Background: an optimization exercise with open tools, aiming at a short achievable clock period. Do not read the settings as production practice.
Where RTL was checked, it was by simulation tests only, not by an equivalence proof against the original.
Not every run is shown, and edits may drop behaviour that the tests do not exercise.
Only the layout flow was run in runs 1 to 5 and 8 to 13; the RTL was not checked for function there.
No run shown here takes its clock network from TritonCTS; it comes from the design's own scripts or RTL.
The clock port is modelled as an ideal driver, which makes a skipped or thinned clock tree look cheaper than it is; a real chip needs a root buffer or a tree.
Power figures rest on the tool's default switching activity, not on a simulated workload.

**Run 1: supply network**

Scale bar: 100 um. Pins as bars on the die edge.
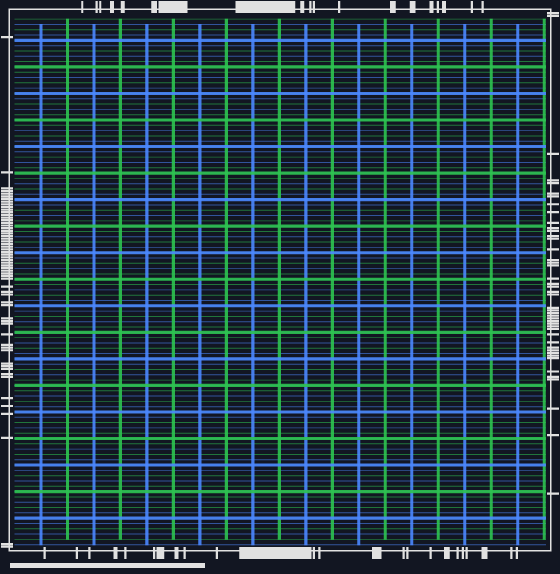
**Run 1: track usage over the die**

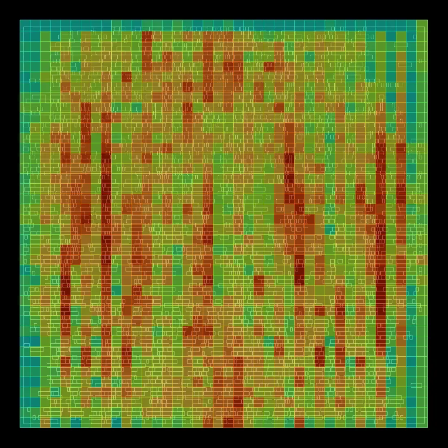
**Run 1: cell classes on the final placement**

Scale bar: 100 um. Fill, decap, tap and diode cells in gray.
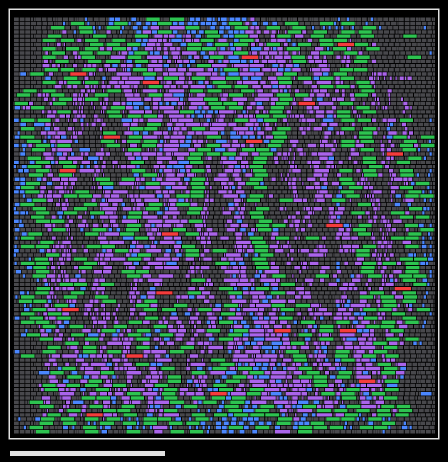
## flow/design.v in outline (module list and top-level ports)
// module fft_4: 2320 lines
// module f4c_and_01: 3 lines
// module f4c_and_10: 3 lines
// module f4c_and_11: 3 lines
// module f4c_g_0001: 3 lines
// module f4c_g_1110: 3 lines
// module f4c_inv: 3 lines
// module f4c_maj_011: 3 lines
// module f4c_maj_101: 3 lines
// module f4c_maj_110: 3 lines
// module f4c_maj_111: 3 lines
// module f4c_or_00: 3 lines
// module f4c_or_01: 3 lines
// module f4c_or_10: 3 lines
// module f4c_or_11: 3 lines
// module f4c_p_001: 3 lines
// module f4c_p_110: 3 lines
// module f4c_s_0: 3 lines
// module f4c_s_1: 3 lines
// module f4c_xor: 3 lines
module fft_4(
        input               clk,
        input               rst_n,
        input wire signed [15:0]  x0_real,
        input wire signed [15:0]  x0_imag,
        input wire signed [15:0]  x1_real,
        input wire signed [15:0]  x1_imag,
        input wire signed [15:0]  x2_real,
        input wire signed [15:0]  x2_imag,
        input wire signed [15:0]  x3_real,
        input wire signed [15:0]  x3_imag,
        output reg signed [15:0]  X0_real,
        output reg signed [15:0]  X0_imag,
        output reg signed [15:0]  X1_real,
        output reg signed [15:0]  X1_imag,
        output reg signed [15:0]  X2_real,
        output reg signed [15:0]  X2_imag,
        output reg signed [15:0]  X3_real,
        output reg signed [15:0]  X3_imag
    );
  // ...
==> flow/flow/run.sh <==
#!/bin/bash
# Own layout flow: the standard flow, except that output flip-flops are
# placed next to their output buffers and the clock tree is a hand-built
# two-level inverter tree (flow/clock_tree.tcl) instead of TritonCTS's.
set -euo pipefail
here=$PWD
export MY_CLK_LEAVES=${MY_CLK_LEAVES:-16}
export MY_CLK_TOP=${MY_CLK_TOP:-4}
export MY_CLK_TOP_CELL=${MY_CLK_TOP_CELL:-sky130_fd_sc_hd__clkinv_16}
export MY_CLK_LEAF_CELL=${MY_CLK_LEAF_CELL:-sky130_fd_sc_hd__clkinv_16}
bash standard.sh synth > log_synth.txt 2>&1
bash standard.sh PRE_DETAIL_PLACE_TCL=$here/flow/pre_dp.tcl place > log_place.txt 2>&1
# a copy of the ORFS scripts whose cts.tcl builds our own tree
rm -rf myscripts; cp -r $FLOW_HOME/scripts myscripts
sed -i "s#log_cmd clock_tree_synthesis {\*}\$cts_args#source $here/flow/clock_tree.tcl#" myscripts/cts.tcl
grep -q "flow/clock_tree.tcl" myscripts/cts.tcl
sed -n 's/^make -C \(.*\) "\${@:-finish}"$/\1/p' standard.sh > make_args.txt
eval "make -C $(cat make_args.txt) SCRIPTS_DIR=$here/myscripts do-4_1_cts do-4_cts" > log_cts.txt 2>&1
bash standard.sh > log_finish.txt 2>&1
==> flow/flow/clock_tree.tcl <==
# Two-level clock tree in place of clock_tree_synthesis. The clock port
# drives NTOP top cells, each of which drives its share of K leaf cells;
# each leaf drives a cluster of flip-flops. With inverters at both levels
# the flip-flops see the clock in its own polarity. Clusters are made by
# k-means with equal cluster sizes, so every flip-flop sees the same tree.
set K $::env(MY_CLK_LEAVES)
set NTOP $::env(MY_CLK_TOP)
set block [ord::get_db_block]
set db [ord::get_db]
set top_master [$db findMaster $::env(MY_CLK_TOP_CELL)]
set leaf_master [$db findMaster $::env(MY_CLK_LEAF_CELL)]
set clk_net [[$block findBTerm clk] getNet]

# balanced k-means: returns {assign cxs cys}
proc bal_kmeans {xs ys K} {
  set n [llength $xs]
  set cap [expr {($n + $K - 1) / $K}]
  set order [lsort -real -indices $xs]
  set cxs {}; set cys {}
  # initial centres: a grid over the bounding box
  set xmin [::tcl::mathfunc::min {*}$xs]; set xmax [::tcl::mathfunc::max {*}$xs]
  set ymin [::tcl::mathfunc::min {*}$ys]; set ymax [::tcl::mathfunc::max {*}$ys]
  set gx [expr {int(ceil(sqrt($K)))}]
  set gy [expr {int(ceil(double($K) / $gx))}]
  for {set k 0} {$k < $K} {incr k} {
    set ix [expr {$k % $gx}]; set iy [expr {$k / $gx}]
    lappend cxs [expr {$xmin + ($ix + 0.5) * ($xmax - $xmin) / $gx}]
    lappend cys [expr {$ymin + ($iy + 0.5) * ($ymax - $ymin) / $gy}]
  }
  set assign [lrepeat $n 0]
  for {set iter 0} {$iter < 30} {incr iter} {
    # order points by how much they lose if not given their nearest centre
    set keyed {}
    for {set i 0} {$i < $n} {incr i} {
      set x [lindex $xs $i]; set y [lindex $ys $i]
      set ds {}
      for {set k 0} {$k < $K} {incr k} {
        lappend ds [expr {abs($x - [lindex $cxs $k]) + abs($y - [lindex $cys $k])}]
      }
      set s [lsort -real $ds]
      lappend keyed [list $i [expr {[lindex $s end] - [lindex $s 0]}] $ds]
    }
    set used [lrepeat $K 0]
    foreach e [lsort -real -decreasing -index 1 $keyed] {
      lassign $e i regret ds
      set best -1; set bd 1e30
      for {set k 0} {$k < $K} {incr k} {
        if {[lindex $used $k] >= $cap} { continue }
        if {[lindex $ds $k] < $bd} { set bd [lindex $ds $k]; set best $k }
      }
      lset assign $i $best
      lset used $best [expr {[lindex $used $best] + 1}]
    }
    set sx [lrepeat $K 0.0]; set sy [lrepeat $K 0.0]; set sc [lrepeat $K 0]
    for {set i 0} {$i < $n} {incr i} {
      set k [lindex $assign $i]
      lset sx $k [expr {[lindex $sx $k] + [lindex $xs $i]}]
      lset sy $k [expr {[lindex $sy $k] + [lindex $ys $i]}]
      lset sc $k [expr {[lindex $sc $k] + 1}]
    }
    for {set k 0} {$k < $K} {incr k} {
      if {[lindex $sc $k] > 0} {
        lset cxs $k [expr {[lindex $sx $k] / [lindex $sc $k]}]
        lset cys $k [expr {[lindex $sy $k] / [lindex $sc $k]}]
      }
    }
  }
  puts "clock_tree: cluster sizes $sc"
  return [list $assign $cxs $cys]
}

proc add_buf {master name x y in_net out_name} {
  global block
  set b [odb::dbInst_create $block $master $name]
  $b setLocation [expr {int($x)}] [expr {int($y)}]
  $b setPlacementStatus PLACED
  set net [odb::dbNet_create $block $out_name]
  $net setSigType CLOCK
  foreach it [$b getITerms] {
    set mt [$it getMTerm]
    if {[$mt getName] eq "A"} { $it connect $in_net }
    if {[$mt getName] eq "X" || [$mt getName] eq "Y"} { $it connect $net }
  }
  return $net
}

set sinks {}
foreach it [$clk_net getITerms] { lappend sinks $it }
set n [llength $sinks]
set xs {}; set ys {}
foreach it $sinks {
  set bb [[$it getInst] getBBox]
  lappend xs [expr {([$bb xMin] + [$bb xMax]) / 2.0}]
  lappend ys [expr {([$bb yMin] + [$bb yMax]) / 2.0}]
}
lassign [bal_kmeans $xs $ys $K] assign cxs cys
lassign [bal_kmeans $cxs $cys $NTOP] tassign tcxs tcys

foreach it $sinks { $it disconnect }
set top_nets {}
for {set t 0} {$t < $NTOP} {incr t} {
  lappend top_nets [add_buf $top_master clktop_$t [lindex $tcxs $t] [lindex $tcys $t] $clk_net clknet_top_$t]
}
set leaf_nets {}
for {set k 0} {$k < $K} {incr k} {
  lappend leaf_nets [add_buf $leaf_master clkleaf_$k [lindex $cxs $k] [lindex $cys $k] \
    [lindex $top_nets [lindex $tassign $k]] clknet_leaf_$k]
}
for {set i 0} {$i < $n} {incr i} {
  [lindex $sinks $i] connect [lindex $leaf_nets [lindex $assign $i]]
}
$clk_net setSigType CLOCK
set_propagated_clock [all_clocks]
==> flow/flow/pre_dp.tcl <==
# Before detailed placement: put each output port's flip-flop right next to
# the port's output buffer, so the flop's Q drives a short wire.
set block [ord::get_db_block]
set moved 0
foreach bterm [$block getBTerms] {
  if { [$bterm getIoType] ne "OUTPUT" } { continue }
  set net [$bterm getNet]
  if { $net eq "NULL" } { continue }
  set buf ""
  foreach it [$net getITerms] {
    if { [$it isOutputSignal] } { set buf [$it getInst] }
  }
  if { $buf eq "" } { continue }
  set ff ""
  foreach it [$buf getITerms] {
    if { [$it isInputSignal] } {
      set n2 [$it getNet]
      foreach it2 [$n2 getITerms] {
        if { [$it2 isOutputSignal] } { set ff [$it2 getInst] }
      }
    }
  }
  if { $ff eq "" } { continue }
  if { ![string match "*DFF*" [[$ff getMaster] getName]] && ![string match "*df*" [[$ff getMaster] getName]] } { continue }
  set bb [$buf getBBox]
  set bx [expr {([$bb xMin] + [$bb xMax]) / 2}]
  set by [expr {([$bb yMin] + [$bb yMax]) / 2}]
  # step from the buffer toward the core centre
  set core [$block getCoreArea]
  set cx [expr {([$core xMin] + [$core xMax]) / 2}]
  set cy [expr {([$core yMin] + [$core yMax]) / 2}]
  set dx [expr {$cx - $bx}]
  set dy [expr {$cy - $by}]
  set d [expr {sqrt($dx*$dx + $dy*$dy)}]
  if { $d < 1 } { set d 1 }
  set step 6000
  set nx [expr {int($bx + $dx / $d * $step)}]
  set ny [expr {int($by + $dy / $d * $step)}]
  $ff setLocation $nx $ny
  incr moved
}
puts "pre_dp: moved $moved output flops next to their buffers"
==> flow/standard.sh <==
#!/bin/bash
# synth_recipe.tcl (not shown) runs the flow's synth.tcl, then flattens the netlist and writes it again
# the make line also repeats each setting of config.mk as NAME=value (left out here)
make -C /OpenROAD-flow-scripts/flow DESIGN_CONFIG=/design/flow/config.mk WORK_HOME=/design/flow/orfs CLKGATE_MAP_FILE= SYNTH_SCRIPT=/design/flow/synth_recipe.tcl "${@:-finish}"
==> flow/config.mk <==
export PLATFORM = sky130hd
export DESIGN_NAME = fft_4
export DESIGN_NICKNAME = fft_4
export VERILOG_FILES = /design/flow/design.v
export SDC_FILE = /design/flow/constraint.sdc
export NUM_CORES = 4
export LEC_CHECK = 0
export CAP_MARGIN = 20
export CORE_MARGIN = 2
export CORE_UTILIZATION = 40
export SETUP_SLACK_MARGIN = 2.0
export SLEW_MARGIN = 20
export SYNTH_HIERARCHICAL = 1
==> flow/constraint.sdc <==
create_clock -name core_clock -period 3.5 [get_ports {clk}]
set_input_delay 0.7000 -clock core_clock [delete_from_list [all_inputs] [get_ports {clk}]]
set_output_delay 0.7000 -clock core_clock [all_outputs]
set_load 0.01 [all_outputs]
==> out/summary.txt, run 1 <==
Actual slew at the worst max-slew pin = 754.4 ps
Top-area cell type share of the netlist area = 51.66%
Worst R2R Setup Slack = 1640 ps
Final wirelength = 92.25 mm
Post-CTS sizing = 1074
Main area contributors after synthesis = dfrtp_1 52%, xor2_1 16%, maj3_2 8.8%
Fin crit share = 53.08%
Power density over cell area = 610.0 mW/mm2
Hold Path Depth = 0
Met3 WL = 1.738 mm
Crit end category = register
Leakage = 18.29 nW
DRC viols = 0
Hold-fix buffers, CTS = 0
Post-synth top cells = 614 x dfrtp_1, 544 x xor2_1, 298 x inv_1, 232 x maj3_2, 200 x a21oi_2
Drt via density = 4.729
Final Max Slew Viols = 0
Post-synthesis instance total = 2569
Starting density of the core = 40.56%
Max stage delay on crit path = 480 ps
Maximum vdd drop = 0.3596 mV
Total gr overflow = 0
Seq cells post-synth = 614
Initial antenna violation count = 0
Most frequent cells in the layout = 490 x dfrtp_1, 273 x inv_1, 235 x xor2_1
Largest net degree at the start of global routing = 85
DR iter-0 viols = 851
Post-CTS Setup Bufs = 212
DRT Pass-1 Iters = 5
Met2 WL = 48.69 mm
CP Class = register to register
RSZ-0062 raised after global routing = true
Crit start category = register
Status = complete, no violations
# diodes = 0
Synthesis-to-layout area growth = 43.61%
Worst path top cell family by delay = XOR/XNOR gates
Synth Flop Type = dfrtp_1
Crit path max fanout = 4
Top Layer Used = met4
Commonest non-fill, non-tap cell in the layout = dfrtp_1
Seq/Total Area, Yosys = 51.66%
Die width = 276.7 um
Netlist Area Pre-Place = 0.02974 mm2
Slew margin rel. = 49.70%
Die H = 276.7 um
Pwr Total = 26.05 mW
Max Fclk = 0.5383 GHz
Reg clk slew, reported paths = 100 ps
Synth unique cells = 14
Worst Clk Skew = 17.03 ps
Critical Path AT = 1990 ps
Final worst slack = 1642 ps
Number of I/O pins = 258
IO Port Bufs = 257
Pre-CTS WS = 1425 ps
Vias in the first global route = 21170
Reg2Reg Depth = 7
Hold Path Class = register to register
Clk latency of the worst-skew pair = 240 ps
Slowest CP cell = dfrtp_2
Post-layout min period = 1858 ps
Mean Syn Cell Area = 11.58 um2
Yosys warning total = 23
Post-synth EDFFs = 0
RePlAce Congestion = 0.9383
Routed vias = 19600
Critical Path RT = 3640 ps
Crit-path cells = xor2_4 > buf_12 > xor2_4 > buf_12 > maj3_2 > xor2_1 > inv_1
Routed Antenna Nets = 0
Hold slack = 356.0 ps
Max-cap violations = 0
Layout cells sized above 1 = 51.99%
Area leader, netlist = dfrtp_1
WL/cell = 22.26 um
WL met1 = 39.32 mm
Cell with the most instances after synthesis = dfrtp_1
Critical path depth = 7
Fin nets = 3317
Share of flip-flops with an asynchronous set or reset = 100.0%
Setup TNS = 0 ps
Final Hold Fails = 0
Site Rows = 99
Core area = 0.07333 mm2
Buf/Inv on CP = 3
Die area = 0.07655 mm2
DP HPWL = 70.91 mm
First-pass GRT wire length = 135.1 mm
Finish-stage setup viols = 0
Notes on 'supply network' above:
VDD -> green
VSS -> blue
met1 rails = 100
met5 straps = 19
signal pins = 258

Notes on 'track usage over the die' above:
fin util: 58.24%
gr usage total: 23.62%

Notes on 'cell classes on the final placement' above:
flops -> green  # cells 614, share of their area 37%
cells driving clock nets -> red  # cells 20, share of their area 1.4%
other buffers and delay cells -> blue  # cells 589, share of their area 13%
all other logic -> purple  # cells 1962, share of their area 48%

-- run 1: logic make-up (layout without fill, tap and decap cells) --
kind of cell,count (synthesis),after routing,synth area share (%)
AND/OR/NAND/NOR,480,480,9.996
other,1,8,0.01261
buffers and inverters,298,907,3.761
adder cells (fa/ha/maj),232,232,8.785
AO/OA/AOI/OAI,360,360,8.583
XOR/XNOR,584,584,17.20
flip-flops,614,614,51.66
-- run 1: where the power goes --
group	total [mW]	switching (mW)	internal (mW)
Clock	2.98	2.53	0.453
Combinational	12.4	6.93	5.46
Sequential	10.7	1.56	9.12
Total	26.1	11.0	15.0
-- run 1: stage by stage --
stage	util [%]	cells	area [um2]
2_1_floorplan	-	2576	30680
3_3_place_gp	47.32	3811	34700
3_5_place_dp	47.32	3811	34700
4_1_cts	54.45	4043	39930
5_1_grt	58.24	4144	42710
6_report	58.24	4144	42710
-- run 1: layout make-up --
type	instances	area, um2
Fill cell	5929	30620
Multi-Input combinational cell	1664	18710
Sequential cell	614	15520
Timing Repair Buffer	589	5559
Inverter	318	1719
Tap cell	959	1200
-- run 1: layer usage --
layer,vias to the layer above,GRT usage (%)
met4,0,4.822
met1,10150,30.96
met5,-,0
met3,102,1.249
li1,9075,-
met2,271,43.40
==> run 2: too many edits to list; what changed since run 1 <==
flow/design.v: 2377 -> 2044 lines; modules unchanged: 10
  fft_4: edited, 2320 -> 1990 lines
  f4c_nand_00: new, 3 lines
  f4c_nand_01: new, 3 lines
  f4c_nand_10: new, 3 lines
  f4c_nand_11: new, 3 lines
  f4c_nor_00: new, 3 lines
  f4c_nor_01: new, 3 lines
  f4c_nor_10: new, 3 lines
  f4c_nor_11: new, 3 lines
  removed: f4c_and_01, f4c_and_10, f4c_and_11, f4c_or_00, f4c_or_01, f4c_or_10, f4c_or_11, f4c_s_0, f4c_s_1
==> module f4c_nand_00 as of run 2 <==
module f4c_nand_00(input a, input b, output y);
    assign y = ~(~a & ~b);
endmodule
==> module f4c_nor_01 as of run 2 <==
module f4c_nor_01(input a, input b, output y);
    assign y = ~(~a | b);
endmodule
==> module f4c_nand_11 as of run 2 <==
module f4c_nand_11(input a, input b, output y);
    assign y = ~(a & b);
endmodule
==> module f4c_nor_00 as of run 2 <==
module f4c_nor_00(input a, input b, output y);
    assign y = ~(~a | ~b);
endmodule
==> module f4c_nor_11 as of run 2 <==
module f4c_nor_11(input a, input b, output y);
    assign y = ~(a | b);
endmodule
==> module f4c_nor_10 as of run 2 <==
module f4c_nor_10(input a, input b, output y);
    assign y = ~(a | ~b);
endmodule
==> module f4c_nand_10 as of run 2 <==
module f4c_nand_10(input a, input b, output y);
    assign y = ~(a & ~b);
endmodule
==> module f4c_nand_01 as of run 2 <==
module f4c_nand_01(input a, input b, output y);
    assign y = ~(~a & b);
endmodule
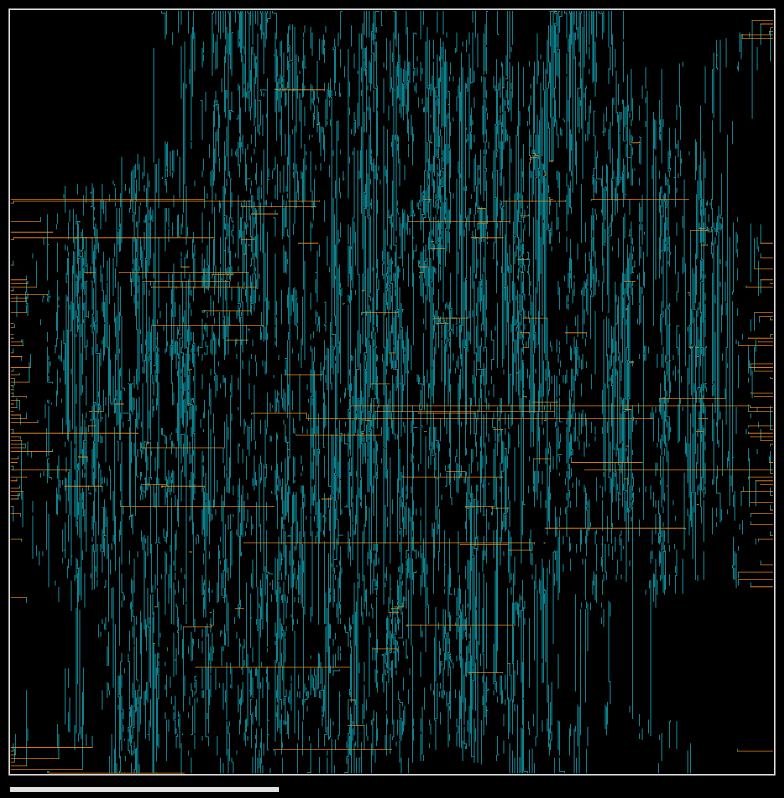
**Above:** run 2 (metal layers overlaid).
Scale bar: 100 um. Two of the layers only.
met3 -> orange  # wire length 2670 um
met2 -> cyan  # wire length 42.9 mm

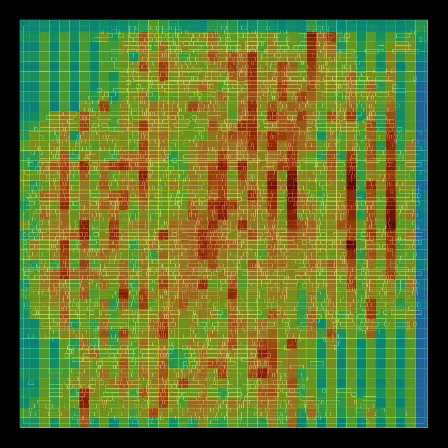
**Above:** run 2 (track usage over the die).
Global Route met3 Usage: 1.597%
gr busiest metal: met2
gr usage total: 20.50%
M2 GR Usage: 37.22%

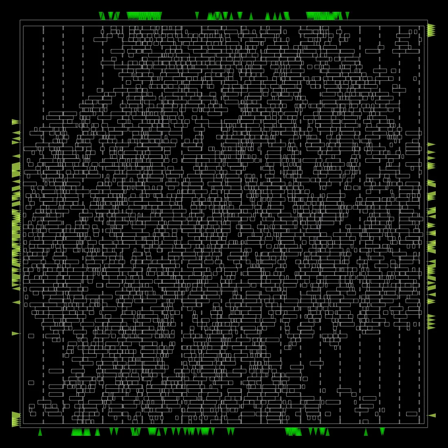
**Above:** run 2 (placement view).
sequential cell area share: 46.46%
Site Rows: 102
fill count: 7127

==> run 2 against run 1 <==
  * Combinational power decreased by 28%
  * Largest power group is now registers
  * Largest cell class is now registers
  * Highest routed layer is now met5
  * Clock skew is 12 ps higher
  * Cell count shrank 2.2%
==> out/summary.txt, run 2 <==
Total gr overflow = 0
Setup TNS = 0 ps
Fin nets = 3138
Largest net degree at the start of global routing = 95
Core area = 0.07759 mm2
Routed Antenna Nets = 0
Hold Path Class = input port to asynchronous set/reset pin
Initial antenna violation count = 17
Layout cells sized above 1 = 33.37%
Routed vias = 19260
Die H = 284.3 um
Final Max Slew Viols = 0
Seq cells post-synth = 686
Critical Path AT = 1680 ps
Critical Path RT = 3640 ps
Mux share of post-synthesis cell area = 0%
Final Hold Fails = 0
Top Consumer = registers
Design area = 0.03729 mm2
Hold-fix buffers, CTS = 0
Clock Power = 3.19 mW
Post-synth top cells = 614 x xor2_1, 596 x dfrtp_1, 266 x inv_1, 232 x maj3_2, 196 x o21ai_1
Worst path top cell family by delay = compound AO/OA/AOI/OAI gates
Slowest CP cell = dfstp_2
Status = complete, no violations
RePlAce Congestion = 0.9603
WL/cell = 20.77 um
Number of I/O pins = 258
Clock network power share = 13.0%
Cell with the most instances after synthesis = xor2_1
Maximum vdd drop = 0.3939 mV
DRC viols = 0
DP HPWL = 67.49 mm
Most frequent cells in the layout = 561 x dfrtp_1, 501 x xor2_1, 266 x inv_1
Top-area cell type share of the netlist area = 47.44%
Complex-gate fraction of the synthesized area = 7.466%
Drt via density = 4.752
IO Port Bufs = 257
Actual slew at the worst max-slew pin = 556.9 ps
Final wirelength = 84.16 mm
Area leader, netlist = dfrtp_1
Mean Syn Cell Area = 11.99 um2
Synth unique cells = 13
Seq pwr share = 50.8%
Crit path max fanout = 3
Max stage delay on crit path = 570 ps
==> run 2: changes by cell type after synthesis, moves of 40 or more <==
cell | previous run | this run
nor2_1 | 88 | 184
xor2_1 | 544 | 614
xnor2_1 | 40 | 0
dfstp_2 | 0 | 90
a21oi_2 | 200 | 156
nand2_1 | 164 | 114
==> run 2: metrics by stage <==
step / power (mW) / utilization [%] / std cells / worst slack (ps) / hold WS, ps
final: 24.49 / 48.05 / 4053 / 1960 / 329.2
after global routing: 26.00 / 48.04 / 4049 / 1925 / 332.6
after CTS: 24.36 / 46.58 / 3992 / 1845 / 366.6
after detailed placement: 21.62 / 45.82 / 3939 / 1435 / 341.8
after global placement: 21.49 / 45.82 / 3939 / 1449 / 334.6
after floorplan: 17.19 / - / 2622 / 2166 / 331.2
==> run 2: routing by layer <==
layer  vias up  track usage (%)  share of wire, %
met5         -                0             0.059
met4         8            3.105               2.2
met3        86            1.597               3.2
met2       308            37.22                51
met1      9870            27.23                44
li1       8988                -                 -
==> run 2: layout make-up <==
cell class	instances	area [um2]	share of cell area (%)
sequential	686	17330	46.46
multi-input combinational	1670	14200	38.09
timing repair buffer	364	2841	7.621
inverter	286	1599	4.288
tap	1040	1301	3.490
antenna	7	17.52	0.04698
==> run 3: too many edits to list; what changed since run 2 <==
flow/design.v: 2044 -> 2168 lines; modules unchanged: 18
  fft_4: edited, 1990 -> 2096 lines
  f4c_g_0001_c: new, 3 lines
  f4c_g_0101: new, 3 lines
  f4c_g_1010: new, 3 lines
  f4c_nand_10_c: new, 3 lines
  f4c_p_001_c: new, 3 lines
  f4c_xor_c: new, 3 lines
==> module f4c_g_1010 as of run 3 <==
module f4c_g_1010(input gh, input ph, input gl, output g);
    assign g = ~((gh) | ((~ph) & (gl)));
endmodule
==> module f4c_p_001_c as of run 3 <==
module f4c_p_001_c(input ph, input pl, output p);
    assign p = ~(((~ph) & (~pl)));
endmodule
==> module f4c_g_0101 as of run 3 <==
module f4c_g_0101(input gh, input ph, input gl, output g);
    assign g = ((~gh) | ((ph) & (~gl)));
endmodule
==> module f4c_g_0001_c as of run 3 <==
module f4c_g_0001_c(input gh, input ph, input gl, output g);
    assign g = ~(((~gh) | ((~ph) & (~gl))));
endmodule
==> module f4c_xor_c as of run 3 <==
module f4c_xor_c(input a, input b, output y);
    assign y = ~(a ^ b);
endmodule
==> module f4c_nand_10_c as of run 3 <==
module f4c_nand_10_c(input a, input b, output y);
    assign y = ~(~(a & ~b));
endmodule
--- a/flow/flow/run.sh
+++ b/flow/flow/run.sh
@@ -3,12 +3,15 @@
 # placed next to their output buffers and the clock tree is a hand-built
 # two-level inverter tree (flow/clock_tree.tcl) instead of TritonCTS's.
+# Ports are buffered with buf_4 (which timing repair may resize) rather
+# than the delay cell buffer_ports picks by default.
 set -euo pipefail
 here=$PWD
-export MY_CLK_LEAVES=${MY_CLK_LEAVES:-16}
+export MY_CLK_LEAVES=${MY_CLK_LEAVES:-0}
+export MY_CLK_PER_LEAF=${MY_CLK_PER_LEAF:-24}
 export MY_CLK_TOP=${MY_CLK_TOP:-4}
 export MY_CLK_TOP_CELL=${MY_CLK_TOP_CELL:-sky130_fd_sc_hd__clkinv_16}
 export MY_CLK_LEAF_CELL=${MY_CLK_LEAF_CELL:-sky130_fd_sc_hd__clkinv_16}
 bash standard.sh synth > log_synth.txt 2>&1
-bash standard.sh PRE_DETAIL_PLACE_TCL=$here/flow/pre_dp.tcl place > log_place.txt 2>&1
+bash standard.sh PRE_DETAIL_PLACE_TCL=$here/flow/pre_dp.tcl "BUFFER_PORTS_ARGS=-buffer_cell sky130_fd_sc_hd__buf_4" place > log_place.txt 2>&1
 # a copy of the ORFS scripts whose cts.tcl builds our own tree
 rm -rf myscripts; cp -r $FLOW_HOME/scripts myscripts
--- a/flow/flow/clock_tree.tcl
+++ b/flow/flow/clock_tree.tcl
@@ -88,4 +88,6 @@
 foreach it [$clk_net getITerms] { lappend sinks $it }
 set n [llength $sinks]
+if {$K <= 0} { set K [expr {($n + $::env(MY_CLK_PER_LEAF) - 1) / $::env(MY_CLK_PER_LEAF)}] }
+puts "clock_tree: $n sinks, $K leaves, $NTOP top cells"
 set xs {}; set ys {}
 foreach it $sinks {
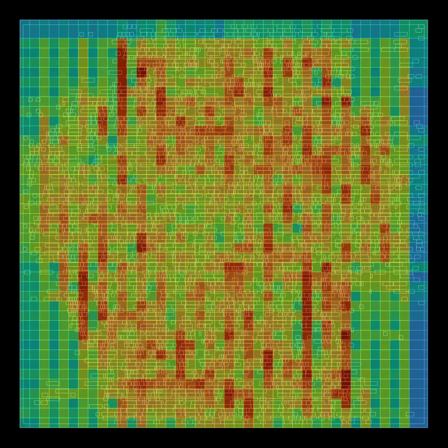
**Above:** run 3 (track usage over the die).
WL/cell: 20.64 um
gr usage total: 21.12%

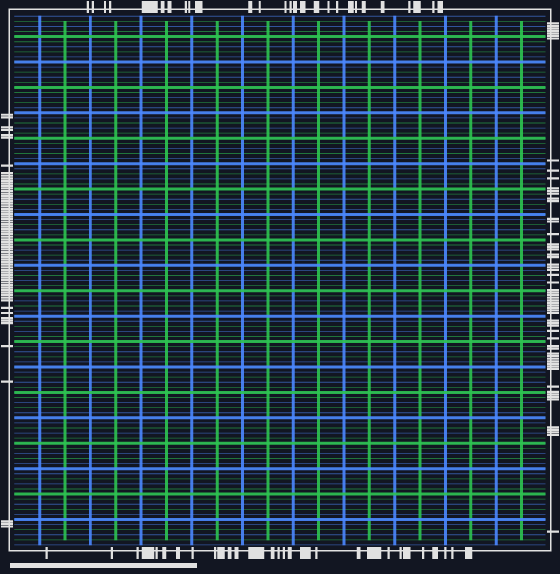
**Above:** run 3 (supply network).
Scale bar: 100 um. Pins as bars on the die edge.
VSS -> blue
VDD -> green
signal pins = 258
met5 straps = 20
met4 straps = 20
met1 rails = 105
rows = 104

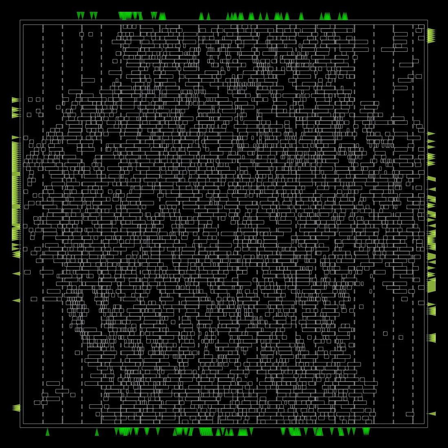
**Above:** run 3 (placement view).
core area: 0.08042 mm2
fin util: 49.49%
Site Rows: 104
tap cell count: 1060

==> run 3 against run 2 <==
  * Still clean
  * Sequential cell count unchanged
  * Combinational power up 17%
  * Die area up 3.3%
  * Clock power up 23%
  * Via count up 2.7%
  * Utilization up 1.4 points
  * First-iteration DRC count up 3.6%
  * Synthesized cell count up 6.9%
  * Critical endpoint is now X0_real[3]
==> out/summary.txt, run 3 <==
Status = complete, no violations
Slowest CP cell = dfrtp_1
Met2 WL = 42.32 mm
Top Layer Used = met5
Routed vias = 19780
Hold-fix buffers, CTS = 0
Fin crit share = 44.06%
Hold Path Depth = 0
Max-cap violations = 0
Yosys warning total = 7
Number of I/O pins = 258
Sw Share = 40.90%
Finish-stage setup viols = 0
Synthesis-to-layout area growth = 22.53%
Fin nets = 3361
Reg clk slew, reported paths = 80 ps
Area taken by multi-input logic gates = 0.01495 mm2
Vias in the first global route = 21020
Synth Flop Type = dfrtp_1
# diodes = 4
Layout cells sized above 1 = 36.42%
IO Port Bufs = 257
Setup TNS = 0 ps
Starting density of the core = 40.39%
DP HPWL = 70.16 mm
CP Class = register to output port
Comb_multi_in = 1672
DR iter-0 viols = 1019
Area leader, netlist = dfrtp_1
Seq pwr = 12.4 mW
DRC viols = 0
Crit start category = register
Final wirelength = 88.59 mm
Hold Path Class = register to register
Crit-path cells = buf_6
Seq pwr share = 46.4%
Comb. pwr = 10.4 mW
Most frequent cells in the layout = 648 x dfrtp_1, 451 x xor2_1, 444 x inv_1
Area-dominant class = registers
Post-synthesis instance total = 2802
Fill count = 7137
Crit path max fanout = 1
Slew margin rel. = 40.83%
Synth unique cells = 15
WL met1 = 40.25 mm
Final worst slack = 1958 ps
Clk latency of the worst-skew pair = 330 ps
Initial antenna violation count = 20
Share of flip-flops with an asynchronous set or reset = 100.0%
Post-layout min period = 1542 ps
Actual slew at the worst max-slew pin = 887.6 ps
Worst path top cell family by delay = flip-flops
Drt via density = 4.607
Netlist Area Pre-Place = 0.03248 mm2
Post-CTS sizing = 242
RePlAce Congestion = 0.8770
Routed Antenna Nets = 0
Total gr overflow = 0
Crit end category = output port
Largest net degree at the start of global routing = 80
Buf/Inv on CP = 1
Critical Path AT = 840 ps
Top Consumer = registers
Fraction of area in multi-input gates = 37.57%
Mean Syn Cell Area = 11.59 um2
Post-synth top cells = 686 x dfrtp_1, 610 x xor2_1, 444 x inv_1, 232 x maj3_2, 156 x a21oi_2
Die H = 289.0 um
Seq. cell area = 0.01721 mm2
Cell with the most instances after synthesis = dfrtp_1
Critical Path RT = 2800 ps
Critical path depth = 1
Sequential cell area share = 43.26%
First-pass GRT wire length = 132.2 mm
Final Hold Fails = 0
Max Fclk = 0.6484 GHz
Seq/Total Area, Yosys = 52.85%
Invs w/o clock = 477
Flip-flop and latch count = 686
DRT Pass-1 Iters = 5
Main area contributors after synthesis = dfrtp_1 53%, xor2_1 16%, maj3_2 8.0%
Cell Int Power = 15.83 mW
Maximum vdd drop = 0.5805 mV
Die width = 289.0 um
RSZ-0062 raised after global routing = true
Met3 WL = 4.269 mm
Top-area cell type share of the netlist area = 52.85%
P_sw = 10.95 mW
Pre-CTS WS = 1633 ps
Clock network power share = 14.7%
Worst Clk Skew = 37.57 ps
Worst R2R Setup Slack = 1970 ps
Final Max Slew Viols = 0
Reg2Reg Depth = 4
run 3: per-layer routing:
layer	vias to the layer above	track usage, %
met5	-	0
met4	26	3.041
met3	90	3.646
met2	312	34.89
met1	10000	29.85
li1	9351	-
run 3: kinds of logic (layout without fill, tap and decap cells):
family,Yosys count,count (layout),share of synthesized area (%)
AO/OA/AOI/OAI,352,352,8.036
XOR/XNOR,614,614,16.56
adder cells (fa/ha/maj),232,232,8.044
buffers and inverters,444,871,5.131
flip-flops,686,686,52.85
other,0,4,0
AND/OR/NAND/NOR,474,474,9.377
run 3: stage by stage:
step / std cells / cell area [um2] / hold WS [ps] / util [%] / power [mW]
5_1_grt: 4291 / 39790 / 370.6 / 49.48 / 28.47
2_1_floorplan: 2802 / 32480 / 331.2 / - / 17.46
6_report: 4293 / 39800 / 354.0 / 49.49 / 26.78
4_1_cts: 4215 / 38440 / 352.5 / 47.80 / 26.68
3_5_place_dp: 4142 / 36030 / 334.7 / 44.80 / 21.67
3_3_place_gp: 4142 / 36030 / 333.8 / 44.80 / 21.55
--- run 4: outline of the changes from run 3 ---
flow/design.v: 2168 -> 2168 lines; modules unchanged: 24
  fft_4: edited, 2096 -> 2096 lines
--- a/flow/flow/run.sh
+++ b/flow/flow/run.sh
@@ -8,8 +8,8 @@
 here=$PWD
 export MY_CLK_LEAVES=${MY_CLK_LEAVES:-0}
-export MY_CLK_PER_LEAF=${MY_CLK_PER_LEAF:-24}
+export MY_CLK_PER_LEAF=${MY_CLK_PER_LEAF:-18}
 export MY_CLK_TOP=${MY_CLK_TOP:-4}
 export MY_CLK_TOP_CELL=${MY_CLK_TOP_CELL:-sky130_fd_sc_hd__clkinv_16}
-export MY_CLK_LEAF_CELL=${MY_CLK_LEAF_CELL:-sky130_fd_sc_hd__clkinv_16}
+export MY_CLK_LEAF_CELL=${MY_CLK_LEAF_CELL:-sky130_fd_sc_hd__clkinv_8}
 bash standard.sh synth > log_synth.txt 2>&1
 bash standard.sh PRE_DETAIL_PLACE_TCL=$here/flow/pre_dp.tcl "BUFFER_PORTS_ARGS=-buffer_cell sky130_fd_sc_hd__buf_4" place > log_place.txt 2>&1
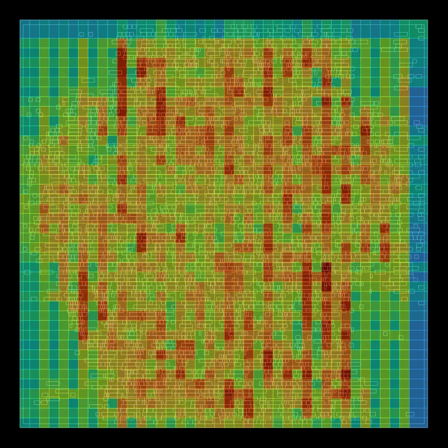
**Above:** run 4 (track usage over the die).
M2 GR Usage: 34.69%
Global Route met3 Usage: 3.638%
M1 GR Usage: 29.91%
WL/cell: 20.73 um
gr usage total: 21.26%

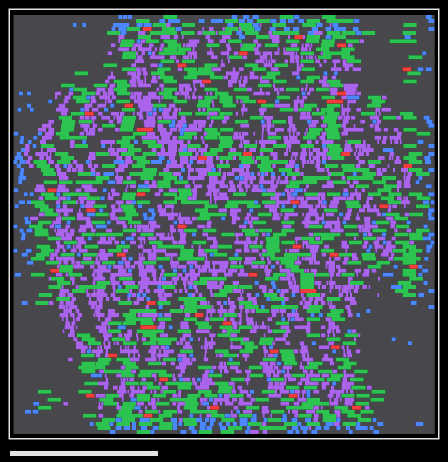
**Above:** run 4 (cell classes on the final placement).
Scale bar: 100 um. Fill, decap, tap and diode cells in gray.
all other logic -> purple  # cells 2116, share of their area 43%
flops -> green  # cells 686, share of their area 45%
cells driving clock nets -> red  # cells 43, share of their area 2.0%
other buffers and delay cells -> blue  # cells 397, share of their area 9.3%

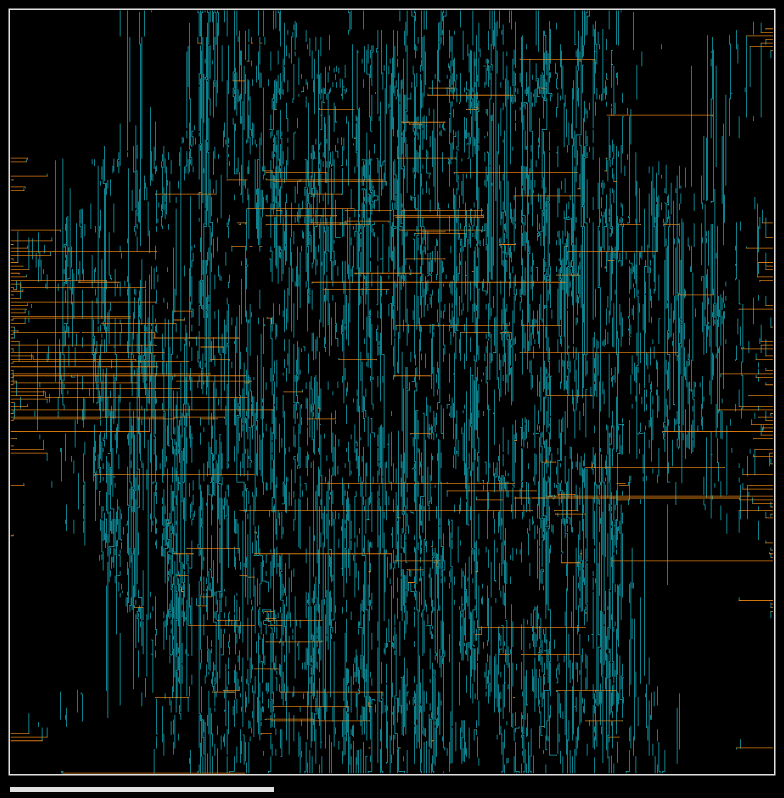
**Above:** run 4 (metal layers overlaid).
Scale bar: 100 um. Two of the layers only.
routed vias: 19910
final wirelength: 89.28 mm

==> run 4 against run 3 <==
  * Worst setup slack gained 8.9 ps
  * Utilization shrank 0.51 points
  * Via count up 0.65%
  * First-iteration DRC count up 7.3%
  * Area after synthesis is the same
  * Maximum frequency rose by 0.58%
  * Clock skew is 5.0 ps lower
  * Wire length is 0.78% higher
  * Highest routed layer unchanged
==> out/summary.txt, run 4 <==
Complex-gate fraction of the synthesized area = 8.036%
Clock Power = 3.59 mW
Adder-cell area share of the yosys netlist = 8.044%
Fin crit share = 43.81%
Placed cell count = 4142
Netlist Area Pre-Place = 0.03248 mm2
Routed Antenna Nets = 0
Most frequent cells in the layout = 648 x dfrtp_1, 462 x xor2_1, 444 x inv_1
Post-CTS sizing = 177
Critical path depth = 4
Actual slew at the worst max-slew pin = 875.6 ps
Setup TNS = 0 ps
Fill count = 7172
Buf/Inv on CP = 1
Clock network power share = 13.6%
Critical Path RT = 3660 ps
Critical Path AT = 1690 ps
Post-Synth Simple-Gate Area = 9.377%
Clk latency of the worst-skew pair = 290 ps
Seq/Total Area, Yosys = 52.85%
Reg2Reg Depth = 4
Fraction of area in multi-input gates = 37.72%
Die area = 0.08349 mm2
Drt via density = 4.622
Vias in the first global route = 21090
Commonest non-fill, non-tap cell in the layout = dfrtp_1
Seq pwr share = 47.1%
Hold-fix buffers, CTS = 0
IO Port Bufs = 257
Area taken by multi-input logic gates = 0.01485 mm2
Largest family of logic cells by synthesized area = XOR/XNOR gates
DP HPWL = 70.16 mm
DR iter-0 viols = 1093
Die width = 289.0 um
Status = complete, no violations
Sw Share = 40.72%
Top Consumer = registers
Invs w/o clock = 487
Share of flip-flops with an asynchronous set or reset = 100.0%
Final worst slack = 1967 ps
Slew margin rel. = 41.63%
Synth unique cells = 15
Flip-flop and latch count = 686
Site Rows = 104
Max Fclk = 0.6522 GHz
Sequential cell area share = 43.71%
Post-synth EDFFs = 0
Worst Clk Skew = 32.53 ps
Die H = 289.0 um
DRC viols = 0
Pre-CTS WS = 1633 ps
Area-dominant class = registers
Comb_multi_in = 1672
Yosys warning total = 7
Worst R2R Setup Slack = 1970 ps
Mux share of post-synthesis cell area = 0%
Core area = 0.08042 mm2
Synth Flop Type = dfrtp_1
Seq pwr = 12.4 mW
Initial antenna violation count = 23
Finish-stage setup viols = 0
DRT Pass-1 Iters = 5
Mean Syn Cell Area = 11.59 um2
[run 4: changes by cell type in the layout (fill, tap and decap cells not counted), moves of 2 or more]
cell and change:
nor2_1 +2, clkinv_8 +39, nor2_2 -3, buf_4 +29
xor2_1 +11, buf_6 -25, clkinv_16 -29, o21ai_2 +2
o21ai_1 -2, xor2_2 -10
[run 4: per-stage QoR]
| stage | instance area (um2) | power (mW) | hold WS (ps) |
|---|---|---|---|
| 2_1_floorplan | 32480 | 17.46 | 331.2 |
| 3_3_place_gp | 36030 | 21.55 | 333.8 |
| 3_5_place_dp | 36030 | 21.67 | 334.7 |
| 4_1_cts | 37950 | 26.05 | 353.0 |
| 5_1_grt | 39380 | 27.97 | 371.0 |
| 6_report | 39380 | 26.33 | 351.4 |
[run 4: routing by layer]
layer  track usage, %  vias to the layer above  share of wire [%]
met3            3.638                      115                5.0
li1                 -                     9413                  -
met1            29.91                     9997                 45
met4            4.356                       28                2.4
met2            34.69                      355                 47
met5                0                        -               0.20
[run 4: kinds of logic after synthesis]
logic type	Yosys count
AOI/OAI and AO/OA	352
buffers and inverters	444
DFF	686
and+or+nand+nor	474
xor gates and xnor gates	614
adders and majority gates	232
==> inputs of run 5 (changes only) <==
--- a/flow/flow/run.sh
+++ b/flow/flow/run.sh
@@ -8,5 +8,5 @@
 here=$PWD
 export MY_CLK_LEAVES=${MY_CLK_LEAVES:-0}
-export MY_CLK_PER_LEAF=${MY_CLK_PER_LEAF:-18}
+export MY_CLK_PER_LEAF=${MY_CLK_PER_LEAF:-24}
 export MY_CLK_TOP=${MY_CLK_TOP:-4}
 export MY_CLK_TOP_CELL=${MY_CLK_TOP_CELL:-sky130_fd_sc_hd__clkinv_16}
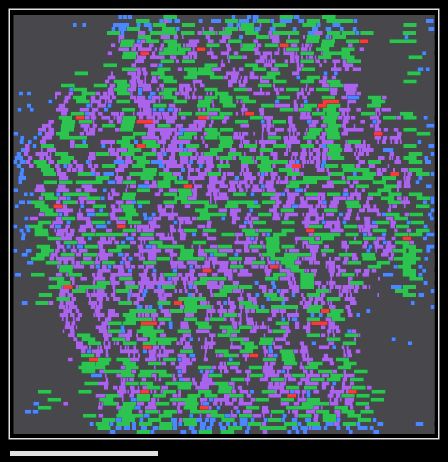
**Above:** run 5 (cell classes on the final placement).
Scale bar: 100 um. Fill, decap, tap and diode cells in gray.
other buffers and delay cells -> blue  # cells 393, share of their area 8.9%
cells driving clock nets -> red  # cells 33, share of their area 1.6%
all other logic -> purple  # cells 2116, share of their area 44%
flops -> green  # cells 686, share of their area 46%

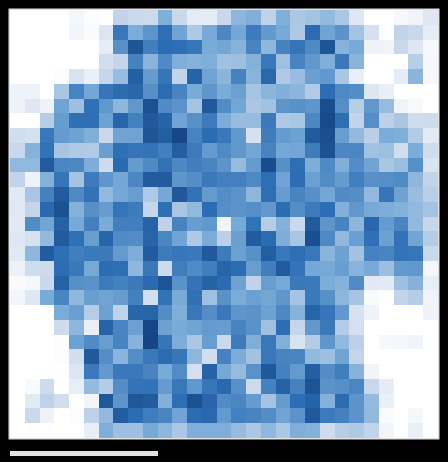
**Above:** run 5 (placement density heat map).
Scale bar: 100 um. The die is cut into 29 by 29 equal tiles; white is low, dark blue is high, 0 to 100% covered.
nearly empty tiles = 12%
fullest tile = 91%
mean over tiles = 45%

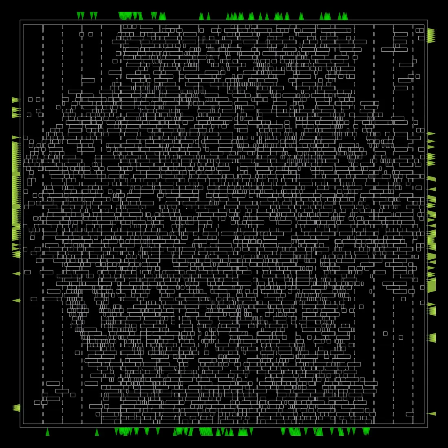
**Above:** run 5 (placement view).
fill count: 7245
sequential cell area share: 44.13%
flip-flop and latch count: 686
fin util: 48.52%
non-filler instance count after layout: 4292

==> run 5 against run 4 <==
  * Sequential cell count is the same
  * Utilization shrank 0.45 points
  * Sequential power is essentially flat
  * Maximum frequency grew 1.1%
  * Clock power shrank 11%
  * Wire length shrank 0.93%
  * Worst setup slack gained 17 ps
  * Largest cell class unchanged
==> out/summary.txt, run 5 <==
RePlAce Congestion = 0.8770
Power density over cell area = 658.1 mW/mm2
Netlist Area Pre-Place = 0.03248 mm2
Die width = 289.0 um
Initial antenna violation count = 19
Largest net degree at the start of global routing = 80
CP Class = register to register
Number of I/O pins = 258
Synth Flop Type = dfrtp_1
Crit start category = register
Pre-CTS WS = 1633 ps
Leakage = 18.32 nW
Total gr overflow = 0
Actual slew at the worst max-slew pin = 886.8 ps
Area leader, netlist = dfrtp_1
Worst Clk Skew = 27.08 ps
Placed cell count = 4142
Post-synthesis instance total = 2802
Post-synth top cells = 686 x dfrtp_1, 610 x xor2_1, 444 x inv_1, 232 x maj3_2, 156 x a21oi_2
First-pass GRT wire length = 131.7 mm
Pwr Total = 25.68 mW
Routed vias = 19940
Post-Synth Simple-Gate Area = 9.377%
Crit-path cells = xor2_1 > xor2_1 > and2_1 > or2_1
Mux share of post-synthesis cell area = 0%
Main area contributors after synthesis = dfrtp_1 53%, xor2_1 16%, maj3_2 8.0%
Critical path depth = 4
Fin nets = 3360
Hold Path Depth = 0
Critical Path AT = 1650 ps
Fin crit share = 43.33%
Slowest CP cell = dfrtp_2
Final Max Slew Viols = 0
Seq. cell area = 0.01722 mm2
DP HPWL = 70.16 mm
Gr usage total = 21.04%
Final Hold Fails = 0
Top-area cell type share of the netlist area = 52.85%
Synth unique cells = 15
Crit path max fanout = 8
Seq/Total Area, Yosys = 52.85%
DRC viols = 0
RSZ-0062 raised after global routing = true
Vias in the first global route = 20940
Core area = 0.08042 mm2
Slew margin rel. = 40.88%
Drt via density = 4.645
Largest family of logic cells by synthesized area = XOR/XNOR gates
Reg2Reg Depth = 4
DR iter-0 viols = 1041
Final wirelength = 88.45 mm
Adder-cell area share of the yosys netlist = 8.044%
IO Port Bufs = 257
Die area = 0.08349 mm2
Most frequent cells in the layout = 648 x dfrtp_1, 462 x xor2_1, 444 x inv_1
Design area = 0.03902 mm2
Critical Path RT = 3630 ps
Complex-gate fraction of the synthesized area = 8.036%
Maximum vdd drop = 0.4152 mV
Share of flip-flops with an asynchronous set or reset = 100.0%
WL/cell = 20.61 um
XOR/XNOR share of the synthesized area = 16.56%
Crit end category = register
Worst R2R Setup Slack = 1980 ps
DRT Pass-1 Iters = 5
Seq cells post-synth = 686
Status = complete, no violations
Hold Path Class = register to register
Area taken by multi-input logic gates = 0.01487 mm2
Most used cell along the critical path = xor2_1
Reg clk slew, reported paths = 100 ps
Clk latency of the worst-skew pair = 260 ps
Yosys warning total = 7
Max stage delay on crit path = 540 ps
Hold slack = 354.9 ps
Max Fclk = 0.6594 GHz
Hold-fix buffers, CTS = 0
Placed Area = 0.03603 mm2
Buf/Inv on CP = 0
Setup TNS = 0 ps
Post-synth EDFFs = 0
Worst path top cell family by delay = flip-flops
Finish-stage setup viols = 0
Mean Syn Cell Area = 11.59 um2
Synthesis-to-layout area growth = 20.13%
Cell with the most instances after synthesis = dfrtp_1
Die H = 289.0 um
Layout cells sized above 1 = 36.06%
Starting density of the core = 40.39%
Site Rows = 104
Final worst slack = 1984 ps
Max-cap violations = 0
Routed Antenna Nets = 0
Post-layout min period = 1516 ps
Commonest non-fill, non-tap cell in the layout = dfrtp_1
-- run 5: final cells by class --
| cell class | count | area share (%) |
|---|---|---|
| flip-flops and latches | 686 | 44.13 |
| multi-input cells | 1672 | 38.11 |
| repair buffers | 393 | 8.553 |
| inverters | 477 | 5.788 |
| well taps | 1060 | 3.399 |
| diodes | 4 | 0.02565 |
-- run 5: what timing repair did --
action                     in CTS  in global routing
gates resized for setup       118                163
cloned                          0                  0
pin swaps                      23                102
setup buffers                  42                 71
hold endpoints to repair        0                  0
setup endpoints to repair     267                243
-- run 5: report_power, final --
part / switching, mW / internal (mW)
registers: 2.00 / 10.3
logic: 5.60 / 4.57
clock network: 2.76 / 0.430
-- run 5: routing by layer --
metal	GRT usage (%)	share of wire, %	vias up
li1	-	-	9396
met1	29.81	46	10070
met2	34.65	47	346
met3	3.409	4.7	96
met4	3.363	1.9	26
met5	0	0.18	-
--- run 6: outline of the changes from run 5 ---
flow/design.v: 2168 -> 2097 lines; modules unchanged: 23
  fft_4: edited, 2096 -> 2013 lines
  f4c_pp_01001: new, 3 lines
  f4c_pp_01011: new, 3 lines
  f4c_pp_10101: new, 3 lines
  f4c_pp_11100: new, 3 lines
  f4c_pp_11110: new, 3 lines
  removed: f4c_p_001_c
==> module f4c_pp_01011 as of run 6 <==
module f4c_pp_01011(input a, input b, input c, input d, output y);
    assign y = ~((~a | b) & (~c | d));
endmodule
==> module f4c_pp_01001 as of run 6 <==
module f4c_pp_01001(input a, input b, input c, input d, output y);
    assign y = ~((~a | b) & (~c | ~d));
endmodule
==> module f4c_pp_11100 as of run 6 <==
module f4c_pp_11100(input a, input b, input c, input d, output y);
    assign y = ((a | b) & (c | ~d));
endmodule
==> module f4c_pp_10101 as of run 6 <==
module f4c_pp_10101(input a, input b, input c, input d, output y);
    assign y = ~((a | ~b) & (c | ~d));
endmodule
==> module f4c_pp_11110 as of run 6 <==
module f4c_pp_11110(input a, input b, input c, input d, output y);
    assign y = ((a | b) & (c | d));
endmodule
--- a/flow/config.mk
+++ b/flow/config.mk
@@ -9,5 +9,5 @@
 export CORE_MARGIN = 2
 export CORE_UTILIZATION = 40
-export SETUP_SLACK_MARGIN = 2.0
+export SETUP_SLACK_MARGIN = 2.4
 export SLEW_MARGIN = 20
 export SYNTH_HIERARCHICAL = 1
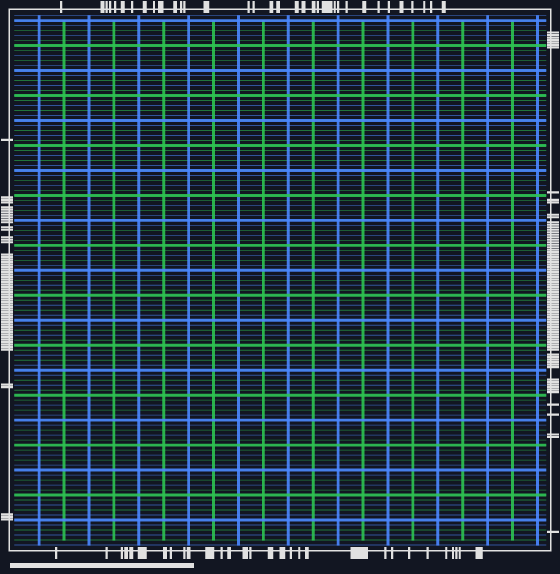
**Above:** run 6 (supply network).
Scale bar: 100 um. Pins as bars on the die edge.
VDD -> green
VSS -> blue
met1 rails = 107
met5 straps = 21
met4 straps = 21
rows = 106
signal pins = 258

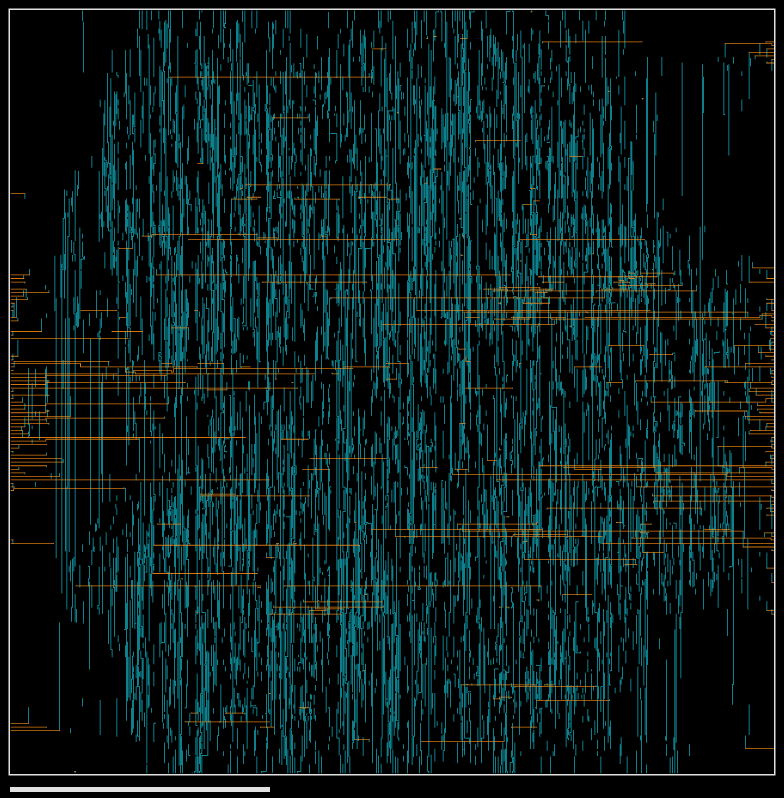
**Above:** run 6 (metal layers overlaid).
Scale bar: 100 um. Two of the layers only.
met3 -> orange  # wire length 5300 um
met2 -> cyan  # wire length 46.0 mm

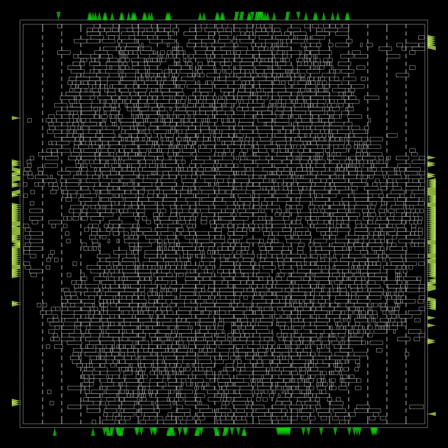
**Above:** run 6 (placement view).
Site Rows: 106
non-filler instance count after layout: 4678
sequential cell area share: 35.93%
fin util: 57.63%

==> run 6 against run 5 <==
  * Still clean on timing, DRC and antenna
  * Final area up 23%
  * Register-to-register slack got worse by 40 ps
  * Clock power rose by 2%
  * Synthesized cell count increased by 5.6%
  * Maximum frequency is 2.6% lower
  * Sequential cell count did not move
  * Via count rose by 8.5%
  * Cell count grew 9.0%
  * Area after synthesis rose by 3.7%
  * Critical path type unchanged
==> out/summary.txt, run 6 <==
RePlAce Congestion = 0.8518
Crit path max fanout = 8
Vias in the first global route = 22470
Drt via density = 4.626
DRT Pass-1 Iters = 5
First-pass GRT wire length = 138.8 mm
Critical Path RT = 3670 ps
DRC viols = 0
DP HPWL = 68.45 mm
Actual slew at the worst max-slew pin = 526.0 ps
Core area = 0.08356 mm2
Die area = 0.08650 mm2
Number of I/O pins = 258
Post-Synth Simple-Gate Area = 7.352%
Reg2Reg Depth = 5
Complex-gate fraction of the synthesized area = 11.25%
Final wirelength = 94.89 mm
Top-area cell type share of the netlist area = 50.99%
Seq pwr share = 42.4%
Hold slack = 317.4 ps
Main area contributors after synthesis = dfrtp_1 51%, xor2_1 16%, maj3_2 7.8%
CP Class = register to register
Hold Path Class = input port to asynchronous set/reset pin
Fin nets = 3723
Post-layout min period = 1556 ps
Synthesis-to-layout area growth = 43.02%
Routed vias = 21640
Pwr Total = 30.01 mW
RSZ-0062 raised after global routing = true
Total gr overflow = 0
Initial antenna violation count = 20
P_sw = 12.12 mW
Seq cells post-synth = 686
Finish-stage setup viols = 0
Routed Antenna Nets = 0
WL/cell = 20.29 um
Status = complete, no violations
Layout cells sized above 1 = 55.56%
Post-synth EDFFs = 0
Post-synth top cells = 686 x dfrtp_1, 610 x xor2_1, 598 x inv_1, 232 x maj3_2, 156 x a21oi_2
Seq/Total Area, Yosys = 50.99%
Area leader, netlist = dfrtp_1
Mux share of post-synthesis cell area = 0%
Logic pwr share = 46.7%
Final Hold Fails = 0
Comb. pwr = 14.0 mW
Crit end category = register
Yosys warning total = 7
Max Fclk = 0.6425 GHz
IO Port Bufs = 257
Leakage = 21.60 nW
Commonest non-fill, non-tap cell in the layout = dfrtp_1
Reg clk slew, reported paths = 110 ps
Maximum vdd drop = 0.4461 mV
Power density over cell area = 623.3 mW/mm2
Worst R2R Setup Slack = 1940 ps
XOR/XNOR share of the synthesized area = 15.97%
Mean Syn Cell Area = 11.38 um2
Adder-cell area share of the yosys netlist = 7.760%
Clock network power share = 10.9%
Seq pwr = 12.7 mW
Crit start category = register
==> run 6: worst max-delay path, cell delays in order (launching register included) <==
cell     delay, ps
dfrtp_2        590
buf_12         160
xor2_4         190
xor2_4         180
buf_12         150
xor2_2         160
==> run 6: stage by stage <==
stage	worst slack, ps	std cells	cell area (um2)
floorplan	2196	2958	35070
global placement	1723	4317	38620
detailed placement	1696	4317	38620
CTS	1960	4588	45440
global route	1914	4672	48130
finish	1944	4678	48150
==> run 6: repair_timing <==
| action | in CTS | in global routing |
|---|---|---|
| buffers inserted | 233 | 83 |
| pin swaps | 361 | 276 |
| endpoints found under the setup margin | 1172 | 569 |
| resized for setup | 715 | 372 |
| cloned | 5 | 0 |
| endpoints found under the hold margin | 0 | 0 |
==> run 6: layer usage <==
metal  part of all wire [%]  track usage, %  vias to the layer above
met5                   0.17               0                        -
met4                    2.4           3.472                       26
met3                    5.6           4.282                      119
met2                     48           35.72                      376
met1                     43           29.55                    10880
li1                       -               -                    10240
==> run 6: layout make-up <==
type,count,area [um2]
multi-input cells,1674,19820
flip-flops and latches,686,17300
repair buffers,600,6295
inverters,631,3364
well taps,1080,1351
fillers,6677,35410
diodes,7,17.52
==> inputs of run 7 (changes only) <==
--- a/flow/config.mk
+++ b/flow/config.mk
@@ -9,5 +9,5 @@
 export CORE_MARGIN = 2
 export CORE_UTILIZATION = 40
-export SETUP_SLACK_MARGIN = 2.4
+export SETUP_SLACK_MARGIN = 2.0
 export SLEW_MARGIN = 20
 export SYNTH_HIERARCHICAL = 1
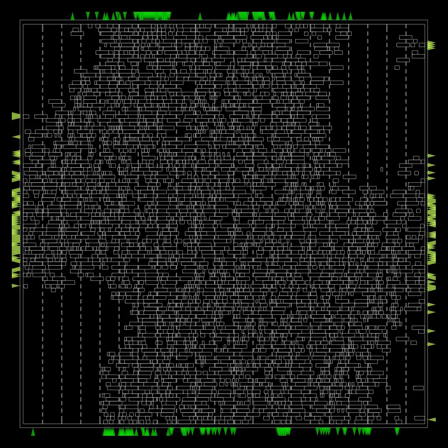
**Above:** run 7 (placement view).
sequential cell area share: 42.30%
tap cell count: 1080
fill count: 7567
non-filler instance count after layout: 4505
fin util: 48.71%

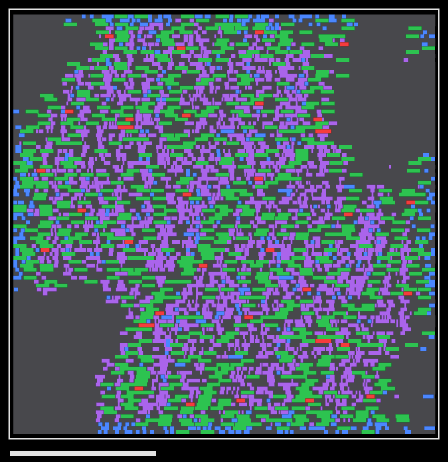
**Above:** run 7 (cell classes on the final placement).
Scale bar: 100 um. Fill, decap, tap and diode cells in gray.
design area: 0.04070 mm2
core area: 0.08356 mm2

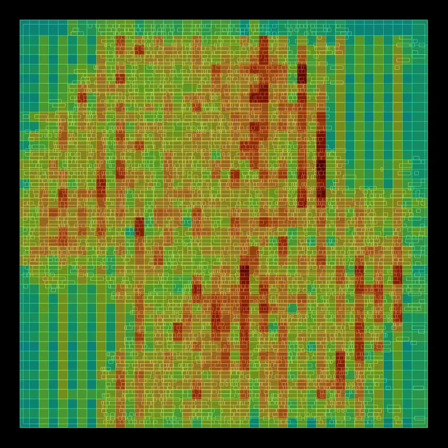
**Above:** run 7 (track usage over the die).
WL/cell: 19.64 um
M1 GR Usage: 28.54%
Global Route met3 Usage: 2.795%

==> run 7 against run 6 <==
  * Die area unchanged
  * Clock skew rose by 2.0 ps
  * First-iteration DRC count down 11%
  * Power down 11%
  * Sequential share of layout area increased by 6.4 points
  * Final area is 15% lower
  * Global-route usage fell by 1.3 points
  * Still clean on timing, DRC and antenna
  * Largest power group is now registers
  * Register-to-register slack better by 70 ps
  * Combinational power is about 20% lower
  * Critical endpoint is now X0_real[14]
  * Cell count shrank 3.7%
==> out/summary.txt, run 7 <==
Status = complete, no violations
Worst Clk Skew = 55.28 ps
Leakage = 19.44 nW
Initial antenna violation count = 19
Clk latency of the worst-skew pair = 280 ps
Finish-stage setup viols = 0
Post-synth EDFFs = 0
Max stage delay on crit path = 410 ps
Post-synth top cells = 686 x dfrtp_1, 610 x xor2_1, 598 x inv_1, 232 x maj3_2, 156 x a21oi_2
Sw Share = 40.63%
Netlist Area Pre-Place = 0.03366 mm2
Fin nets = 3552
Crit start category = register
Yosys warning total = 7
P_sw = 10.86 mW
M2 GR Usage = 32.97%
Area leader, netlist = dfrtp_1
RePlAce Congestion = 0.8655
Seq pwr = 12.3 mW
Crit path max fanout = 1
Top-area cell type share of the netlist area = 50.99%
Reg clk slew, reported paths = 90 ps
CP Class = register to output port
Final Max Slew Viols = 0
Seq cells post-synth = 686
Max Fclk = 0.6680 GHz
Commonest non-fill, non-tap cell in the layout = dfrtp_1
Placed Area = 0.03715 mm2
Hold Path Depth = 0
Number of I/O pins = 258
Actual slew at the worst max-slew pin = 533.8 ps
Worst path top cell family by delay = flip-flops
Clock Power = 3.23 mW
Starting density of the core = 40.29%
Seq/Total Area, Yosys = 50.99%
Pwr Total = 26.72 mW
Drt via density = 4.566
Final worst slack = 2003 ps
Vias in the first global route = 20720
Final Hold Fails = 0
Gr usage total = 20.15%
Pre-CTS WS = 1606 ps
Post-layout min period = 1497 ps
Main area contributors after synthesis = dfrtp_1 51%, xor2_1 16%, maj3_2 7.8%
First-pass GRT wire length = 129.7 mm
Final wirelength = 88.49 mm
DP HPWL = 69.65 mm
Comb. pwr = 11.2 mW
Clock network power share = 12.1%
Top Consumer = registers
Maximum vdd drop = 0.4172 mV
Most frequent cells in the layout = 649 x dfrtp_1, 598 x inv_1, 447 x xor2_1
Max-cap violations = 0
Routed Antenna Nets = 0
Die H = 294.1 um
Setup TNS = 0 ps
Top Layer Used = met5
Critical path depth = 1
Share of flip-flops with an asynchronous set or reset = 100.0%
Die area = 0.08650 mm2
DRC viols = 0
Logic pwr share = 41.9%
Crit end category = output port
Critical Path AT = 800 ps
Post-synthesis instance total = 2958
Hold Path Class = register to register
Reg2Reg Depth = 5
Met2 WL = 42.38 mm
Layout cells sized above 1 = 37.54%
Slew margin rel. = 64.29%
Die width = 294.1 um
Largest net degree at the start of global routing = 100
Routed vias = 20570
Synth Flop Type = dfrtp_1
Cell with the most instances after synthesis = dfrtp_1
Seq pwr share = 46.0%
Synthesis-to-layout area growth = 20.89%
Site Rows = 106
DR iter-0 viols = 1035
Buf/Inv on CP = 1
Cell Int Power = 15.86 mW
Hold-fix buffers, CTS = 0
Crit-path cells = buf_6
Met3 WL = 3.644 mm
Critical Path RT = 2800 ps
Fin crit share = 42.77%
IO Port Bufs = 257
Worst R2R Setup Slack = 2010 ps
RSZ-0062 raised after global routing = true
-- run 7: changes by cell type in the layout (fill, tap and decap cells not counted), sizes merged --
| cell | previous run | this run |
|---|---|---|
| buf | 596 | 428 |
| clkbuf | 0 | 1 |
| bufbuf | 4 | 0 |
| diode | 7 | 5 |
-- run 7: stage by stage --
step,hold WS [ps],instances
5_1_grt,371.7,4501
6_report,354.2,4505
3_5_place_dp,334.7,4310
3_3_place_gp,338.8,4310
2_1_floorplan,331.2,2958
4_1_cts,355.2,4410
-- run 7: cell families after synthesis --
kind of cell,after synthesis,share of synthesized area [%]
flip-flops,686,50.99
AO/OA/AOI/OAI,454,11.25
AND/OR/NAND/NOR,374,7.352
buffers and inverters,598,6.668
adder cells (fa/ha/maj),232,7.760
XOR/XNOR,614,15.97
-- run 7: cell type report --
type	instances	area [um2]
flip-flops and latches	686	17210
fillers	7567	42860
repair buffers	429	3677
multi-input cells	1674	15610
well taps	1080	1351
diodes	5	12.51
inverters	631	2836
-- run 7: what timing repair did --
item / CTS / global route
endpoints found under the setup margin: 341 / 351
setup buffers: 67 / 89
hold endpoints to repair: 0 / 0
pin swaps: 54 / 59
cloned: 0 / 1
gates resized for setup: 175 / 120
==> run 8: too many edits to list; what changed since run 7 <==
flow/design.v: 2097 -> 2291 lines; modules unchanged: 28
  fft_4: edited, 2013 -> 2207 lines
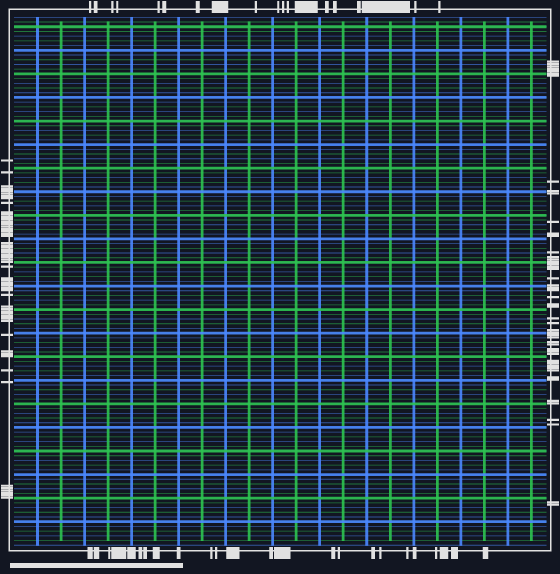
**Above:** run 8 (supply network).
Scale bar: 100 um. Pins as bars on the die edge.
core area: 0.09361 mm2
Die H: 311.6 um
die width: 311.6 um
maximum vdd drop: 0.4527 mV

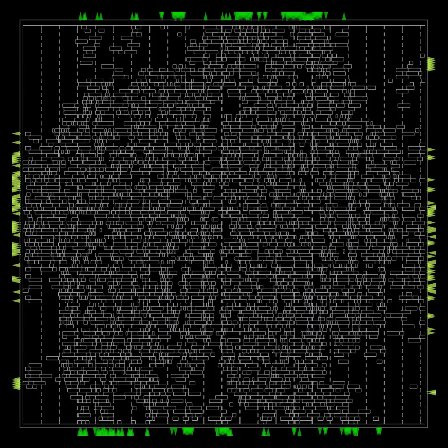
**Above:** run 8 (placement view).
Site Rows: 112
fin util: 46.33%

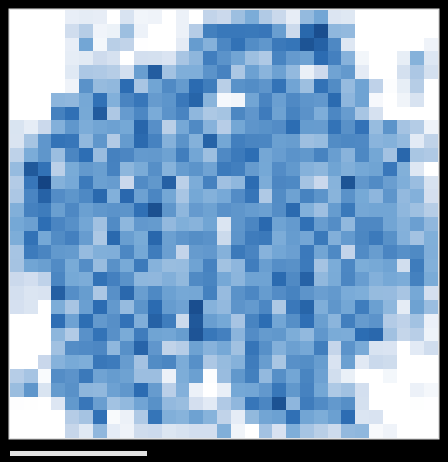
**Above:** run 8 (placement density heat map).
Scale bar: 100 um. The die is cut into 31 by 31 equal tiles; white is low, dark blue is high, 0 to 100% covered.
starting density of the core: 40.43%

==> run 8 against run 7 <==
  * First-iteration DRC count grew 0.68%
  * Cell count grew 6.6%
  * Sequential cell count grew 110
  * Critical path type unchanged
  * Sequential share of layout area grew 3.7 points
  * Clock power grew 15%
==> out/summary.txt, run 8 <==
Synthesis-to-layout area growth = 14.60%
Number of I/O pins = 258
Worst R2R Setup Slack = 2010 ps
Fin nets = 3675
Critical path depth = 1
Buf/Inv on CP = 1
Crit path max fanout = 1
Power density over cell area = 653.0 mW/mm2
Status = complete, no violations
Comb. pwr = 10.9 mW
Cell with the most instances after synthesis = dfrtp_1
Fin crit share = 44.17%
Non-filler instance count after layout = 4803
Cell Int Power = 17.05 mW
Slew margin rel. = 43.97%
Commonest non-fill, non-tap cell in the layout = dfrtp_1
DR iter-0 viols = 1042
Seq cells post-synth = 796
Max stage delay on crit path = 400 ps
Slowest CP cell = dfrtp_1
Post-CTS Setup Bufs = 1
Crit-path cells = buf_6
Placed cell count = 4750
Setup TNS = 0 ps
Die area = 0.09709 mm2
Share of flip-flops with an asynchronous set or reset = 100.0%
Top-area cell type share of the netlist area = 52.64%
Pwr Total = 28.32 mW
DP HPWL = 73.51 mm
Total gr overflow = 0
Netlist Area Pre-Place = 0.03784 mm2
Critical Path RT = 2800 ps
Gr usage total = 18.88%
P_sw = 11.27 mW
Layout cells sized above 1 = 31.58%
Initial antenna violation count = 6
Actual slew at the worst max-slew pin = 837.7 ps
Placed Area = 0.04157 mm2
Largest net degree at the start of global routing = 80
Max Fclk = 0.6468 GHz
Finish-stage setup viols = 0
Post-CTS sizing = 154
WL/cell = 19.20 um
Clk latency of the worst-skew pair = 310 ps
Most frequent cells in the layout = 785 x dfrtp_1, 642 x inv_1, 512 x xor2_1
DRC viols = 0
Area leader, netlist = dfrtp_1
Hold Path Depth = 0
Final Max Slew Viols = 0
Vias in the first global route = 22350
Synth unique cells = 17
Routed vias = 21890
Crit end category = output port
Final wirelength = 92.21 mm
CP Class = register to output port
IO Port Bufs = 257
Hold-fix buffers, CTS = 0
Drt via density = 4.558
First-pass GRT wire length = 138.8 mm
Synth Flop Type = dfrtp_1
Seq/Total Area, Yosys = 52.64%
Seq pwr share = 48.2%
RePlAce Congestion = 0.8813
DRT Pass-1 Iters = 5
Routed Antenna Nets = 0
Reg2Reg Depth = 5
Post-layout min period = 1546 ps
Hold slack = 356.5 ps
Final worst slack = 1954 ps
Sw Share = 39.79%
Main area contributors after synthesis = dfrtp_1 53%, xor2_1 13%, maj3_2 10%
Top Consumer = registers
Reg clk slew, reported paths = 100 ps
Clock Power = 3.73 mW
Worst path top cell family by delay = flip-flops
Crit start category = register
Max-cap violations = 0
Worst Clk Skew = 62.75 ps
Critical Path AT = 850 ps
RSZ-0062 raised after global routing = true
Pre-CTS WS = 1781 ps
Design area = 0.04337 mm2
Final Hold Fails = 0
Post-synth top cells = 796 x dfrtp_1, 642 x inv_1, 570 x xor2_1, 344 x maj3_2, 156 x a21oi_2
Post-synth EDFFs = 0
Leakage = 20.47 nW
-- run 8: cell types whose count changed in the layout (fill, tap and decap cells not counted), sizes merged --
cell    delta
buf      -147
maj3     +112
dfrtp    +110
inv       +44
xnor2     +40
xor2      -40
clkinv     +5
clkbuf     -1
diode      +1
-- run 8: area by class of cell --
class	count	area, um2
diodes	6	15.01
multi-input cells	1786	16080
fillers	8672	50240
inverters	680	3083
repair buffers	281	2684
flip-flops and latches	796	19930
well taps	1254	1569
-- run 8: cells by family (layout without fill, tap and decap cells) --
family | Yosys count | count (layout) | synth area share (%)
AND/OR/NAND/NOR | 374 | 374 | 6.540
flip-flops | 796 | 796 | 52.64
XOR/XNOR | 614 | 614 | 14.21
other | 0 | 6 | 0
AO/OA/AOI/OAI | 454 | 454 | 10.01
buffers and inverters | 642 | 961 | 6.368
adder cells (fa/ha/maj) | 344 | 344 | 10.24
-- run 8: metal layers --
metal | vias up | GRT usage (%) | routed length [um]
met2 | 258 | 34.58 | 47920
met5 | - | 0 | 16
li1 | 10660 | - | -
met4 | 4 | 3.453 | 1949
met1 | 10870 | 24.44 | 39790
met3 | 93 | 1.657 | 2523
==> inputs of run 9 (changes only) <==
--- a/flow/config.mk
+++ b/flow/config.mk
@@ -8,5 +8,6 @@
 export CAP_MARGIN = 20
 export CORE_MARGIN = 2
-export CORE_UTILIZATION = 40
+export CORE_UTILIZATION = 55
+export PLACE_DENSITY = 0.65
 export SETUP_SLACK_MARGIN = 2.0
 export SLEW_MARGIN = 20
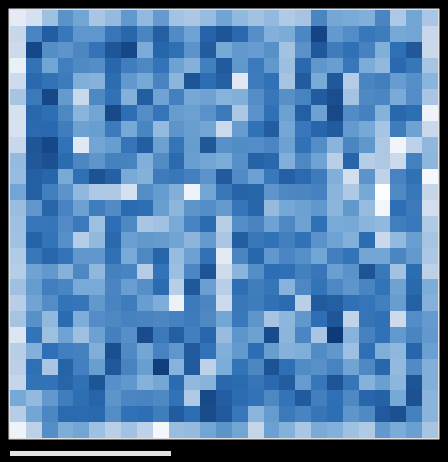
**Above:** run 9 (placement density heat map).
Scale bar: 100 um. The die is cut into 27 by 27 equal tiles; white is low, dark blue is high, 0 to 100% covered.
tiles over 75% full = 18%
mean over tiles = 59%
fullest tile = 96%
nearly empty tiles = 0.10%

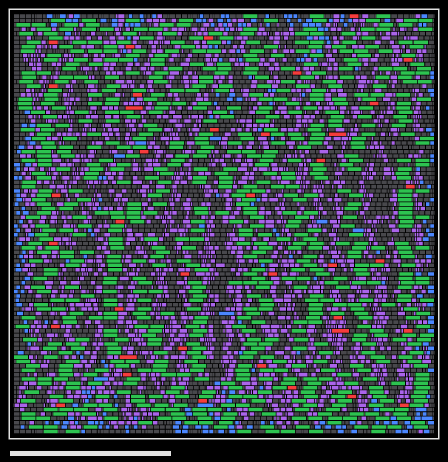
**Above:** run 9 (cell classes on the final placement).
Scale bar: 100 um. Fill, decap, tap and diode cells in gray.
flops -> green  # cells 796, share of their area 48%
all other logic -> purple  # cells 2428, share of their area 44%
other buffers and delay cells -> blue  # cells 280, share of their area 6.4%
cells driving clock nets -> red  # cells 38, share of their area 1.6%

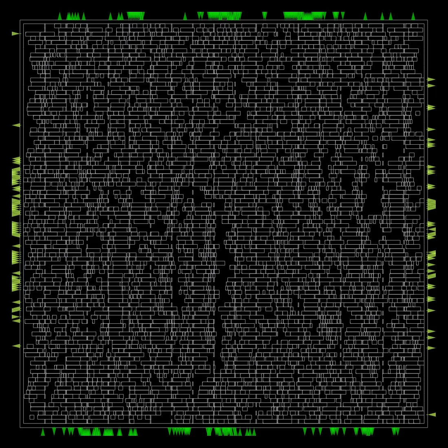
**Above:** run 9 (placement view).
fin util: 62.48%
fill count: 5538
Site Rows: 96

==> run 9 against run 8 <==
  * Still clean
  * Clock power decreased by 4%
  * Utilization up 16 points
  * Worst setup slack improved by 25 ps
  * Global-route usage grew 6.4 points
  * Sequential share of layout area grew 0.71 points
  * Die area decreased by 27%
  * Critical path depth increased by 2
  * Cell count fell by 7.9%
  * Maximum frequency increased by 1.6%
  * Sequential cell count unchanged
  * Combinational power barely moved
  * Power is 1.5% lower
  * Critical endpoint is now X0_imag_g[5]
  * Highest routed layer unchanged
==> out/summary.txt, run 9 <==
WL met1 = 37.21 mm
Max-cap violations = 0
Status = complete, no violations
Gr usage total = 25.29%
Reg2Reg Depth = 3
Seq cells post-synth = 796
Final Hold Fails = 0
Die H = 266.3 um
Sw Share = 39.29%
M2 GR Usage = 45.61%
Clk latency of the worst-skew pair = 280 ps
DRC viols = 0
RePlAce Congestion = 0.9177
Netlist Area Pre-Place = 0.03784 mm2
Power density over cell area = 653.3 mW/mm2
Final Max Slew Viols = 0
Area leader, netlist = dfrtp_1
Seq pwr share = 48.9%
Core area = 0.06835 mm2
Layout cells sized above 1 = 31.20%
Critical path depth = 3
Synth unique cells = 17
Fin nets = 3674
Flip-flop and latch count = 796
DRT Pass-1 Iters = 4
Starting density of the core = 55.37%
Worst path top cell family by delay = XOR/XNOR gates
Cell with the most instances after synthesis = dfrtp_1
Seq. cell area = 0.01993 mm2
Met2 WL = 46.12 mm
Crit end category = register
Synthesis-to-layout area growth = 12.83%
Routed vias = 22270
Finish-stage setup viols = 0
Die area = 0.07092 mm2
Critical Path RT = 3700 ps
Crit start category = register
Most frequent cells in the layout = 787 x dfrtp_1, 642 x inv_1, 524 x xor2_1
Initial antenna violation count = 2
Number of I/O pins = 258
Slew margin rel. = 48.07%
Global Route met3 Usage = 2.006%
Slowest CP cell = xor2_1
## run 9: through the flow
step	instance area [um2]	utilization [%]	hold WS, ps	cells
5_1_grt	42700	62.47	320.1	4424
3_3_place_gp	41120	60.16	335.9	4381
4_1_cts	42150	61.68	356.7	4419
6_report	42700	62.48	329.4	4425
3_5_place_dp	41120	60.16	344.3	4381
2_1_floorplan	37840	-	331.2	3224
## run 9: repair_timing
| action | 4_1_cts | 5_1_grt |
|---|---|---|
| gates resized for setup | 79 | 97 |
| endpoints found under the setup margin | 266 | 368 |
| pin swaps | 0 | 2 |
| gates cloned | 0 | 1 |
| setup buffers | 0 | 4 |
## run 9: cell families (layout without fill, tap and decap cells)
kind of cell    count (synthesis)  count (layout)  share of synthesized area, %
xor+xnor                      614             614                         14.21
compound gates                454             454                         10.01
other cells                     0               1                             0
simple gates                  374             374                         6.540
flops                         796             796                         52.64
fa+ha+maj                     344             344                         10.24
buf+inv                       642             960                         6.368
## run 9: worst register-to-register path, delay by kind of cell, from the launching register on
family,cells,cell delay [ps]
XOR/XNOR,1,640
flip-flops,1,460
AND/OR/NAND/NOR,1,190
AO/OA/AOI/OAI,1,180
==> inputs of run 10 (changes only) <==
--- a/flow/config.mk
+++ b/flow/config.mk
@@ -8,6 +8,6 @@
 export CAP_MARGIN = 20
 export CORE_MARGIN = 2
-export CORE_UTILIZATION = 55
-export PLACE_DENSITY = 0.65
+export CORE_UTILIZATION = 65
+export PLACE_DENSITY = 0.75
 export SETUP_SLACK_MARGIN = 2.0
 export SLEW_MARGIN = 20
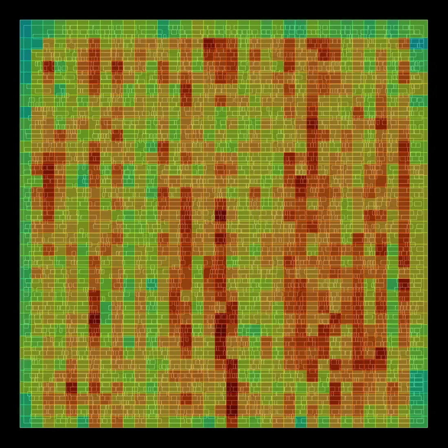
**Above:** run 10 (track usage over the die).
fin util: 73.90%
M2 GR Usage: 54.85%
Global Route met3 Usage: 2.128%
WL/cell: 20.33 um
M1 GR Usage: 36.72%

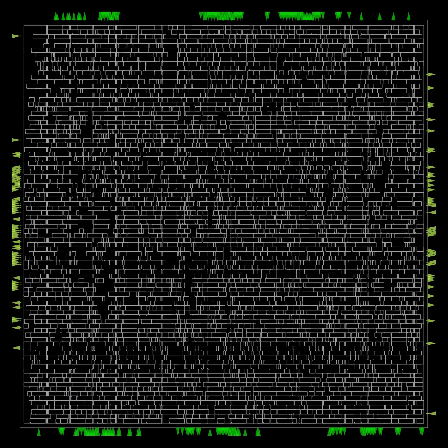
**Above:** run 10 (placement view).
fill count: 3868
non-filler instance count after layout: 4308
sequential cell area share: 46.83%

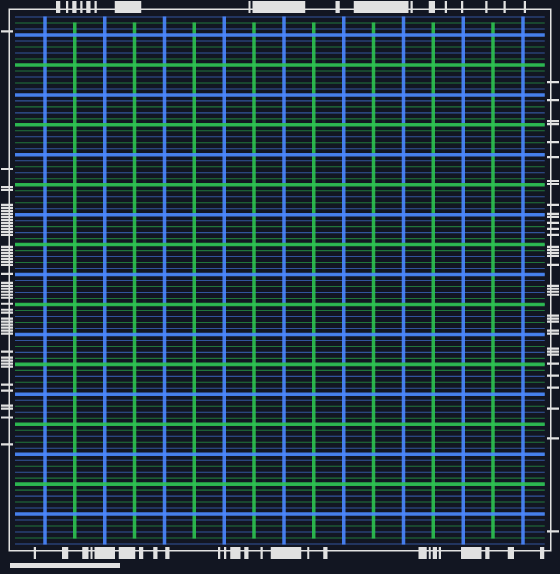
**Above:** run 10 (supply network).
Scale bar: 50 um. Pins as bars on the die edge.
VDD -> green
VSS -> blue
met5 straps = 17
rows = 88
signal pins = 258

==> run 10 against run 9 <==
  * Sequential cell count is the same
  * Power hardly changed
  * Worst hold slack worse by 1.3 ps
  * Critical endpoint is now X2_imag[2]
  * Highest routed layer is now met4
==> out/summary.txt, run 10 <==
Max stage delay on crit path = 420 ps
Post-synth top cells = 796 x dfrtp_1, 642 x inv_1, 570 x xor2_1, 344 x maj3_2, 156 x a21oi_2
Power density over cell area = 655.2 mW/mm2
Mux share of post-synthesis cell area = 0%
RePlAce Congestion = 0.8656
Starting density of the core = 65.72%
Share of flip-flops with an asynchronous set or reset = 100.0%
Die width = 245.3 um
Slowest CP cell = dfrtp_1
IO Port Bufs = 257
Setup TNS = 0 ps
Vias in the first global route = 23800
Post-synth EDFFs = 0
Maximum vdd drop = 0.4810 mV
Netlist Area Pre-Place = 0.03784 mm2
Initial antenna violation count = 1
Total gr overflow = 0
Area taken by multi-input logic gates = 0.01599 mm2
Crit-path cells = buf_6
Cell with the most instances after synthesis = dfrtp_1
Clk latency of the worst-skew pair = 280 ps
Worst path top cell family by delay = flip-flops
Routed Antenna Nets = 0
Drt via density = 5.256
Worst Clk Skew = 36.41 ps
Final worst slack = 1977 ps
Pre-CTS WS = 1543 ps
CP Class = register to output port
Critical path depth = 1
Actual slew at the worst max-slew pin = 873.8 ps
Max Fclk = 0.6566 GHz
Placed cell count = 4267
Crit path max fanout = 1
Status = complete, no violations
Area-dominant class = registers
DP HPWL = 69.72 mm
Post-Synth Simple-Gate Area = 6.540%
Seq. cell area = 0.01993 mm2
Hold Path Class = input port to asynchronous set/reset pin
Yosys warning total = 7
Area leader, netlist = dfrtp_1
Seq cells post-synth = 796
Synth unique cells = 17
Routed vias = 22650
[run 10: cell count changes in the layout (fill, tap and decap cells not counted), sizes merged]
| cell | change |
|---|---|
| diode | -1 |
| buf | +2 |
| clkbuf | -1 |
[run 10: timing repair]
action	CTS	global route
pin swaps	6	1
setup endpoints to repair	77	261
setup buffers	1	2
gates resized for setup	75	93
[run 10: per-layer routing]
metal	global-route usage [%]	vias up	share of wire [%]
li1	-	10630	-
met1	36.72	11470	40
met2	54.85	397	53
met3	2.128	144	3.1
met4	8.608	0	3.6
met5	0	-	0
[run 10: worst register-to-register path, delay by kind of cell (launching register included)]
family / cells / cell delay [ps]
compound gates: 1 / 180
xor+xnor: 1 / 580
flops: 1 / 430
simple gates: 1 / 190
[run 10: where the power goes]
| group | internal (mW) | total, mW | switching [mW] | leakage (nW) |
|---|---|---|---|---|
| logic | 4.66 | 10.7 | 6.02 | 10.8 |
| registers | 11.8 | 13.7 | 1.90 | 9.35 |
| clock network | 0.481 | 3.54 | 3.06 | 0.280 |
==> inputs of run 11 (changes only) <==
--- a/flow/config.mk
+++ b/flow/config.mk
@@ -8,7 +8,6 @@
 export CAP_MARGIN = 20
 export CORE_MARGIN = 2
-export CORE_UTILIZATION = 65
-export PLACE_DENSITY = 0.75
-export SETUP_SLACK_MARGIN = 2.0
+export CORE_UTILIZATION = 40
+export SETUP_SLACK_MARGIN = 2.5
 export SLEW_MARGIN = 20
 export SYNTH_HIERARCHICAL = 1
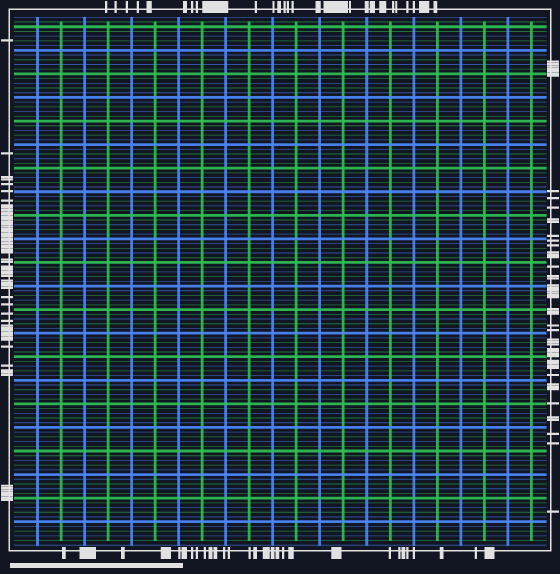
**Above:** run 11 (supply network).
Scale bar: 100 um. Pins as bars on the die edge.
VSS -> blue
VDD -> green
met5 straps = 22
met4 straps = 22
met1 rails = 113

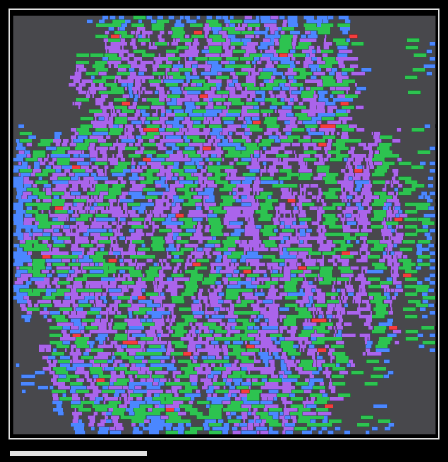
**Above:** run 11 (cell classes on the final placement).
Scale bar: 100 um. Fill, decap, tap and diode cells in gray.
all other logic -> purple  # cells 2428, share of their area 42%
flops -> green  # cells 796, share of their area 35%
cells driving clock nets -> red  # cells 38, share of their area 1.2%
other buffers and delay cells -> blue  # cells 861, share of their area 21%

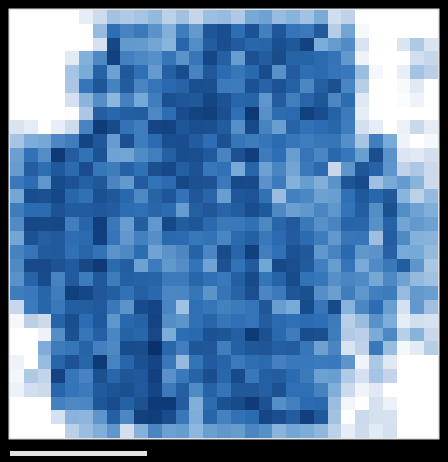
**Above:** run 11 (placement density heat map).
Scale bar: 100 um. The die is cut into 31 by 31 equal tiles; white is low, dark blue is high, 0 to 100% covered.
fin util: 62.20%

==> run 11 against run 10 <==
  * Clock skew increased by 5.1 ps
  * Wire length increased by 30%
  * Synthesized cell count unchanged
  * Still clean
  * Sequential cell count unchanged
  * Largest cell class is now multi-input combinational cells
  * Critical endpoint is now X1_real[12]
  * Sequential share of layout area decreased by 12 points
==> out/summary.txt, run 11 <==
Gr busiest metal = met2
DRT Pass-1 Iters = 4
Drt via density = 4.652
DR iter-0 viols = 1088
Area leader, netlist = dfrtp_1
Gr usage total = 22.73%
Pwr Total = 34.91 mW
Synth unique cells = 17
Hold Path Class = input port to asynchronous set/reset pin
M2 GR Usage = 39.66%
Design area = 0.05822 mm2
Buf/Inv on CP = 1
Post-synthesis instance total = 3224
DRC viols = 0
DP HPWL = 75.29 mm
Actual slew at the worst max-slew pin = 483.9 ps
Routed Antenna Nets = 0
Netlist Area Pre-Place = 0.03784 mm2
Worst Clk Skew = 41.56 ps
Power density over cell area = 599.6 mW/mm2
Fin crit share = 44.00%
Slew margin rel. = 67.71%
Hold slack = 309.2 ps
Layout cells sized above 1 = 63.50%
Core area = 0.09361 mm2
Placed cell count = 4758
Post-synth top cells = 796 x dfrtp_1, 642 x inv_1, 570 x xor2_1, 344 x maj3_2, 156 x a21oi_2
Leakage = 26.01 nW
Reg clk slew, reported paths = 120 ps
Status = complete, no violations
RePlAce Congestion = 0.8594
Crit path max fanout = 1
Setup TNS = 0 ps
Final Hold Fails = 0
Post-synth EDFFs = 0
Fin nets = 4255
Die H = 311.6 um
Synth Flop Type = dfrtp_1
Critical Path AT = 840 ps
Final worst slack = 1960 ps
Final wirelength = 113.8 mm
Die area = 0.09709 mm2
Seq. cell area = 0.02009 mm2
Fill count = 6973
Reg2Reg Depth = 5
Largest net degree at the start of global routing = 85
Pre-CTS WS = 1717 ps
Initial antenna violation count = 5
Vias in the first global route = 26190
Routed vias = 25020
Clk latency of the worst-skew pair = 300 ps
Non-filler instance count after layout = 5379
RSZ-0062 raised after global routing = true
Commonest non-fill, non-tap cell in the layout = dfrtp_1
Synthesis-to-layout area growth = 53.85%
Finish-stage setup viols = 0
Seq cells post-synth = 796
Slowest CP cell = dfrtp_1
Die width = 311.6 um
Crit end category = output port
Starting density of the core = 40.43%
Final Max Slew Viols = 0
Critical Path RT = 2800 ps
Total gr overflow = 0
CP Class = register to output port
First-pass GRT wire length = 165.7 mm
Crit start category = register
Placed Area = 0.04361 mm2
Max-cap violations = 0
Critical path depth = 1
Share of flip-flops with an asynchronous set or reset = 100.0%
Site Rows = 112
WL/cell = 21.15 um
Crit-path cells = buf_6
Area taken by multi-input logic gates = 0.02104 mm2
Worst R2R Setup Slack = 2040 ps
Most frequent cells in the layout = 662 x dfrtp_1, 395 x buf_6, 329 x xor2_1
[run 11: cell counts after synthesis]
No cell type changed its count.
[run 11: where the power goes]
| part | switching [mW] | total [mW] | internal [mW] |
|---|---|---|---|
| Clock | 3.31 | 3.79 | 0.483 |
| Combinational | 8.13 | 16.9 | 8.74 |
| Sequential | 2.42 | 14.2 | 11.8 |
[run 11: metal layers]
metal  routed length [um]  share of wire [%]
met1                49270                 43
met4                 3126                2.7
met3                 3795                3.3
met5                   35              0.031
met2                57540                 51
[run 11: layout make-up]
cell class	instances	share of cell area, %
multi-input combinational	1786	36.13
antenna	2	0.008596
inverter	680	6.266
sequential	796	34.50
tap	1254	2.695
timing repair buffer	861	20.40
[run 11: timing repair]
item	CTS	global route
setup endpoints to repair	1541	1031
hold buffers	0	0
buffers inserted	409	115
gates resized for setup	1210	511
cloned	51	6
pin swaps	623	502
[run 11: cells by family after synthesis]
| logic type | Yosys count | synth area share, % |
|---|---|---|
| buf+inv | 642 | 6.368 |
| compound gates | 454 | 10.01 |
| fa+ha+maj | 344 | 10.24 |
| xor+xnor | 614 | 14.21 |
| simple gates | 374 | 6.540 |
| flops | 796 | 52.64 |
==> inputs of run 12 (changes only) <==
--- a/flow/config.mk
+++ b/flow/config.mk
@@ -9,5 +9,5 @@
 export CORE_MARGIN = 2
 export CORE_UTILIZATION = 40
-export SETUP_SLACK_MARGIN = 2.5
+export SETUP_SLACK_MARGIN = 2.2
 export SLEW_MARGIN = 20
 export SYNTH_HIERARCHICAL = 1
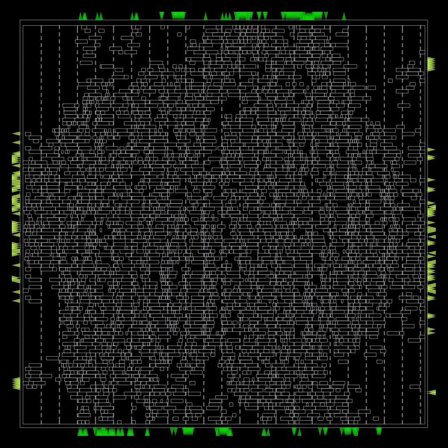
**Above:** run 12 (placement view).
fin util: 49.34%
tap cell count: 1254
sequential cell area share: 43.40%
Site Rows: 112
fill count: 8418

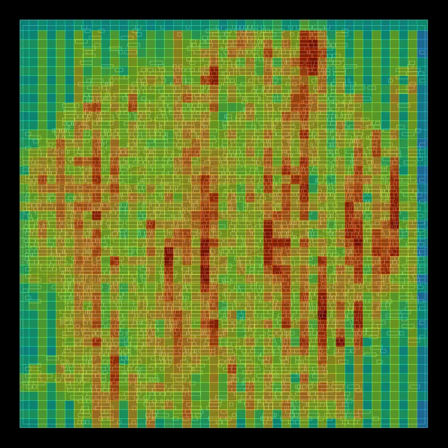
**Above:** run 12 (track usage over the die).
WL/cell: 19.22 um
M2 GR Usage: 35.01%

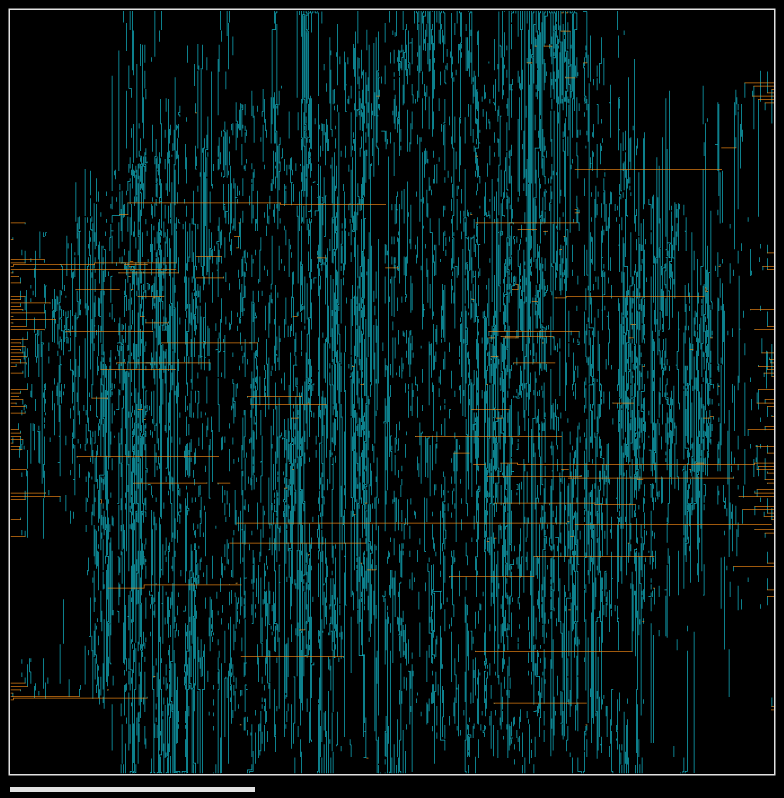
**Above:** run 12 (metal layers overlaid).
Scale bar: 100 um. Two of the layers only.
met3 -> orange  # wire length 2540 um
met2 -> cyan  # wire length 49.0 mm

==> run 12 against run 11 <==
  * Critical path depth is the same
  * Cell count is 9.0% lower
  * Power decreased by 13%
  * Critical endpoint is now X2_imag[15]
==> out/summary.txt, run 12 <==
Hold Path Class = input port to asynchronous set/reset pin
Initial antenna violation count = 7
Starting density of the core = 40.43%
Worst path top cell family by delay = flip-flops
Synth Flop Type = dfrtp_1
Met3 WL = 2.541 mm
Finish-stage setup viols = 0
Global Route met3 Usage = 1.591%
Routed vias = 22260
Netlist Area Pre-Place = 0.03784 mm2
RSZ-0062 raised after global routing = true
Hold-fix buffers, CTS = 0
Die area = 0.09709 mm2
Worst R2R Setup Slack = 2110 ps
DP HPWL = 73.51 mm
Largest net degree at the start of global routing = 80
DRT Pass-1 Iters = 5
Reg clk slew, reported paths = 110 ps
Die width = 311.6 um
Comb_multi_in = 1786
Synth unique cells = 17
Top-area cell type share of the netlist area = 52.64%
Final worst slack = 1979 ps
Total gr overflow = 0
Vias in the first global route = 22950
Crit start category = register
Max stage delay on crit path = 410 ps
Buf/Inv on CP = 1
IO Port Bufs = 257
Status = complete, no violations
Area leader, netlist = dfrtp_1
Die H = 311.6 um
Maximum vdd drop = 0.4533 mV
Crit-path cells = buf_6
Slew margin rel. = 64.18%
Post-synth EDFFs = 0
Max Fclk = 0.6576 GHz
Clk latency of the worst-skew pair = 290 ps
Crit end category = output port
Seq cells post-synth = 796
Reg2Reg Depth = 4
Number of I/O pins = 258
Core area = 0.09361 mm2
WL met1 = 39.90 mm
Critical path depth = 1
[run 12: cell counts after synthesis]
Identical to the previous run, type by type.
[run 12: repair_timing]
item / CTS / global route
pin swaps: 90 / 129
endpoints found under the setup margin: 528 / 290
buffers inserted: 55 / 46
resized for setup: 383 / 242
[run 12: cell families after synthesis]
kind of cell | after synthesis | synth area share, %
DFF | 796 | 52.64
buffers and inverters | 642 | 6.368
xor gates and xnor gates | 614 | 14.21
AOI/OAI and AO/OA | 454 | 10.01
and+or+nand+nor | 374 | 6.540
adders and majority gates | 344 | 10.24
[run 12: stage by stage]
| step | utilization [%] | cells | total power [mW] | area [um2] |
|---|---|---|---|---|
| 2_1_floorplan | - | 3224 | 19.54 | 37840 |
| 3_3_place_gp | 44.41 | 4750 | 23.88 | 41570 |
| 3_5_place_dp | 44.41 | 4750 | 24.10 | 41570 |
| 4_1_cts | 47.69 | 4843 | 29.82 | 44650 |
| 5_1_grt | 49.34 | 4893 | 32.13 | 46190 |
| 6_report | 49.34 | 4895 | 30.30 | 46190 |
[run 12: power breakdown]
group / internal, mW / switching, mW
logic: 5.88 / 6.73
clock network: 0.482 / 3.25
registers: 11.8 / 2.15
total: 18.2 / 12.1
==> inputs of run 13 (changes only) <==
--- a/flow/flow/run.sh
+++ b/flow/flow/run.sh
@@ -12,4 +12,5 @@
 export MY_CLK_TOP_CELL=${MY_CLK_TOP_CELL:-sky130_fd_sc_hd__clkinv_16}
 export MY_CLK_LEAF_CELL=${MY_CLK_LEAF_CELL:-sky130_fd_sc_hd__clkinv_8}
+export MY_CLK_LEAF_UP=${MY_CLK_LEAF_UP-sky130_fd_sc_hd__clkinv_16}
 bash standard.sh synth > log_synth.txt 2>&1
 bash standard.sh PRE_DETAIL_PLACE_TCL=$here/flow/pre_dp.tcl "BUFFER_PORTS_ARGS=-buffer_cell sky130_fd_sc_hd__buf_4" place > log_place.txt 2>&1
--- a/flow/flow/clock_tree.tcl
+++ b/flow/flow/clock_tree.tcl
@@ -114,2 +114,43 @@
 $clk_net setSigType CLOCK
 set_propagated_clock [all_clocks]
+
+# Size the leaves: the latest leaves get the stronger cell as long as the
+# latest clock arrival at any flip-flop keeps dropping.
+if {$::env(MY_CLK_LEAF_UP) ne ""} {
+  source $::env(PLATFORM_DIR)/setRC.tcl
+  set up_master [$db findMaster $::env(MY_CLK_LEAF_UP)]
+  proc leaf_arrivals {K} {
+    set res {}
+    for {set k 0} {$k < $K} {incr k} {
+      lappend res [get_property [get_pins clkleaf_$k/Y] arrival_max_rise]
+    }
+    return $res
+  }
+  estimate_parasitics -placement
+  set arr [leaf_arrivals $K]
+  set best [::tcl::mathfunc::max {*}$arr]
+  puts "clock_tree: leaf arrivals [format %.3f [::tcl::mathfunc::min {*}$arr]] .. [format %.3f $best]"
+  for {set iter 0} {$iter < 12} {incr iter} {
+    set order [lsort -real -decreasing -indices $arr]
+    set swapped {}
+    foreach k [lrange $order 0 1] {
+      set inst [$block findInst clkleaf_$k]
+      if {[[$inst getMaster] getName] ne [$up_master getName]} {
+        $inst swapMaster $up_master
+        lappend swapped $k
+      }
+    }
+    if {$swapped eq ""} { break }
+    estimate_parasitics -placement
+    set arr [leaf_arrivals $K]
+    set worst [::tcl::mathfunc::max {*}$arr]
+    puts "clock_tree: upsized leaves $swapped, latest arrival [format %.3f $worst]"
+    if {$worst >= $best - 0.001} {
+      foreach k $swapped { [$block findInst clkleaf_$k] swapMaster $leaf_master }
+      estimate_parasitics -placement
+      set arr [leaf_arrivals $K]
+      break
+    }
+    set best $worst
+  }
+}
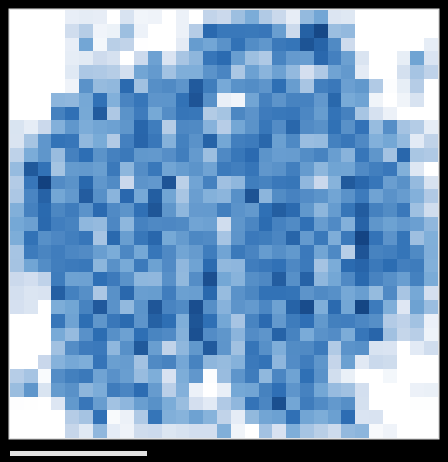
**Above:** run 13 (placement density heat map).
Scale bar: 100 um. The die is cut into 31 by 31 equal tiles; white is low, dark blue is high, 0 to 100% covered.
tiles over 75% full = 7.9%
fullest tile = 93%
mean over tiles = 46%

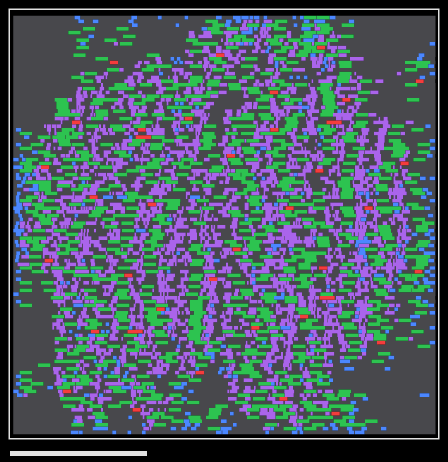
**Above:** run 13 (cell classes on the final placement).
Scale bar: 100 um. Fill, decap, tap and diode cells in gray.
other buffers and delay cells -> blue  # cells 373, share of their area 8.0%
cells driving clock nets -> red  # cells 38, share of their area 1.5%
flops -> green  # cells 796, share of their area 45%
all other logic -> purple  # cells 2428, share of their area 46%

==> run 13 against run 12 <==
  * Highest routed layer unchanged
  * Sequential power hardly changed
  * Combinational power hardly changed
  * Power stayed put
  * Sequential cell count stayed put
==> out/summary.txt, run 13 <==
Worst Clk Skew = 74.29 ps
IO Port Bufs = 257
Buf/Inv on CP = 1
Synth Flop Type = dfrtp_1
Final worst slack = 1979 ps
Placed Area = 0.04157 mm2
Top-area cell type share of the netlist area = 52.64%
M1 GR Usage = 24.69%
Crit-path cells = buf_6
Worst R2R Setup Slack = 2110 ps
Actual slew at the worst max-slew pin = 536.8 ps
Main area contributors after synthesis = dfrtp_1 53%, xor2_1 13%, maj3_2 10%
Vias in the first global route = 22950
DP HPWL = 73.51 mm
Gr usage total = 19.18%
Hold slack = 341.9 ps
Netlist Area Pre-Place = 0.03784 mm2
Fill count = 8418
M2 GR Usage = 35.01%
Setup TNS = 0 ps
Crit start category = register
Fin util = 49.34%
Synthesis-to-layout area growth = 22.06%
Pwr Total = 30.30 mW
Gr busiest metal = met2
DR iter-0 viols = 1018
Pre-CTS WS = 1781 ps
Mean Syn Cell Area = 11.74 um2
Status = complete, no violations
Share of flip-flops with an asynchronous set or reset = 100.0%
Post-synth EDFFs = 0
Global Route met3 Usage = 1.591%
Finish-stage setup viols = 0
Reg clk slew, reported paths = 110 ps
WL met1 = 39.90 mm
Top Layer Used = met5
Drt via density = 4.548
Reg2Reg Depth = 4
Post-layout min period = 1521 ps
Critical path depth = 1
Met3 WL = 2.541 mm
Slowest CP cell = dfrtp_1
Crit path max fanout = 1
Routed Antenna Nets = 0
Max-cap violations = 0
RSZ-0062 raised after global routing = true
Fin nets = 3767
Critical Path AT = 820 ps
Leakage = 21.32 nW
Worst path top cell family by delay = flip-flops
Critical Path RT = 2800 ps
Clk latency of the worst-skew pair = 290 ps
Power density over cell area = 655.9 mW/mm2
Max Fclk = 0.6576 GHz
Core area = 0.09361 mm2
Seq/Total Area, Yosys = 52.64%
Initial antenna violation count = 7
Area leader, netlist = dfrtp_1
Crit end category = output port
First-pass GRT wire length = 141.3 mm
Non-filler instance count after layout = 4895
Final Max Slew Viols = 0
Post-synthesis instance total = 3224
Placed cell count = 4750
Design area = 0.04619 mm2
Area taken by multi-input logic gates = 0.01792 mm2
Commonest non-fill, non-tap cell in the layout = dfrtp_1
Max stage delay on crit path = 410 ps
Layout cells sized above 1 = 41.18%
Site Rows = 112
Hold Path Class = input port to asynchronous set/reset pin
RePlAce Congestion = 0.8813
Starting density of the core = 40.43%
Final Hold Fails = 0
Synth unique cells = 17
Largest net degree at the start of global routing = 80
WL/cell = 19.22 um
Met2 WL = 49.02 mm
Post-synth top cells = 796 x dfrtp_1, 642 x inv_1, 570 x xor2_1, 344 x maj3_2, 156 x a21oi_2
Seq. cell area = 0.02005 mm2
CP Class = register to output port
Number of I/O pins = 258
Die H = 311.6 um
Die area = 0.09709 mm2
Most frequent cells in the layout = 693 x dfrtp_1, 599 x inv_1, 442 x xor2_1
Cell with the most instances after synthesis = dfrtp_1
Slew margin rel. = 64.18%
Yosys warning total = 7
DRT Pass-1 Iters = 5
Maximum vdd drop = 0.4533 mV
==> run 13: cell counts in the layout (fill, tap and decap cells not counted) <==
Identical to the previous run, type by type.
==> run 13: power breakdown <==
part           internal (mW)  total (mW)  switching, mW
sequential              11.8        13.9           2.15
clock                  0.482        3.74           3.25
combinational           5.88        12.6           6.73
==> run 13: area by class of cell <==
cell class | instances | share of cell area, %
tap | 1254 | 3.397
sequential | 796 | 43.40
inverter | 680 | 6.680
multi-input combinational | 1786 | 38.80
timing repair buffer | 373 | 7.693
antenna | 6 | 0.03251
==> run 13: cell families after synthesis <==
group / after synthesis / synth area share (%)
DFF: 796 / 52.64
AOI/OAI and AO/OA: 454 / 10.01
adders and majority gates: 344 / 10.24
and+or+nand+nor: 374 / 6.540
xor gates and xnor gates: 614 / 14.21
buffers and inverters: 642 / 6.368
==> run 13: timing repair <==
| action | in CTS | in global routing |
|---|---|---|
| pin swaps | 90 | 129 |
| gates resized for setup | 383 | 242 |
| gates cloned | 0 | 0 |
| endpoints found under the setup margin | 528 | 290 |
| buffers inserted | 55 | 46 |
| hold buffers | 0 | 0 |
==> run 14: too many edits to list; what changed since run 13 <==
flow/design.v: 2291 -> 2211 lines; modules unchanged: 27
  fft_4: edited, 2207 -> 2115 lines
  f4c_c2_000: new, 3 lines
  f4c_c2_101: new, 3 lines
  f4c_c2_111: new, 3 lines
  f4c_pp_11101: new, 3 lines
  f4c_pp_11111: new, 3 lines
  removed: f4c_pp_10101
==> module f4c_c2_101 as of run 14 <==
module f4c_c2_101(input s, input u, input d, output y);
    assign y = d ? (s | ~(~u)) : (s & ~u);
endmodule
==> module f4c_pp_11111 as of run 14 <==
module f4c_pp_11111(input a, input b, input c, input d, output y);
    assign y = ~((a | b) & (c | d));
endmodule
==> module f4c_pp_11101 as of run 14 <==
module f4c_pp_11101(input a, input b, input c, input d, output y);
    assign y = ~((a | b) & (c | ~d));
endmodule
==> module f4c_c2_000 as of run 14 <==
module f4c_c2_000(input s, input u, input d, output y);
    assign y = ~d ? (~s | ~(~u)) : (~s & ~u);
endmodule
==> module f4c_c2_111 as of run 14 <==
module f4c_c2_111(input s, input u, input d, output y);
    assign y = d ? (s | ~(u)) : (s & u);
endmodule
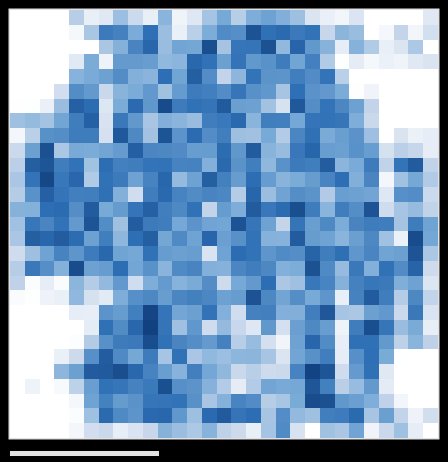
**Above:** run 14 (placement density heat map).
Scale bar: 100 um. The die is cut into 29 by 29 equal tiles; white is low, dark blue is high, 0 to 100% covered.
nearly empty tiles = 12%
tiles over 75% full = 11%
mean over tiles = 46%
fullest tile = 93%

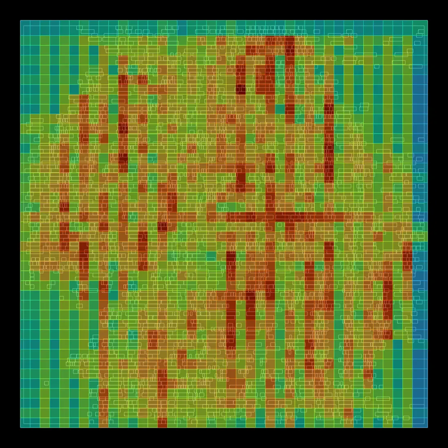
**Above:** run 14 (track usage over the die).
M1 GR Usage: 27.97%
WL/cell: 20.89 um
fin util: 49.13%
M2 GR Usage: 34.31%
gr usage total: 20.70%

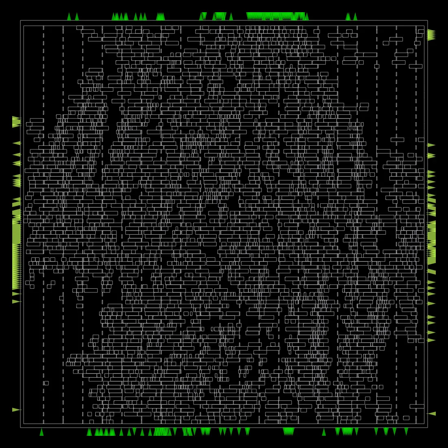
**Above:** run 14 (placement view).
flip-flop and latch count: 684
fill count: 6959
core area: 0.07900 mm2
non-filler instance count after layout: 4126

==> run 14 against run 13 <==
  * Global-route usage is 1.5 points higher
  * Cell count is 16% lower
  * Register-to-register slack hardly changed
  * Worst hold slack worse by 28 ps
  * Sequential share of layout area is 0.86 points higher
  * Sequential power is 9% lower
  * Wire length is 8.4% lower
  * First-iteration DRC count is 23% higher
  * Final area is 16% lower
  * Critical path type unchanged
  * Largest cell class unchanged
==> out/summary.txt, run 14 <==
Global Route met3 Usage = 4.420%
Gr busiest metal = met2
Area leader, netlist = dfrtp_1
DP HPWL = 68.06 mm
Maximum vdd drop = 0.4089 mV
Layout cells sized above 1 = 33.87%
Top-area cell type share of the netlist area = 53.55%
Most frequent cells in the layout = 634 x dfrtp_1, 399 x xor2_1, 369 x inv_1
DRT Pass-1 Iters = 5
Total gr overflow = 0
Met2 WL = 41.18 mm
Final Hold Fails = 0
Worst Clk Skew = 37.67 ps
Crit-path cells = buf_6
Seq. cell area = 0.01718 mm2
Yosys warning total = 7
Critical path depth = 1
Number of I/O pins = 258
Crit path max fanout = 1
Synth unique cells = 20
Vias in the first global route = 20480
Top Layer Used = met5
Slowest CP cell = dfrtp_1
Leakage = 17.49 nW
Worst R2R Setup Slack = 2110 ps
Commonest non-fill, non-tap cell in the layout = dfrtp_1
Drt via density = 4.772
Placed Area = 0.03547 mm2
Pre-CTS WS = 1649 ps
Max Fclk = 0.6595 GHz
Initial antenna violation count = 25
Reg clk slew, reported paths = 110 ps
IO Port Bufs = 257
Final worst slack = 1984 ps
Design area = 0.03881 mm2
Crit start category = register
Largest net degree at the start of global routing = 82
Clk latency of the worst-skew pair = 280 ps
Final Max Slew Viols = 0
Actual slew at the worst max-slew pin = 464.1 ps
Max-cap violations = 0
Synth Flop Type = dfrtp_1
RePlAce Congestion = 0.9090
Finish-stage setup viols = 0
Routed vias = 19690
CP Class = register to output port
Starting density of the core = 40.46%
Placed cell count = 4055
Pwr Total = 27.04 mW
Critical Path AT = 820 ps
Netlist Area Pre-Place = 0.03196 mm2
Die width = 286.7 um
Post-synth top cells = 684 x dfrtp_1, 514 x xor2_1, 374 x inv_1, 158 x nor2_1, 156 x a21oi_2
Power density over cell area = 696.8 mW/mm2
Post-layout min period = 1516 ps
Met3 WL = 5.561 mm
RSZ-0062 raised after global routing = true
Post-synthesis instance total = 2732
Die H = 286.7 um
Site Rows = 103
Cell with the most instances after synthesis = dfrtp_1
Status = complete, no violations
WL met1 = 37.01 mm
Main area contributors after synthesis = dfrtp_1 54%, xor2_1 14%, inv_1 4.4%
Final wirelength = 86.21 mm
First-pass GRT wire length = 127.2 mm
Seq/Total Area, Yosys = 53.55%
DR iter-0 viols = 1257
Fin nets = 3203
Routed Antenna Nets = 0
Area taken by multi-input logic gates = 0.01533 mm2
Post-synth EDFFs = 0
Worst path top cell family by delay = flip-flops
Die area = 0.08219 mm2
Max stage delay on crit path = 410 ps
Seq cells post-synth = 684
Hold slack = 313.9 ps
Setup TNS = 0 ps
Hold Path Class = input port to asynchronous set/reset pin
Share of flip-flops with an asynchronous set or reset = 100.0%
Fin crit share = 43.32%
Reg2Reg Depth = 4
Buf/Inv on CP = 1
DRC viols = 0
Critical Path RT = 2800 ps
Crit end category = output port
Slew margin rel. = 68.84%
Mean Syn Cell Area = 11.70 um2
Synthesis-to-layout area growth = 21.44%
-- run 14: area by class of cell --
type | count | area share, %
well taps | 1050 | 3.385
multi-input cells | 1674 | 39.49
inverters | 407 | 5.142
diodes | 5 | 0.03224
flip-flops and latches | 684 | 44.27
repair buffers | 306 | 7.682
-- run 14: kinds of logic (layout without fill, tap and decap cells) --
| logic type | Yosys count | count (layout) | synth area share [%] |
|---|---|---|---|
| DFF | 684 | 684 | 53.55 |
| adders and majority gates | 120 | 120 | 4.228 |
| xor gates and xnor gates | 614 | 614 | 16.82 |
| and+or+nand+nor | 374 | 374 | 5.707 |
| AOI/OAI and AO/OA | 454 | 454 | 10.91 |
| other | 0 | 5 | 0 |
| buffers and inverters | 374 | 713 | 4.392 |
| muxes | 112 | 112 | 4.384 |
-- run 14: repair_timing --
item                       in CTS  in global routing
setup buffers                  15                 16
pin swaps                      20                 50
resized for setup             278                181
setup endpoints to repair     761                466
hold buffers                    0                  0
cloned                          0                  2
-- run 14: power by group --
group / switching (mW) / total [mW] / internal [mW]
Sequential: 2.22 / 12.7 / 10.5
Combinational: 5.98 / 11.1 / 5.16
Clock: 2.78 / 3.21 / 0.430
Total: 11.0 / 27.0 / 16.1
==> inputs of run 15 (changes only) <==
--- a/flow/flow/run.sh
+++ b/flow/flow/run.sh
@@ -8,8 +8,8 @@
 here=$PWD
 export MY_CLK_LEAVES=${MY_CLK_LEAVES:-0}
-export MY_CLK_PER_LEAF=${MY_CLK_PER_LEAF:-24}
+export MY_CLK_PER_LEAF=${MY_CLK_PER_LEAF:-30}
 export MY_CLK_TOP=${MY_CLK_TOP:-4}
 export MY_CLK_TOP_CELL=${MY_CLK_TOP_CELL:-sky130_fd_sc_hd__clkinv_16}
-export MY_CLK_LEAF_CELL=${MY_CLK_LEAF_CELL:-sky130_fd_sc_hd__clkinv_8}
+export MY_CLK_LEAF_CELL=${MY_CLK_LEAF_CELL:-sky130_fd_sc_hd__clkinv_16}
 export MY_CLK_LEAF_UP=${MY_CLK_LEAF_UP-sky130_fd_sc_hd__clkinv_16}
 bash standard.sh synth > log_synth.txt 2>&1
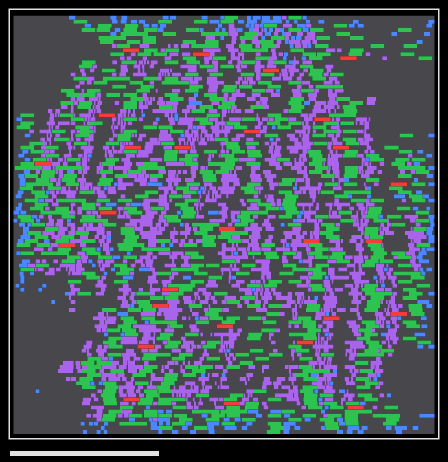
**Above:** run 15 (cell classes on the final placement).
Scale bar: 100 um. Fill, decap, tap and diode cells in gray.
Site Rows: 103
sequential cell area share: 44.08%

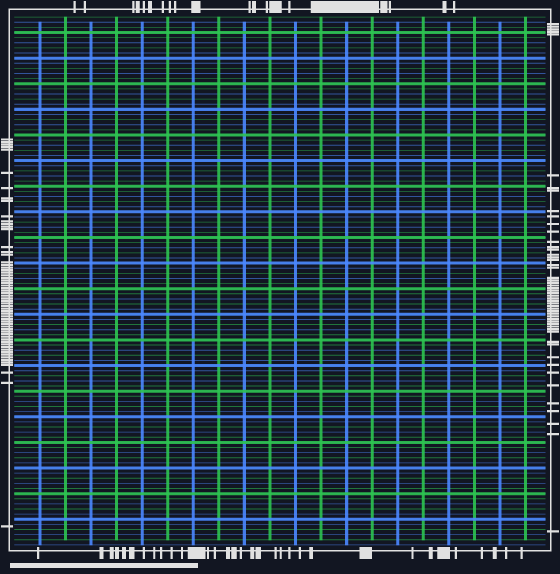
**Above:** run 15 (supply network).
Scale bar: 100 um. Pins as bars on the die edge.
die width: 286.7 um
maximum vdd drop: 0.4925 mV

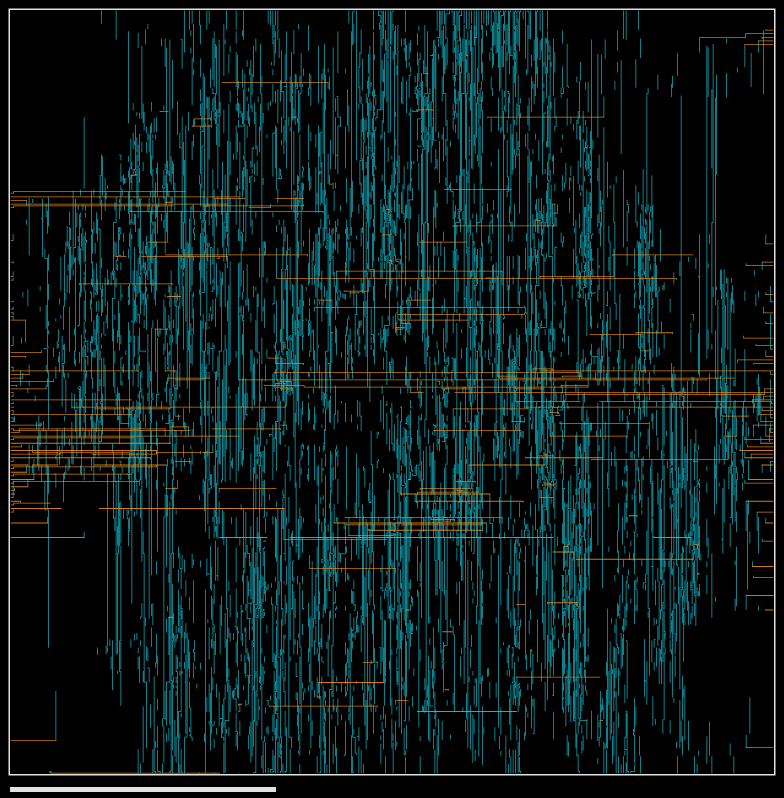
**Above:** run 15 (metal layers overlaid).
Scale bar: 100 um. Two of the layers only.
met3 -> orange  # wire length 5120 um
met2 -> cyan  # wire length 41.2 mm

==> run 15 against run 14 <==
  * Register-to-register slack got worse by 30 ps
  * Area after synthesis unchanged
  * Sequential share of layout area decreased by 0.19 points
  * Critical path depth unchanged
  * Cell count about the same
  * Power increased by 1.6%
  * Via count decreased by 0.11%
  * Still clean
  * Worst hold slack improved by 39 ps
  * Final area increased by 0.42%
  * Highest routed layer unchanged
  * Sequential cell count unchanged
  * Die area unchanged
  * Worst setup slack improved by 2.6 ps
==> out/summary.txt, run 15 <==
Status = complete, no violations
Seq pwr share = 46.2%
Main area contributors after synthesis = dfrtp_1 54%, xor2_1 14%, inv_1 4.4%
Placed Area = 0.03547 mm2
Final Max Slew Viols = 0
Hold-fix buffers, CTS = 0
Max Fclk = 0.6607 GHz
Leakage = 17.56 nW
Hold Path Depth = 0
Largest net degree at the start of global routing = 82
Layout cells sized above 1 = 33.84%
Final Hold Fails = 0
Final worst slack = 1986 ps
Final wirelength = 85.88 mm
Logic pwr share = 40.8%
Post-CTS Setup Bufs = 22
DP HPWL = 68.06 mm
Total gr overflow = 0
Seq/Total Area, Yosys = 53.55%
Worst R2R Setup Slack = 2080 ps
Placed cell count = 4055
Synth unique cells = 20
Routed Antenna Nets = 0
Setup TNS = 0 ps
Max stage delay on crit path = 400 ps
Routed vias = 19670
Gr usage total = 20.67%
Starting density of the core = 40.46%
Commonest non-fill, non-tap cell in the layout = dfrtp_1
CP Class = register to output port
Crit-path cells = buf_6
Hold slack = 353.3 ps
Synth Flop Type = dfrtp_1
Core area = 0.07900 mm2
Seq cells post-synth = 684
Area leader, netlist = dfrtp_1
RePlAce Congestion = 0.9090
DRC viols = 0
Slowest CP cell = dfrtp_1
Slew margin rel. = 58.02%
Vias in the first global route = 20530
Mean Syn Cell Area = 11.70 um2
Top Consumer = registers
Post-synthesis instance total = 2732
Top-area cell type share of the netlist area = 53.55%
Sw Share = 40.82%
Most frequent cells in the layout = 633 x dfrtp_1, 404 x xor2_1, 367 x inv_1
Crit start category = register
Crit end category = output port
Reg2Reg Depth = 4
Actual slew at the worst max-slew pin = 629.6 ps
Drt via density = 4.765
Post-synth EDFFs = 0
Comb. pwr = 11.2 mW
Hold Path Class = register to register
Worst path top cell family by delay = flip-flops
Critical path depth = 1
Fin nets = 3205
RSZ-0062 raised after global routing = true
Power density over cell area = 704.7 mW/mm2
Design area = 0.03898 mm2
Post-CTS sizing = 275
Critical Path AT = 810 ps
Fin crit share = 43.25%
Netlist Area Pre-Place = 0.03196 mm2
Non-filler instance count after layout = 4128
Clock Power = 3.57 mW
Number of I/O pins = 258
WL/cell = 20.80 um
Buf/Inv on CP = 1
DRT Pass-1 Iters = 7
Clock network power share = 13.0%
Seq pwr = 12.7 mW
Share of flip-flops with an asynchronous set or reset = 100.0%
Finish-stage setup viols = 0
Post-layout min period = 1514 ps
DR iter-0 viols = 1024
Die area = 0.08219 mm2
Cell with the most instances after synthesis = dfrtp_1
Synthesis-to-layout area growth = 21.95%
Initial antenna violation count = 25
Reg clk slew, reported paths = 80 ps
Max-cap violations = 0
P_sw = 11.21 mW
Clk latency of the worst-skew pair = 290 ps
Critical Path RT = 2800 ps
Pwr Total = 27.47 mW
IO Port Bufs = 257
Crit path max fanout = 1
Pre-CTS WS = 1649 ps
First-pass GRT wire length = 127.1 mm
Worst Clk Skew = 43.05 ps
Cell Int Power = 16.26 mW
Yosys warning total = 7
Fin util = 49.34%
Post-synth top cells = 684 x dfrtp_1, 514 x xor2_1, 374 x inv_1, 158 x nor2_1, 156 x a21oi_2
-- run 15: cell types whose count changed in the layout (fill, tap and decap cells not counted), moves of 3 or more --
cell	before	now
xor2_1	399	404
buf_4	163	171
clkinv_16	4	27
nor2_2	7	11
xor2_4	24	21
mux2i_4	23	20
nor2_1	149	145
clkinv_8	29	0
-- run 15: kinds of logic (layout without fill, tap and decap cells) --
kind of cell | after synthesis | after routing | synth area share (%)
mux | 112 | 112 | 4.384
flops | 684 | 684 | 53.55
xor+xnor | 614 | 614 | 16.82
buf+inv | 374 | 715 | 4.392
other cells | 0 | 5 | 0
simple gates | 374 | 374 | 5.707
compound gates | 454 | 454 | 10.91
fa+ha+maj | 120 | 120 | 4.228
-- run 15: area by class of cell --
| cell class | count | area (um2) |
|---|---|---|
| repair buffers | 314 | 3028 |
| well taps | 1050 | 1314 |
| multi-input cells | 1674 | 15230 |
| fillers | 6961 | 40020 |
| inverters | 401 | 2215 |
| diodes | 5 | 12.51 |
| flip-flops and latches | 684 | 17180 |
-- run 15: metal layers --
metal / global-route usage, % / wire length [um]
met1: 27.87 / 37180
met2: 34.44 / 41250
met3: 4.452 / 5116
met5: 0 / 232
met4: 4.136 / 2106

## Gallery

Placement view.
picture 1
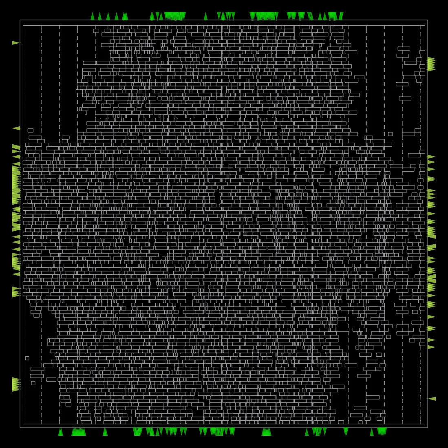
picture 2
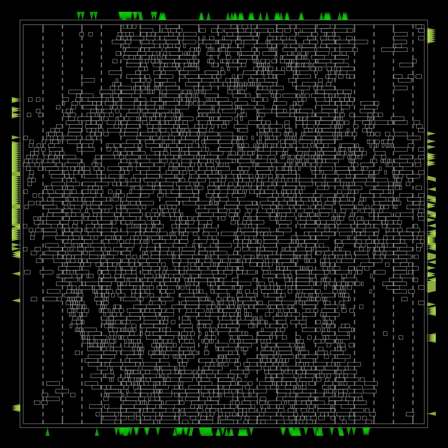
picture 3
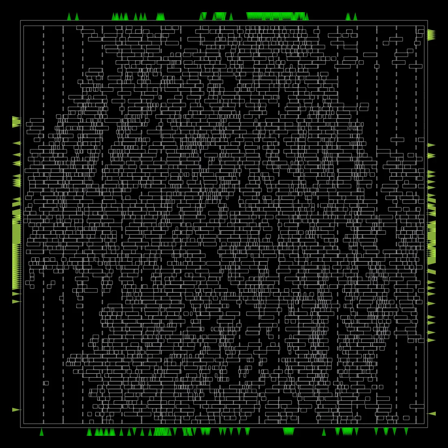
picture 4
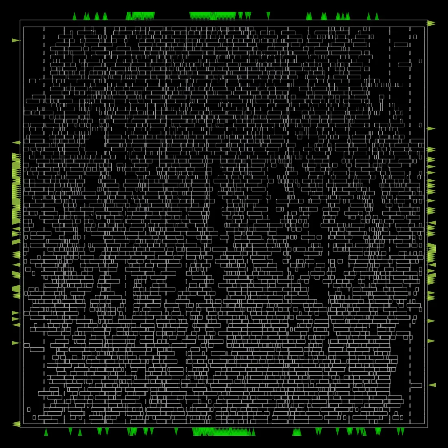
run 15 -> picture 3
run 1 -> picture 4
run 11 -> picture 1
run 4 -> picture 2


==> screenshots <==
Supply network.
Scale bar: 100 um. Pins as bars on the die edge.
shot_01.png
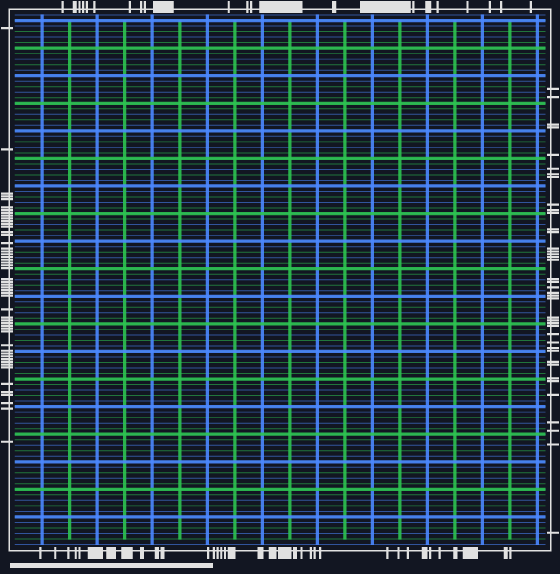
shot_02.png
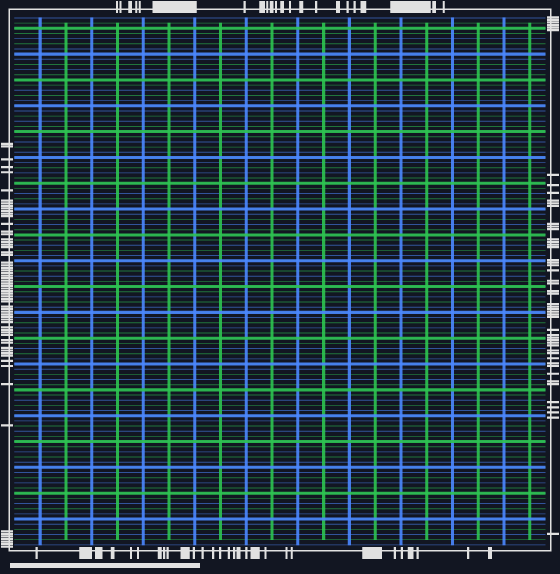
shot_01.png comes from run 9.
shot_02.png comes from run 2.

## separate check: timing with driven ports
How much do the figures lean on ideal ports? The routed layouts below were timed once more, with nothing changed but the port constraints. Step 1 (the two cells are an assumption about what drives the block):
set clk [get_ports {clk}]
set_driving_cell -lib_cell sky130_fd_sc_hd__clkbuf_16 $clk
set_driving_cell -lib_cell sky130_fd_sc_hd__buf_2 [delete_from_list [all_inputs] $clk]
Step 2, shift: input delay + t, output delay - t, t = (earliest + latest rising clock arrival at the registers) / 2. This alone moves slack from input paths to output paths. a / b / c = ideal / step 1 / step 2; a / b = the first two.
run	t (ns)	slack for setup (ns)	worst data-port slew with drivers (ns)	pins driven straight from the clock port
run 1	0.514	1.642 / 1.641 / 1.641	0.06	4
run 2	0.506	1.960 / 1.757 / 1.680	0.18	4
run 3	0.577	1.958 / 1.690 / 1.779	0.14	4
run 4	0.543	1.967 / 1.703 / 1.785	0.14	4
run 5	0.514	1.984 / 1.747 / 1.799	0.14	4
run 6	0.522	1.944 / 1.722 / 1.943	0.27	4
run 7	0.516	2.003 / 1.734 / 1.913	0.18	4
run 8	0.522	1.954 / 1.712 / 1.897	0.15	4
run 9	0.530	1.979 / 1.711 / 1.803	0.12	4
run 10	0.520	1.977 / 1.714 / 1.878	0.11	4
run 11	0.554	1.960 / 1.678 / 1.848	0.25	4
run 12	0.516	1.979 / 1.712 / 1.905	0.14	4
run 13	0.516	1.979 / 1.712 / 1.905	0.14	4
run 14	0.516	1.984 / 1.720 / 1.910	0.25	4
run 15	0.535	1.986 / 1.722 / 1.895	0.15	4
After both steps every run listed still meets setup and hold. For run 2, which loses most, drivers alone change the setup slack by -0.203 ns; drivers and shift together by -0.280 ns. The worst setup slack also covers recovery checks on asynchronous resets.
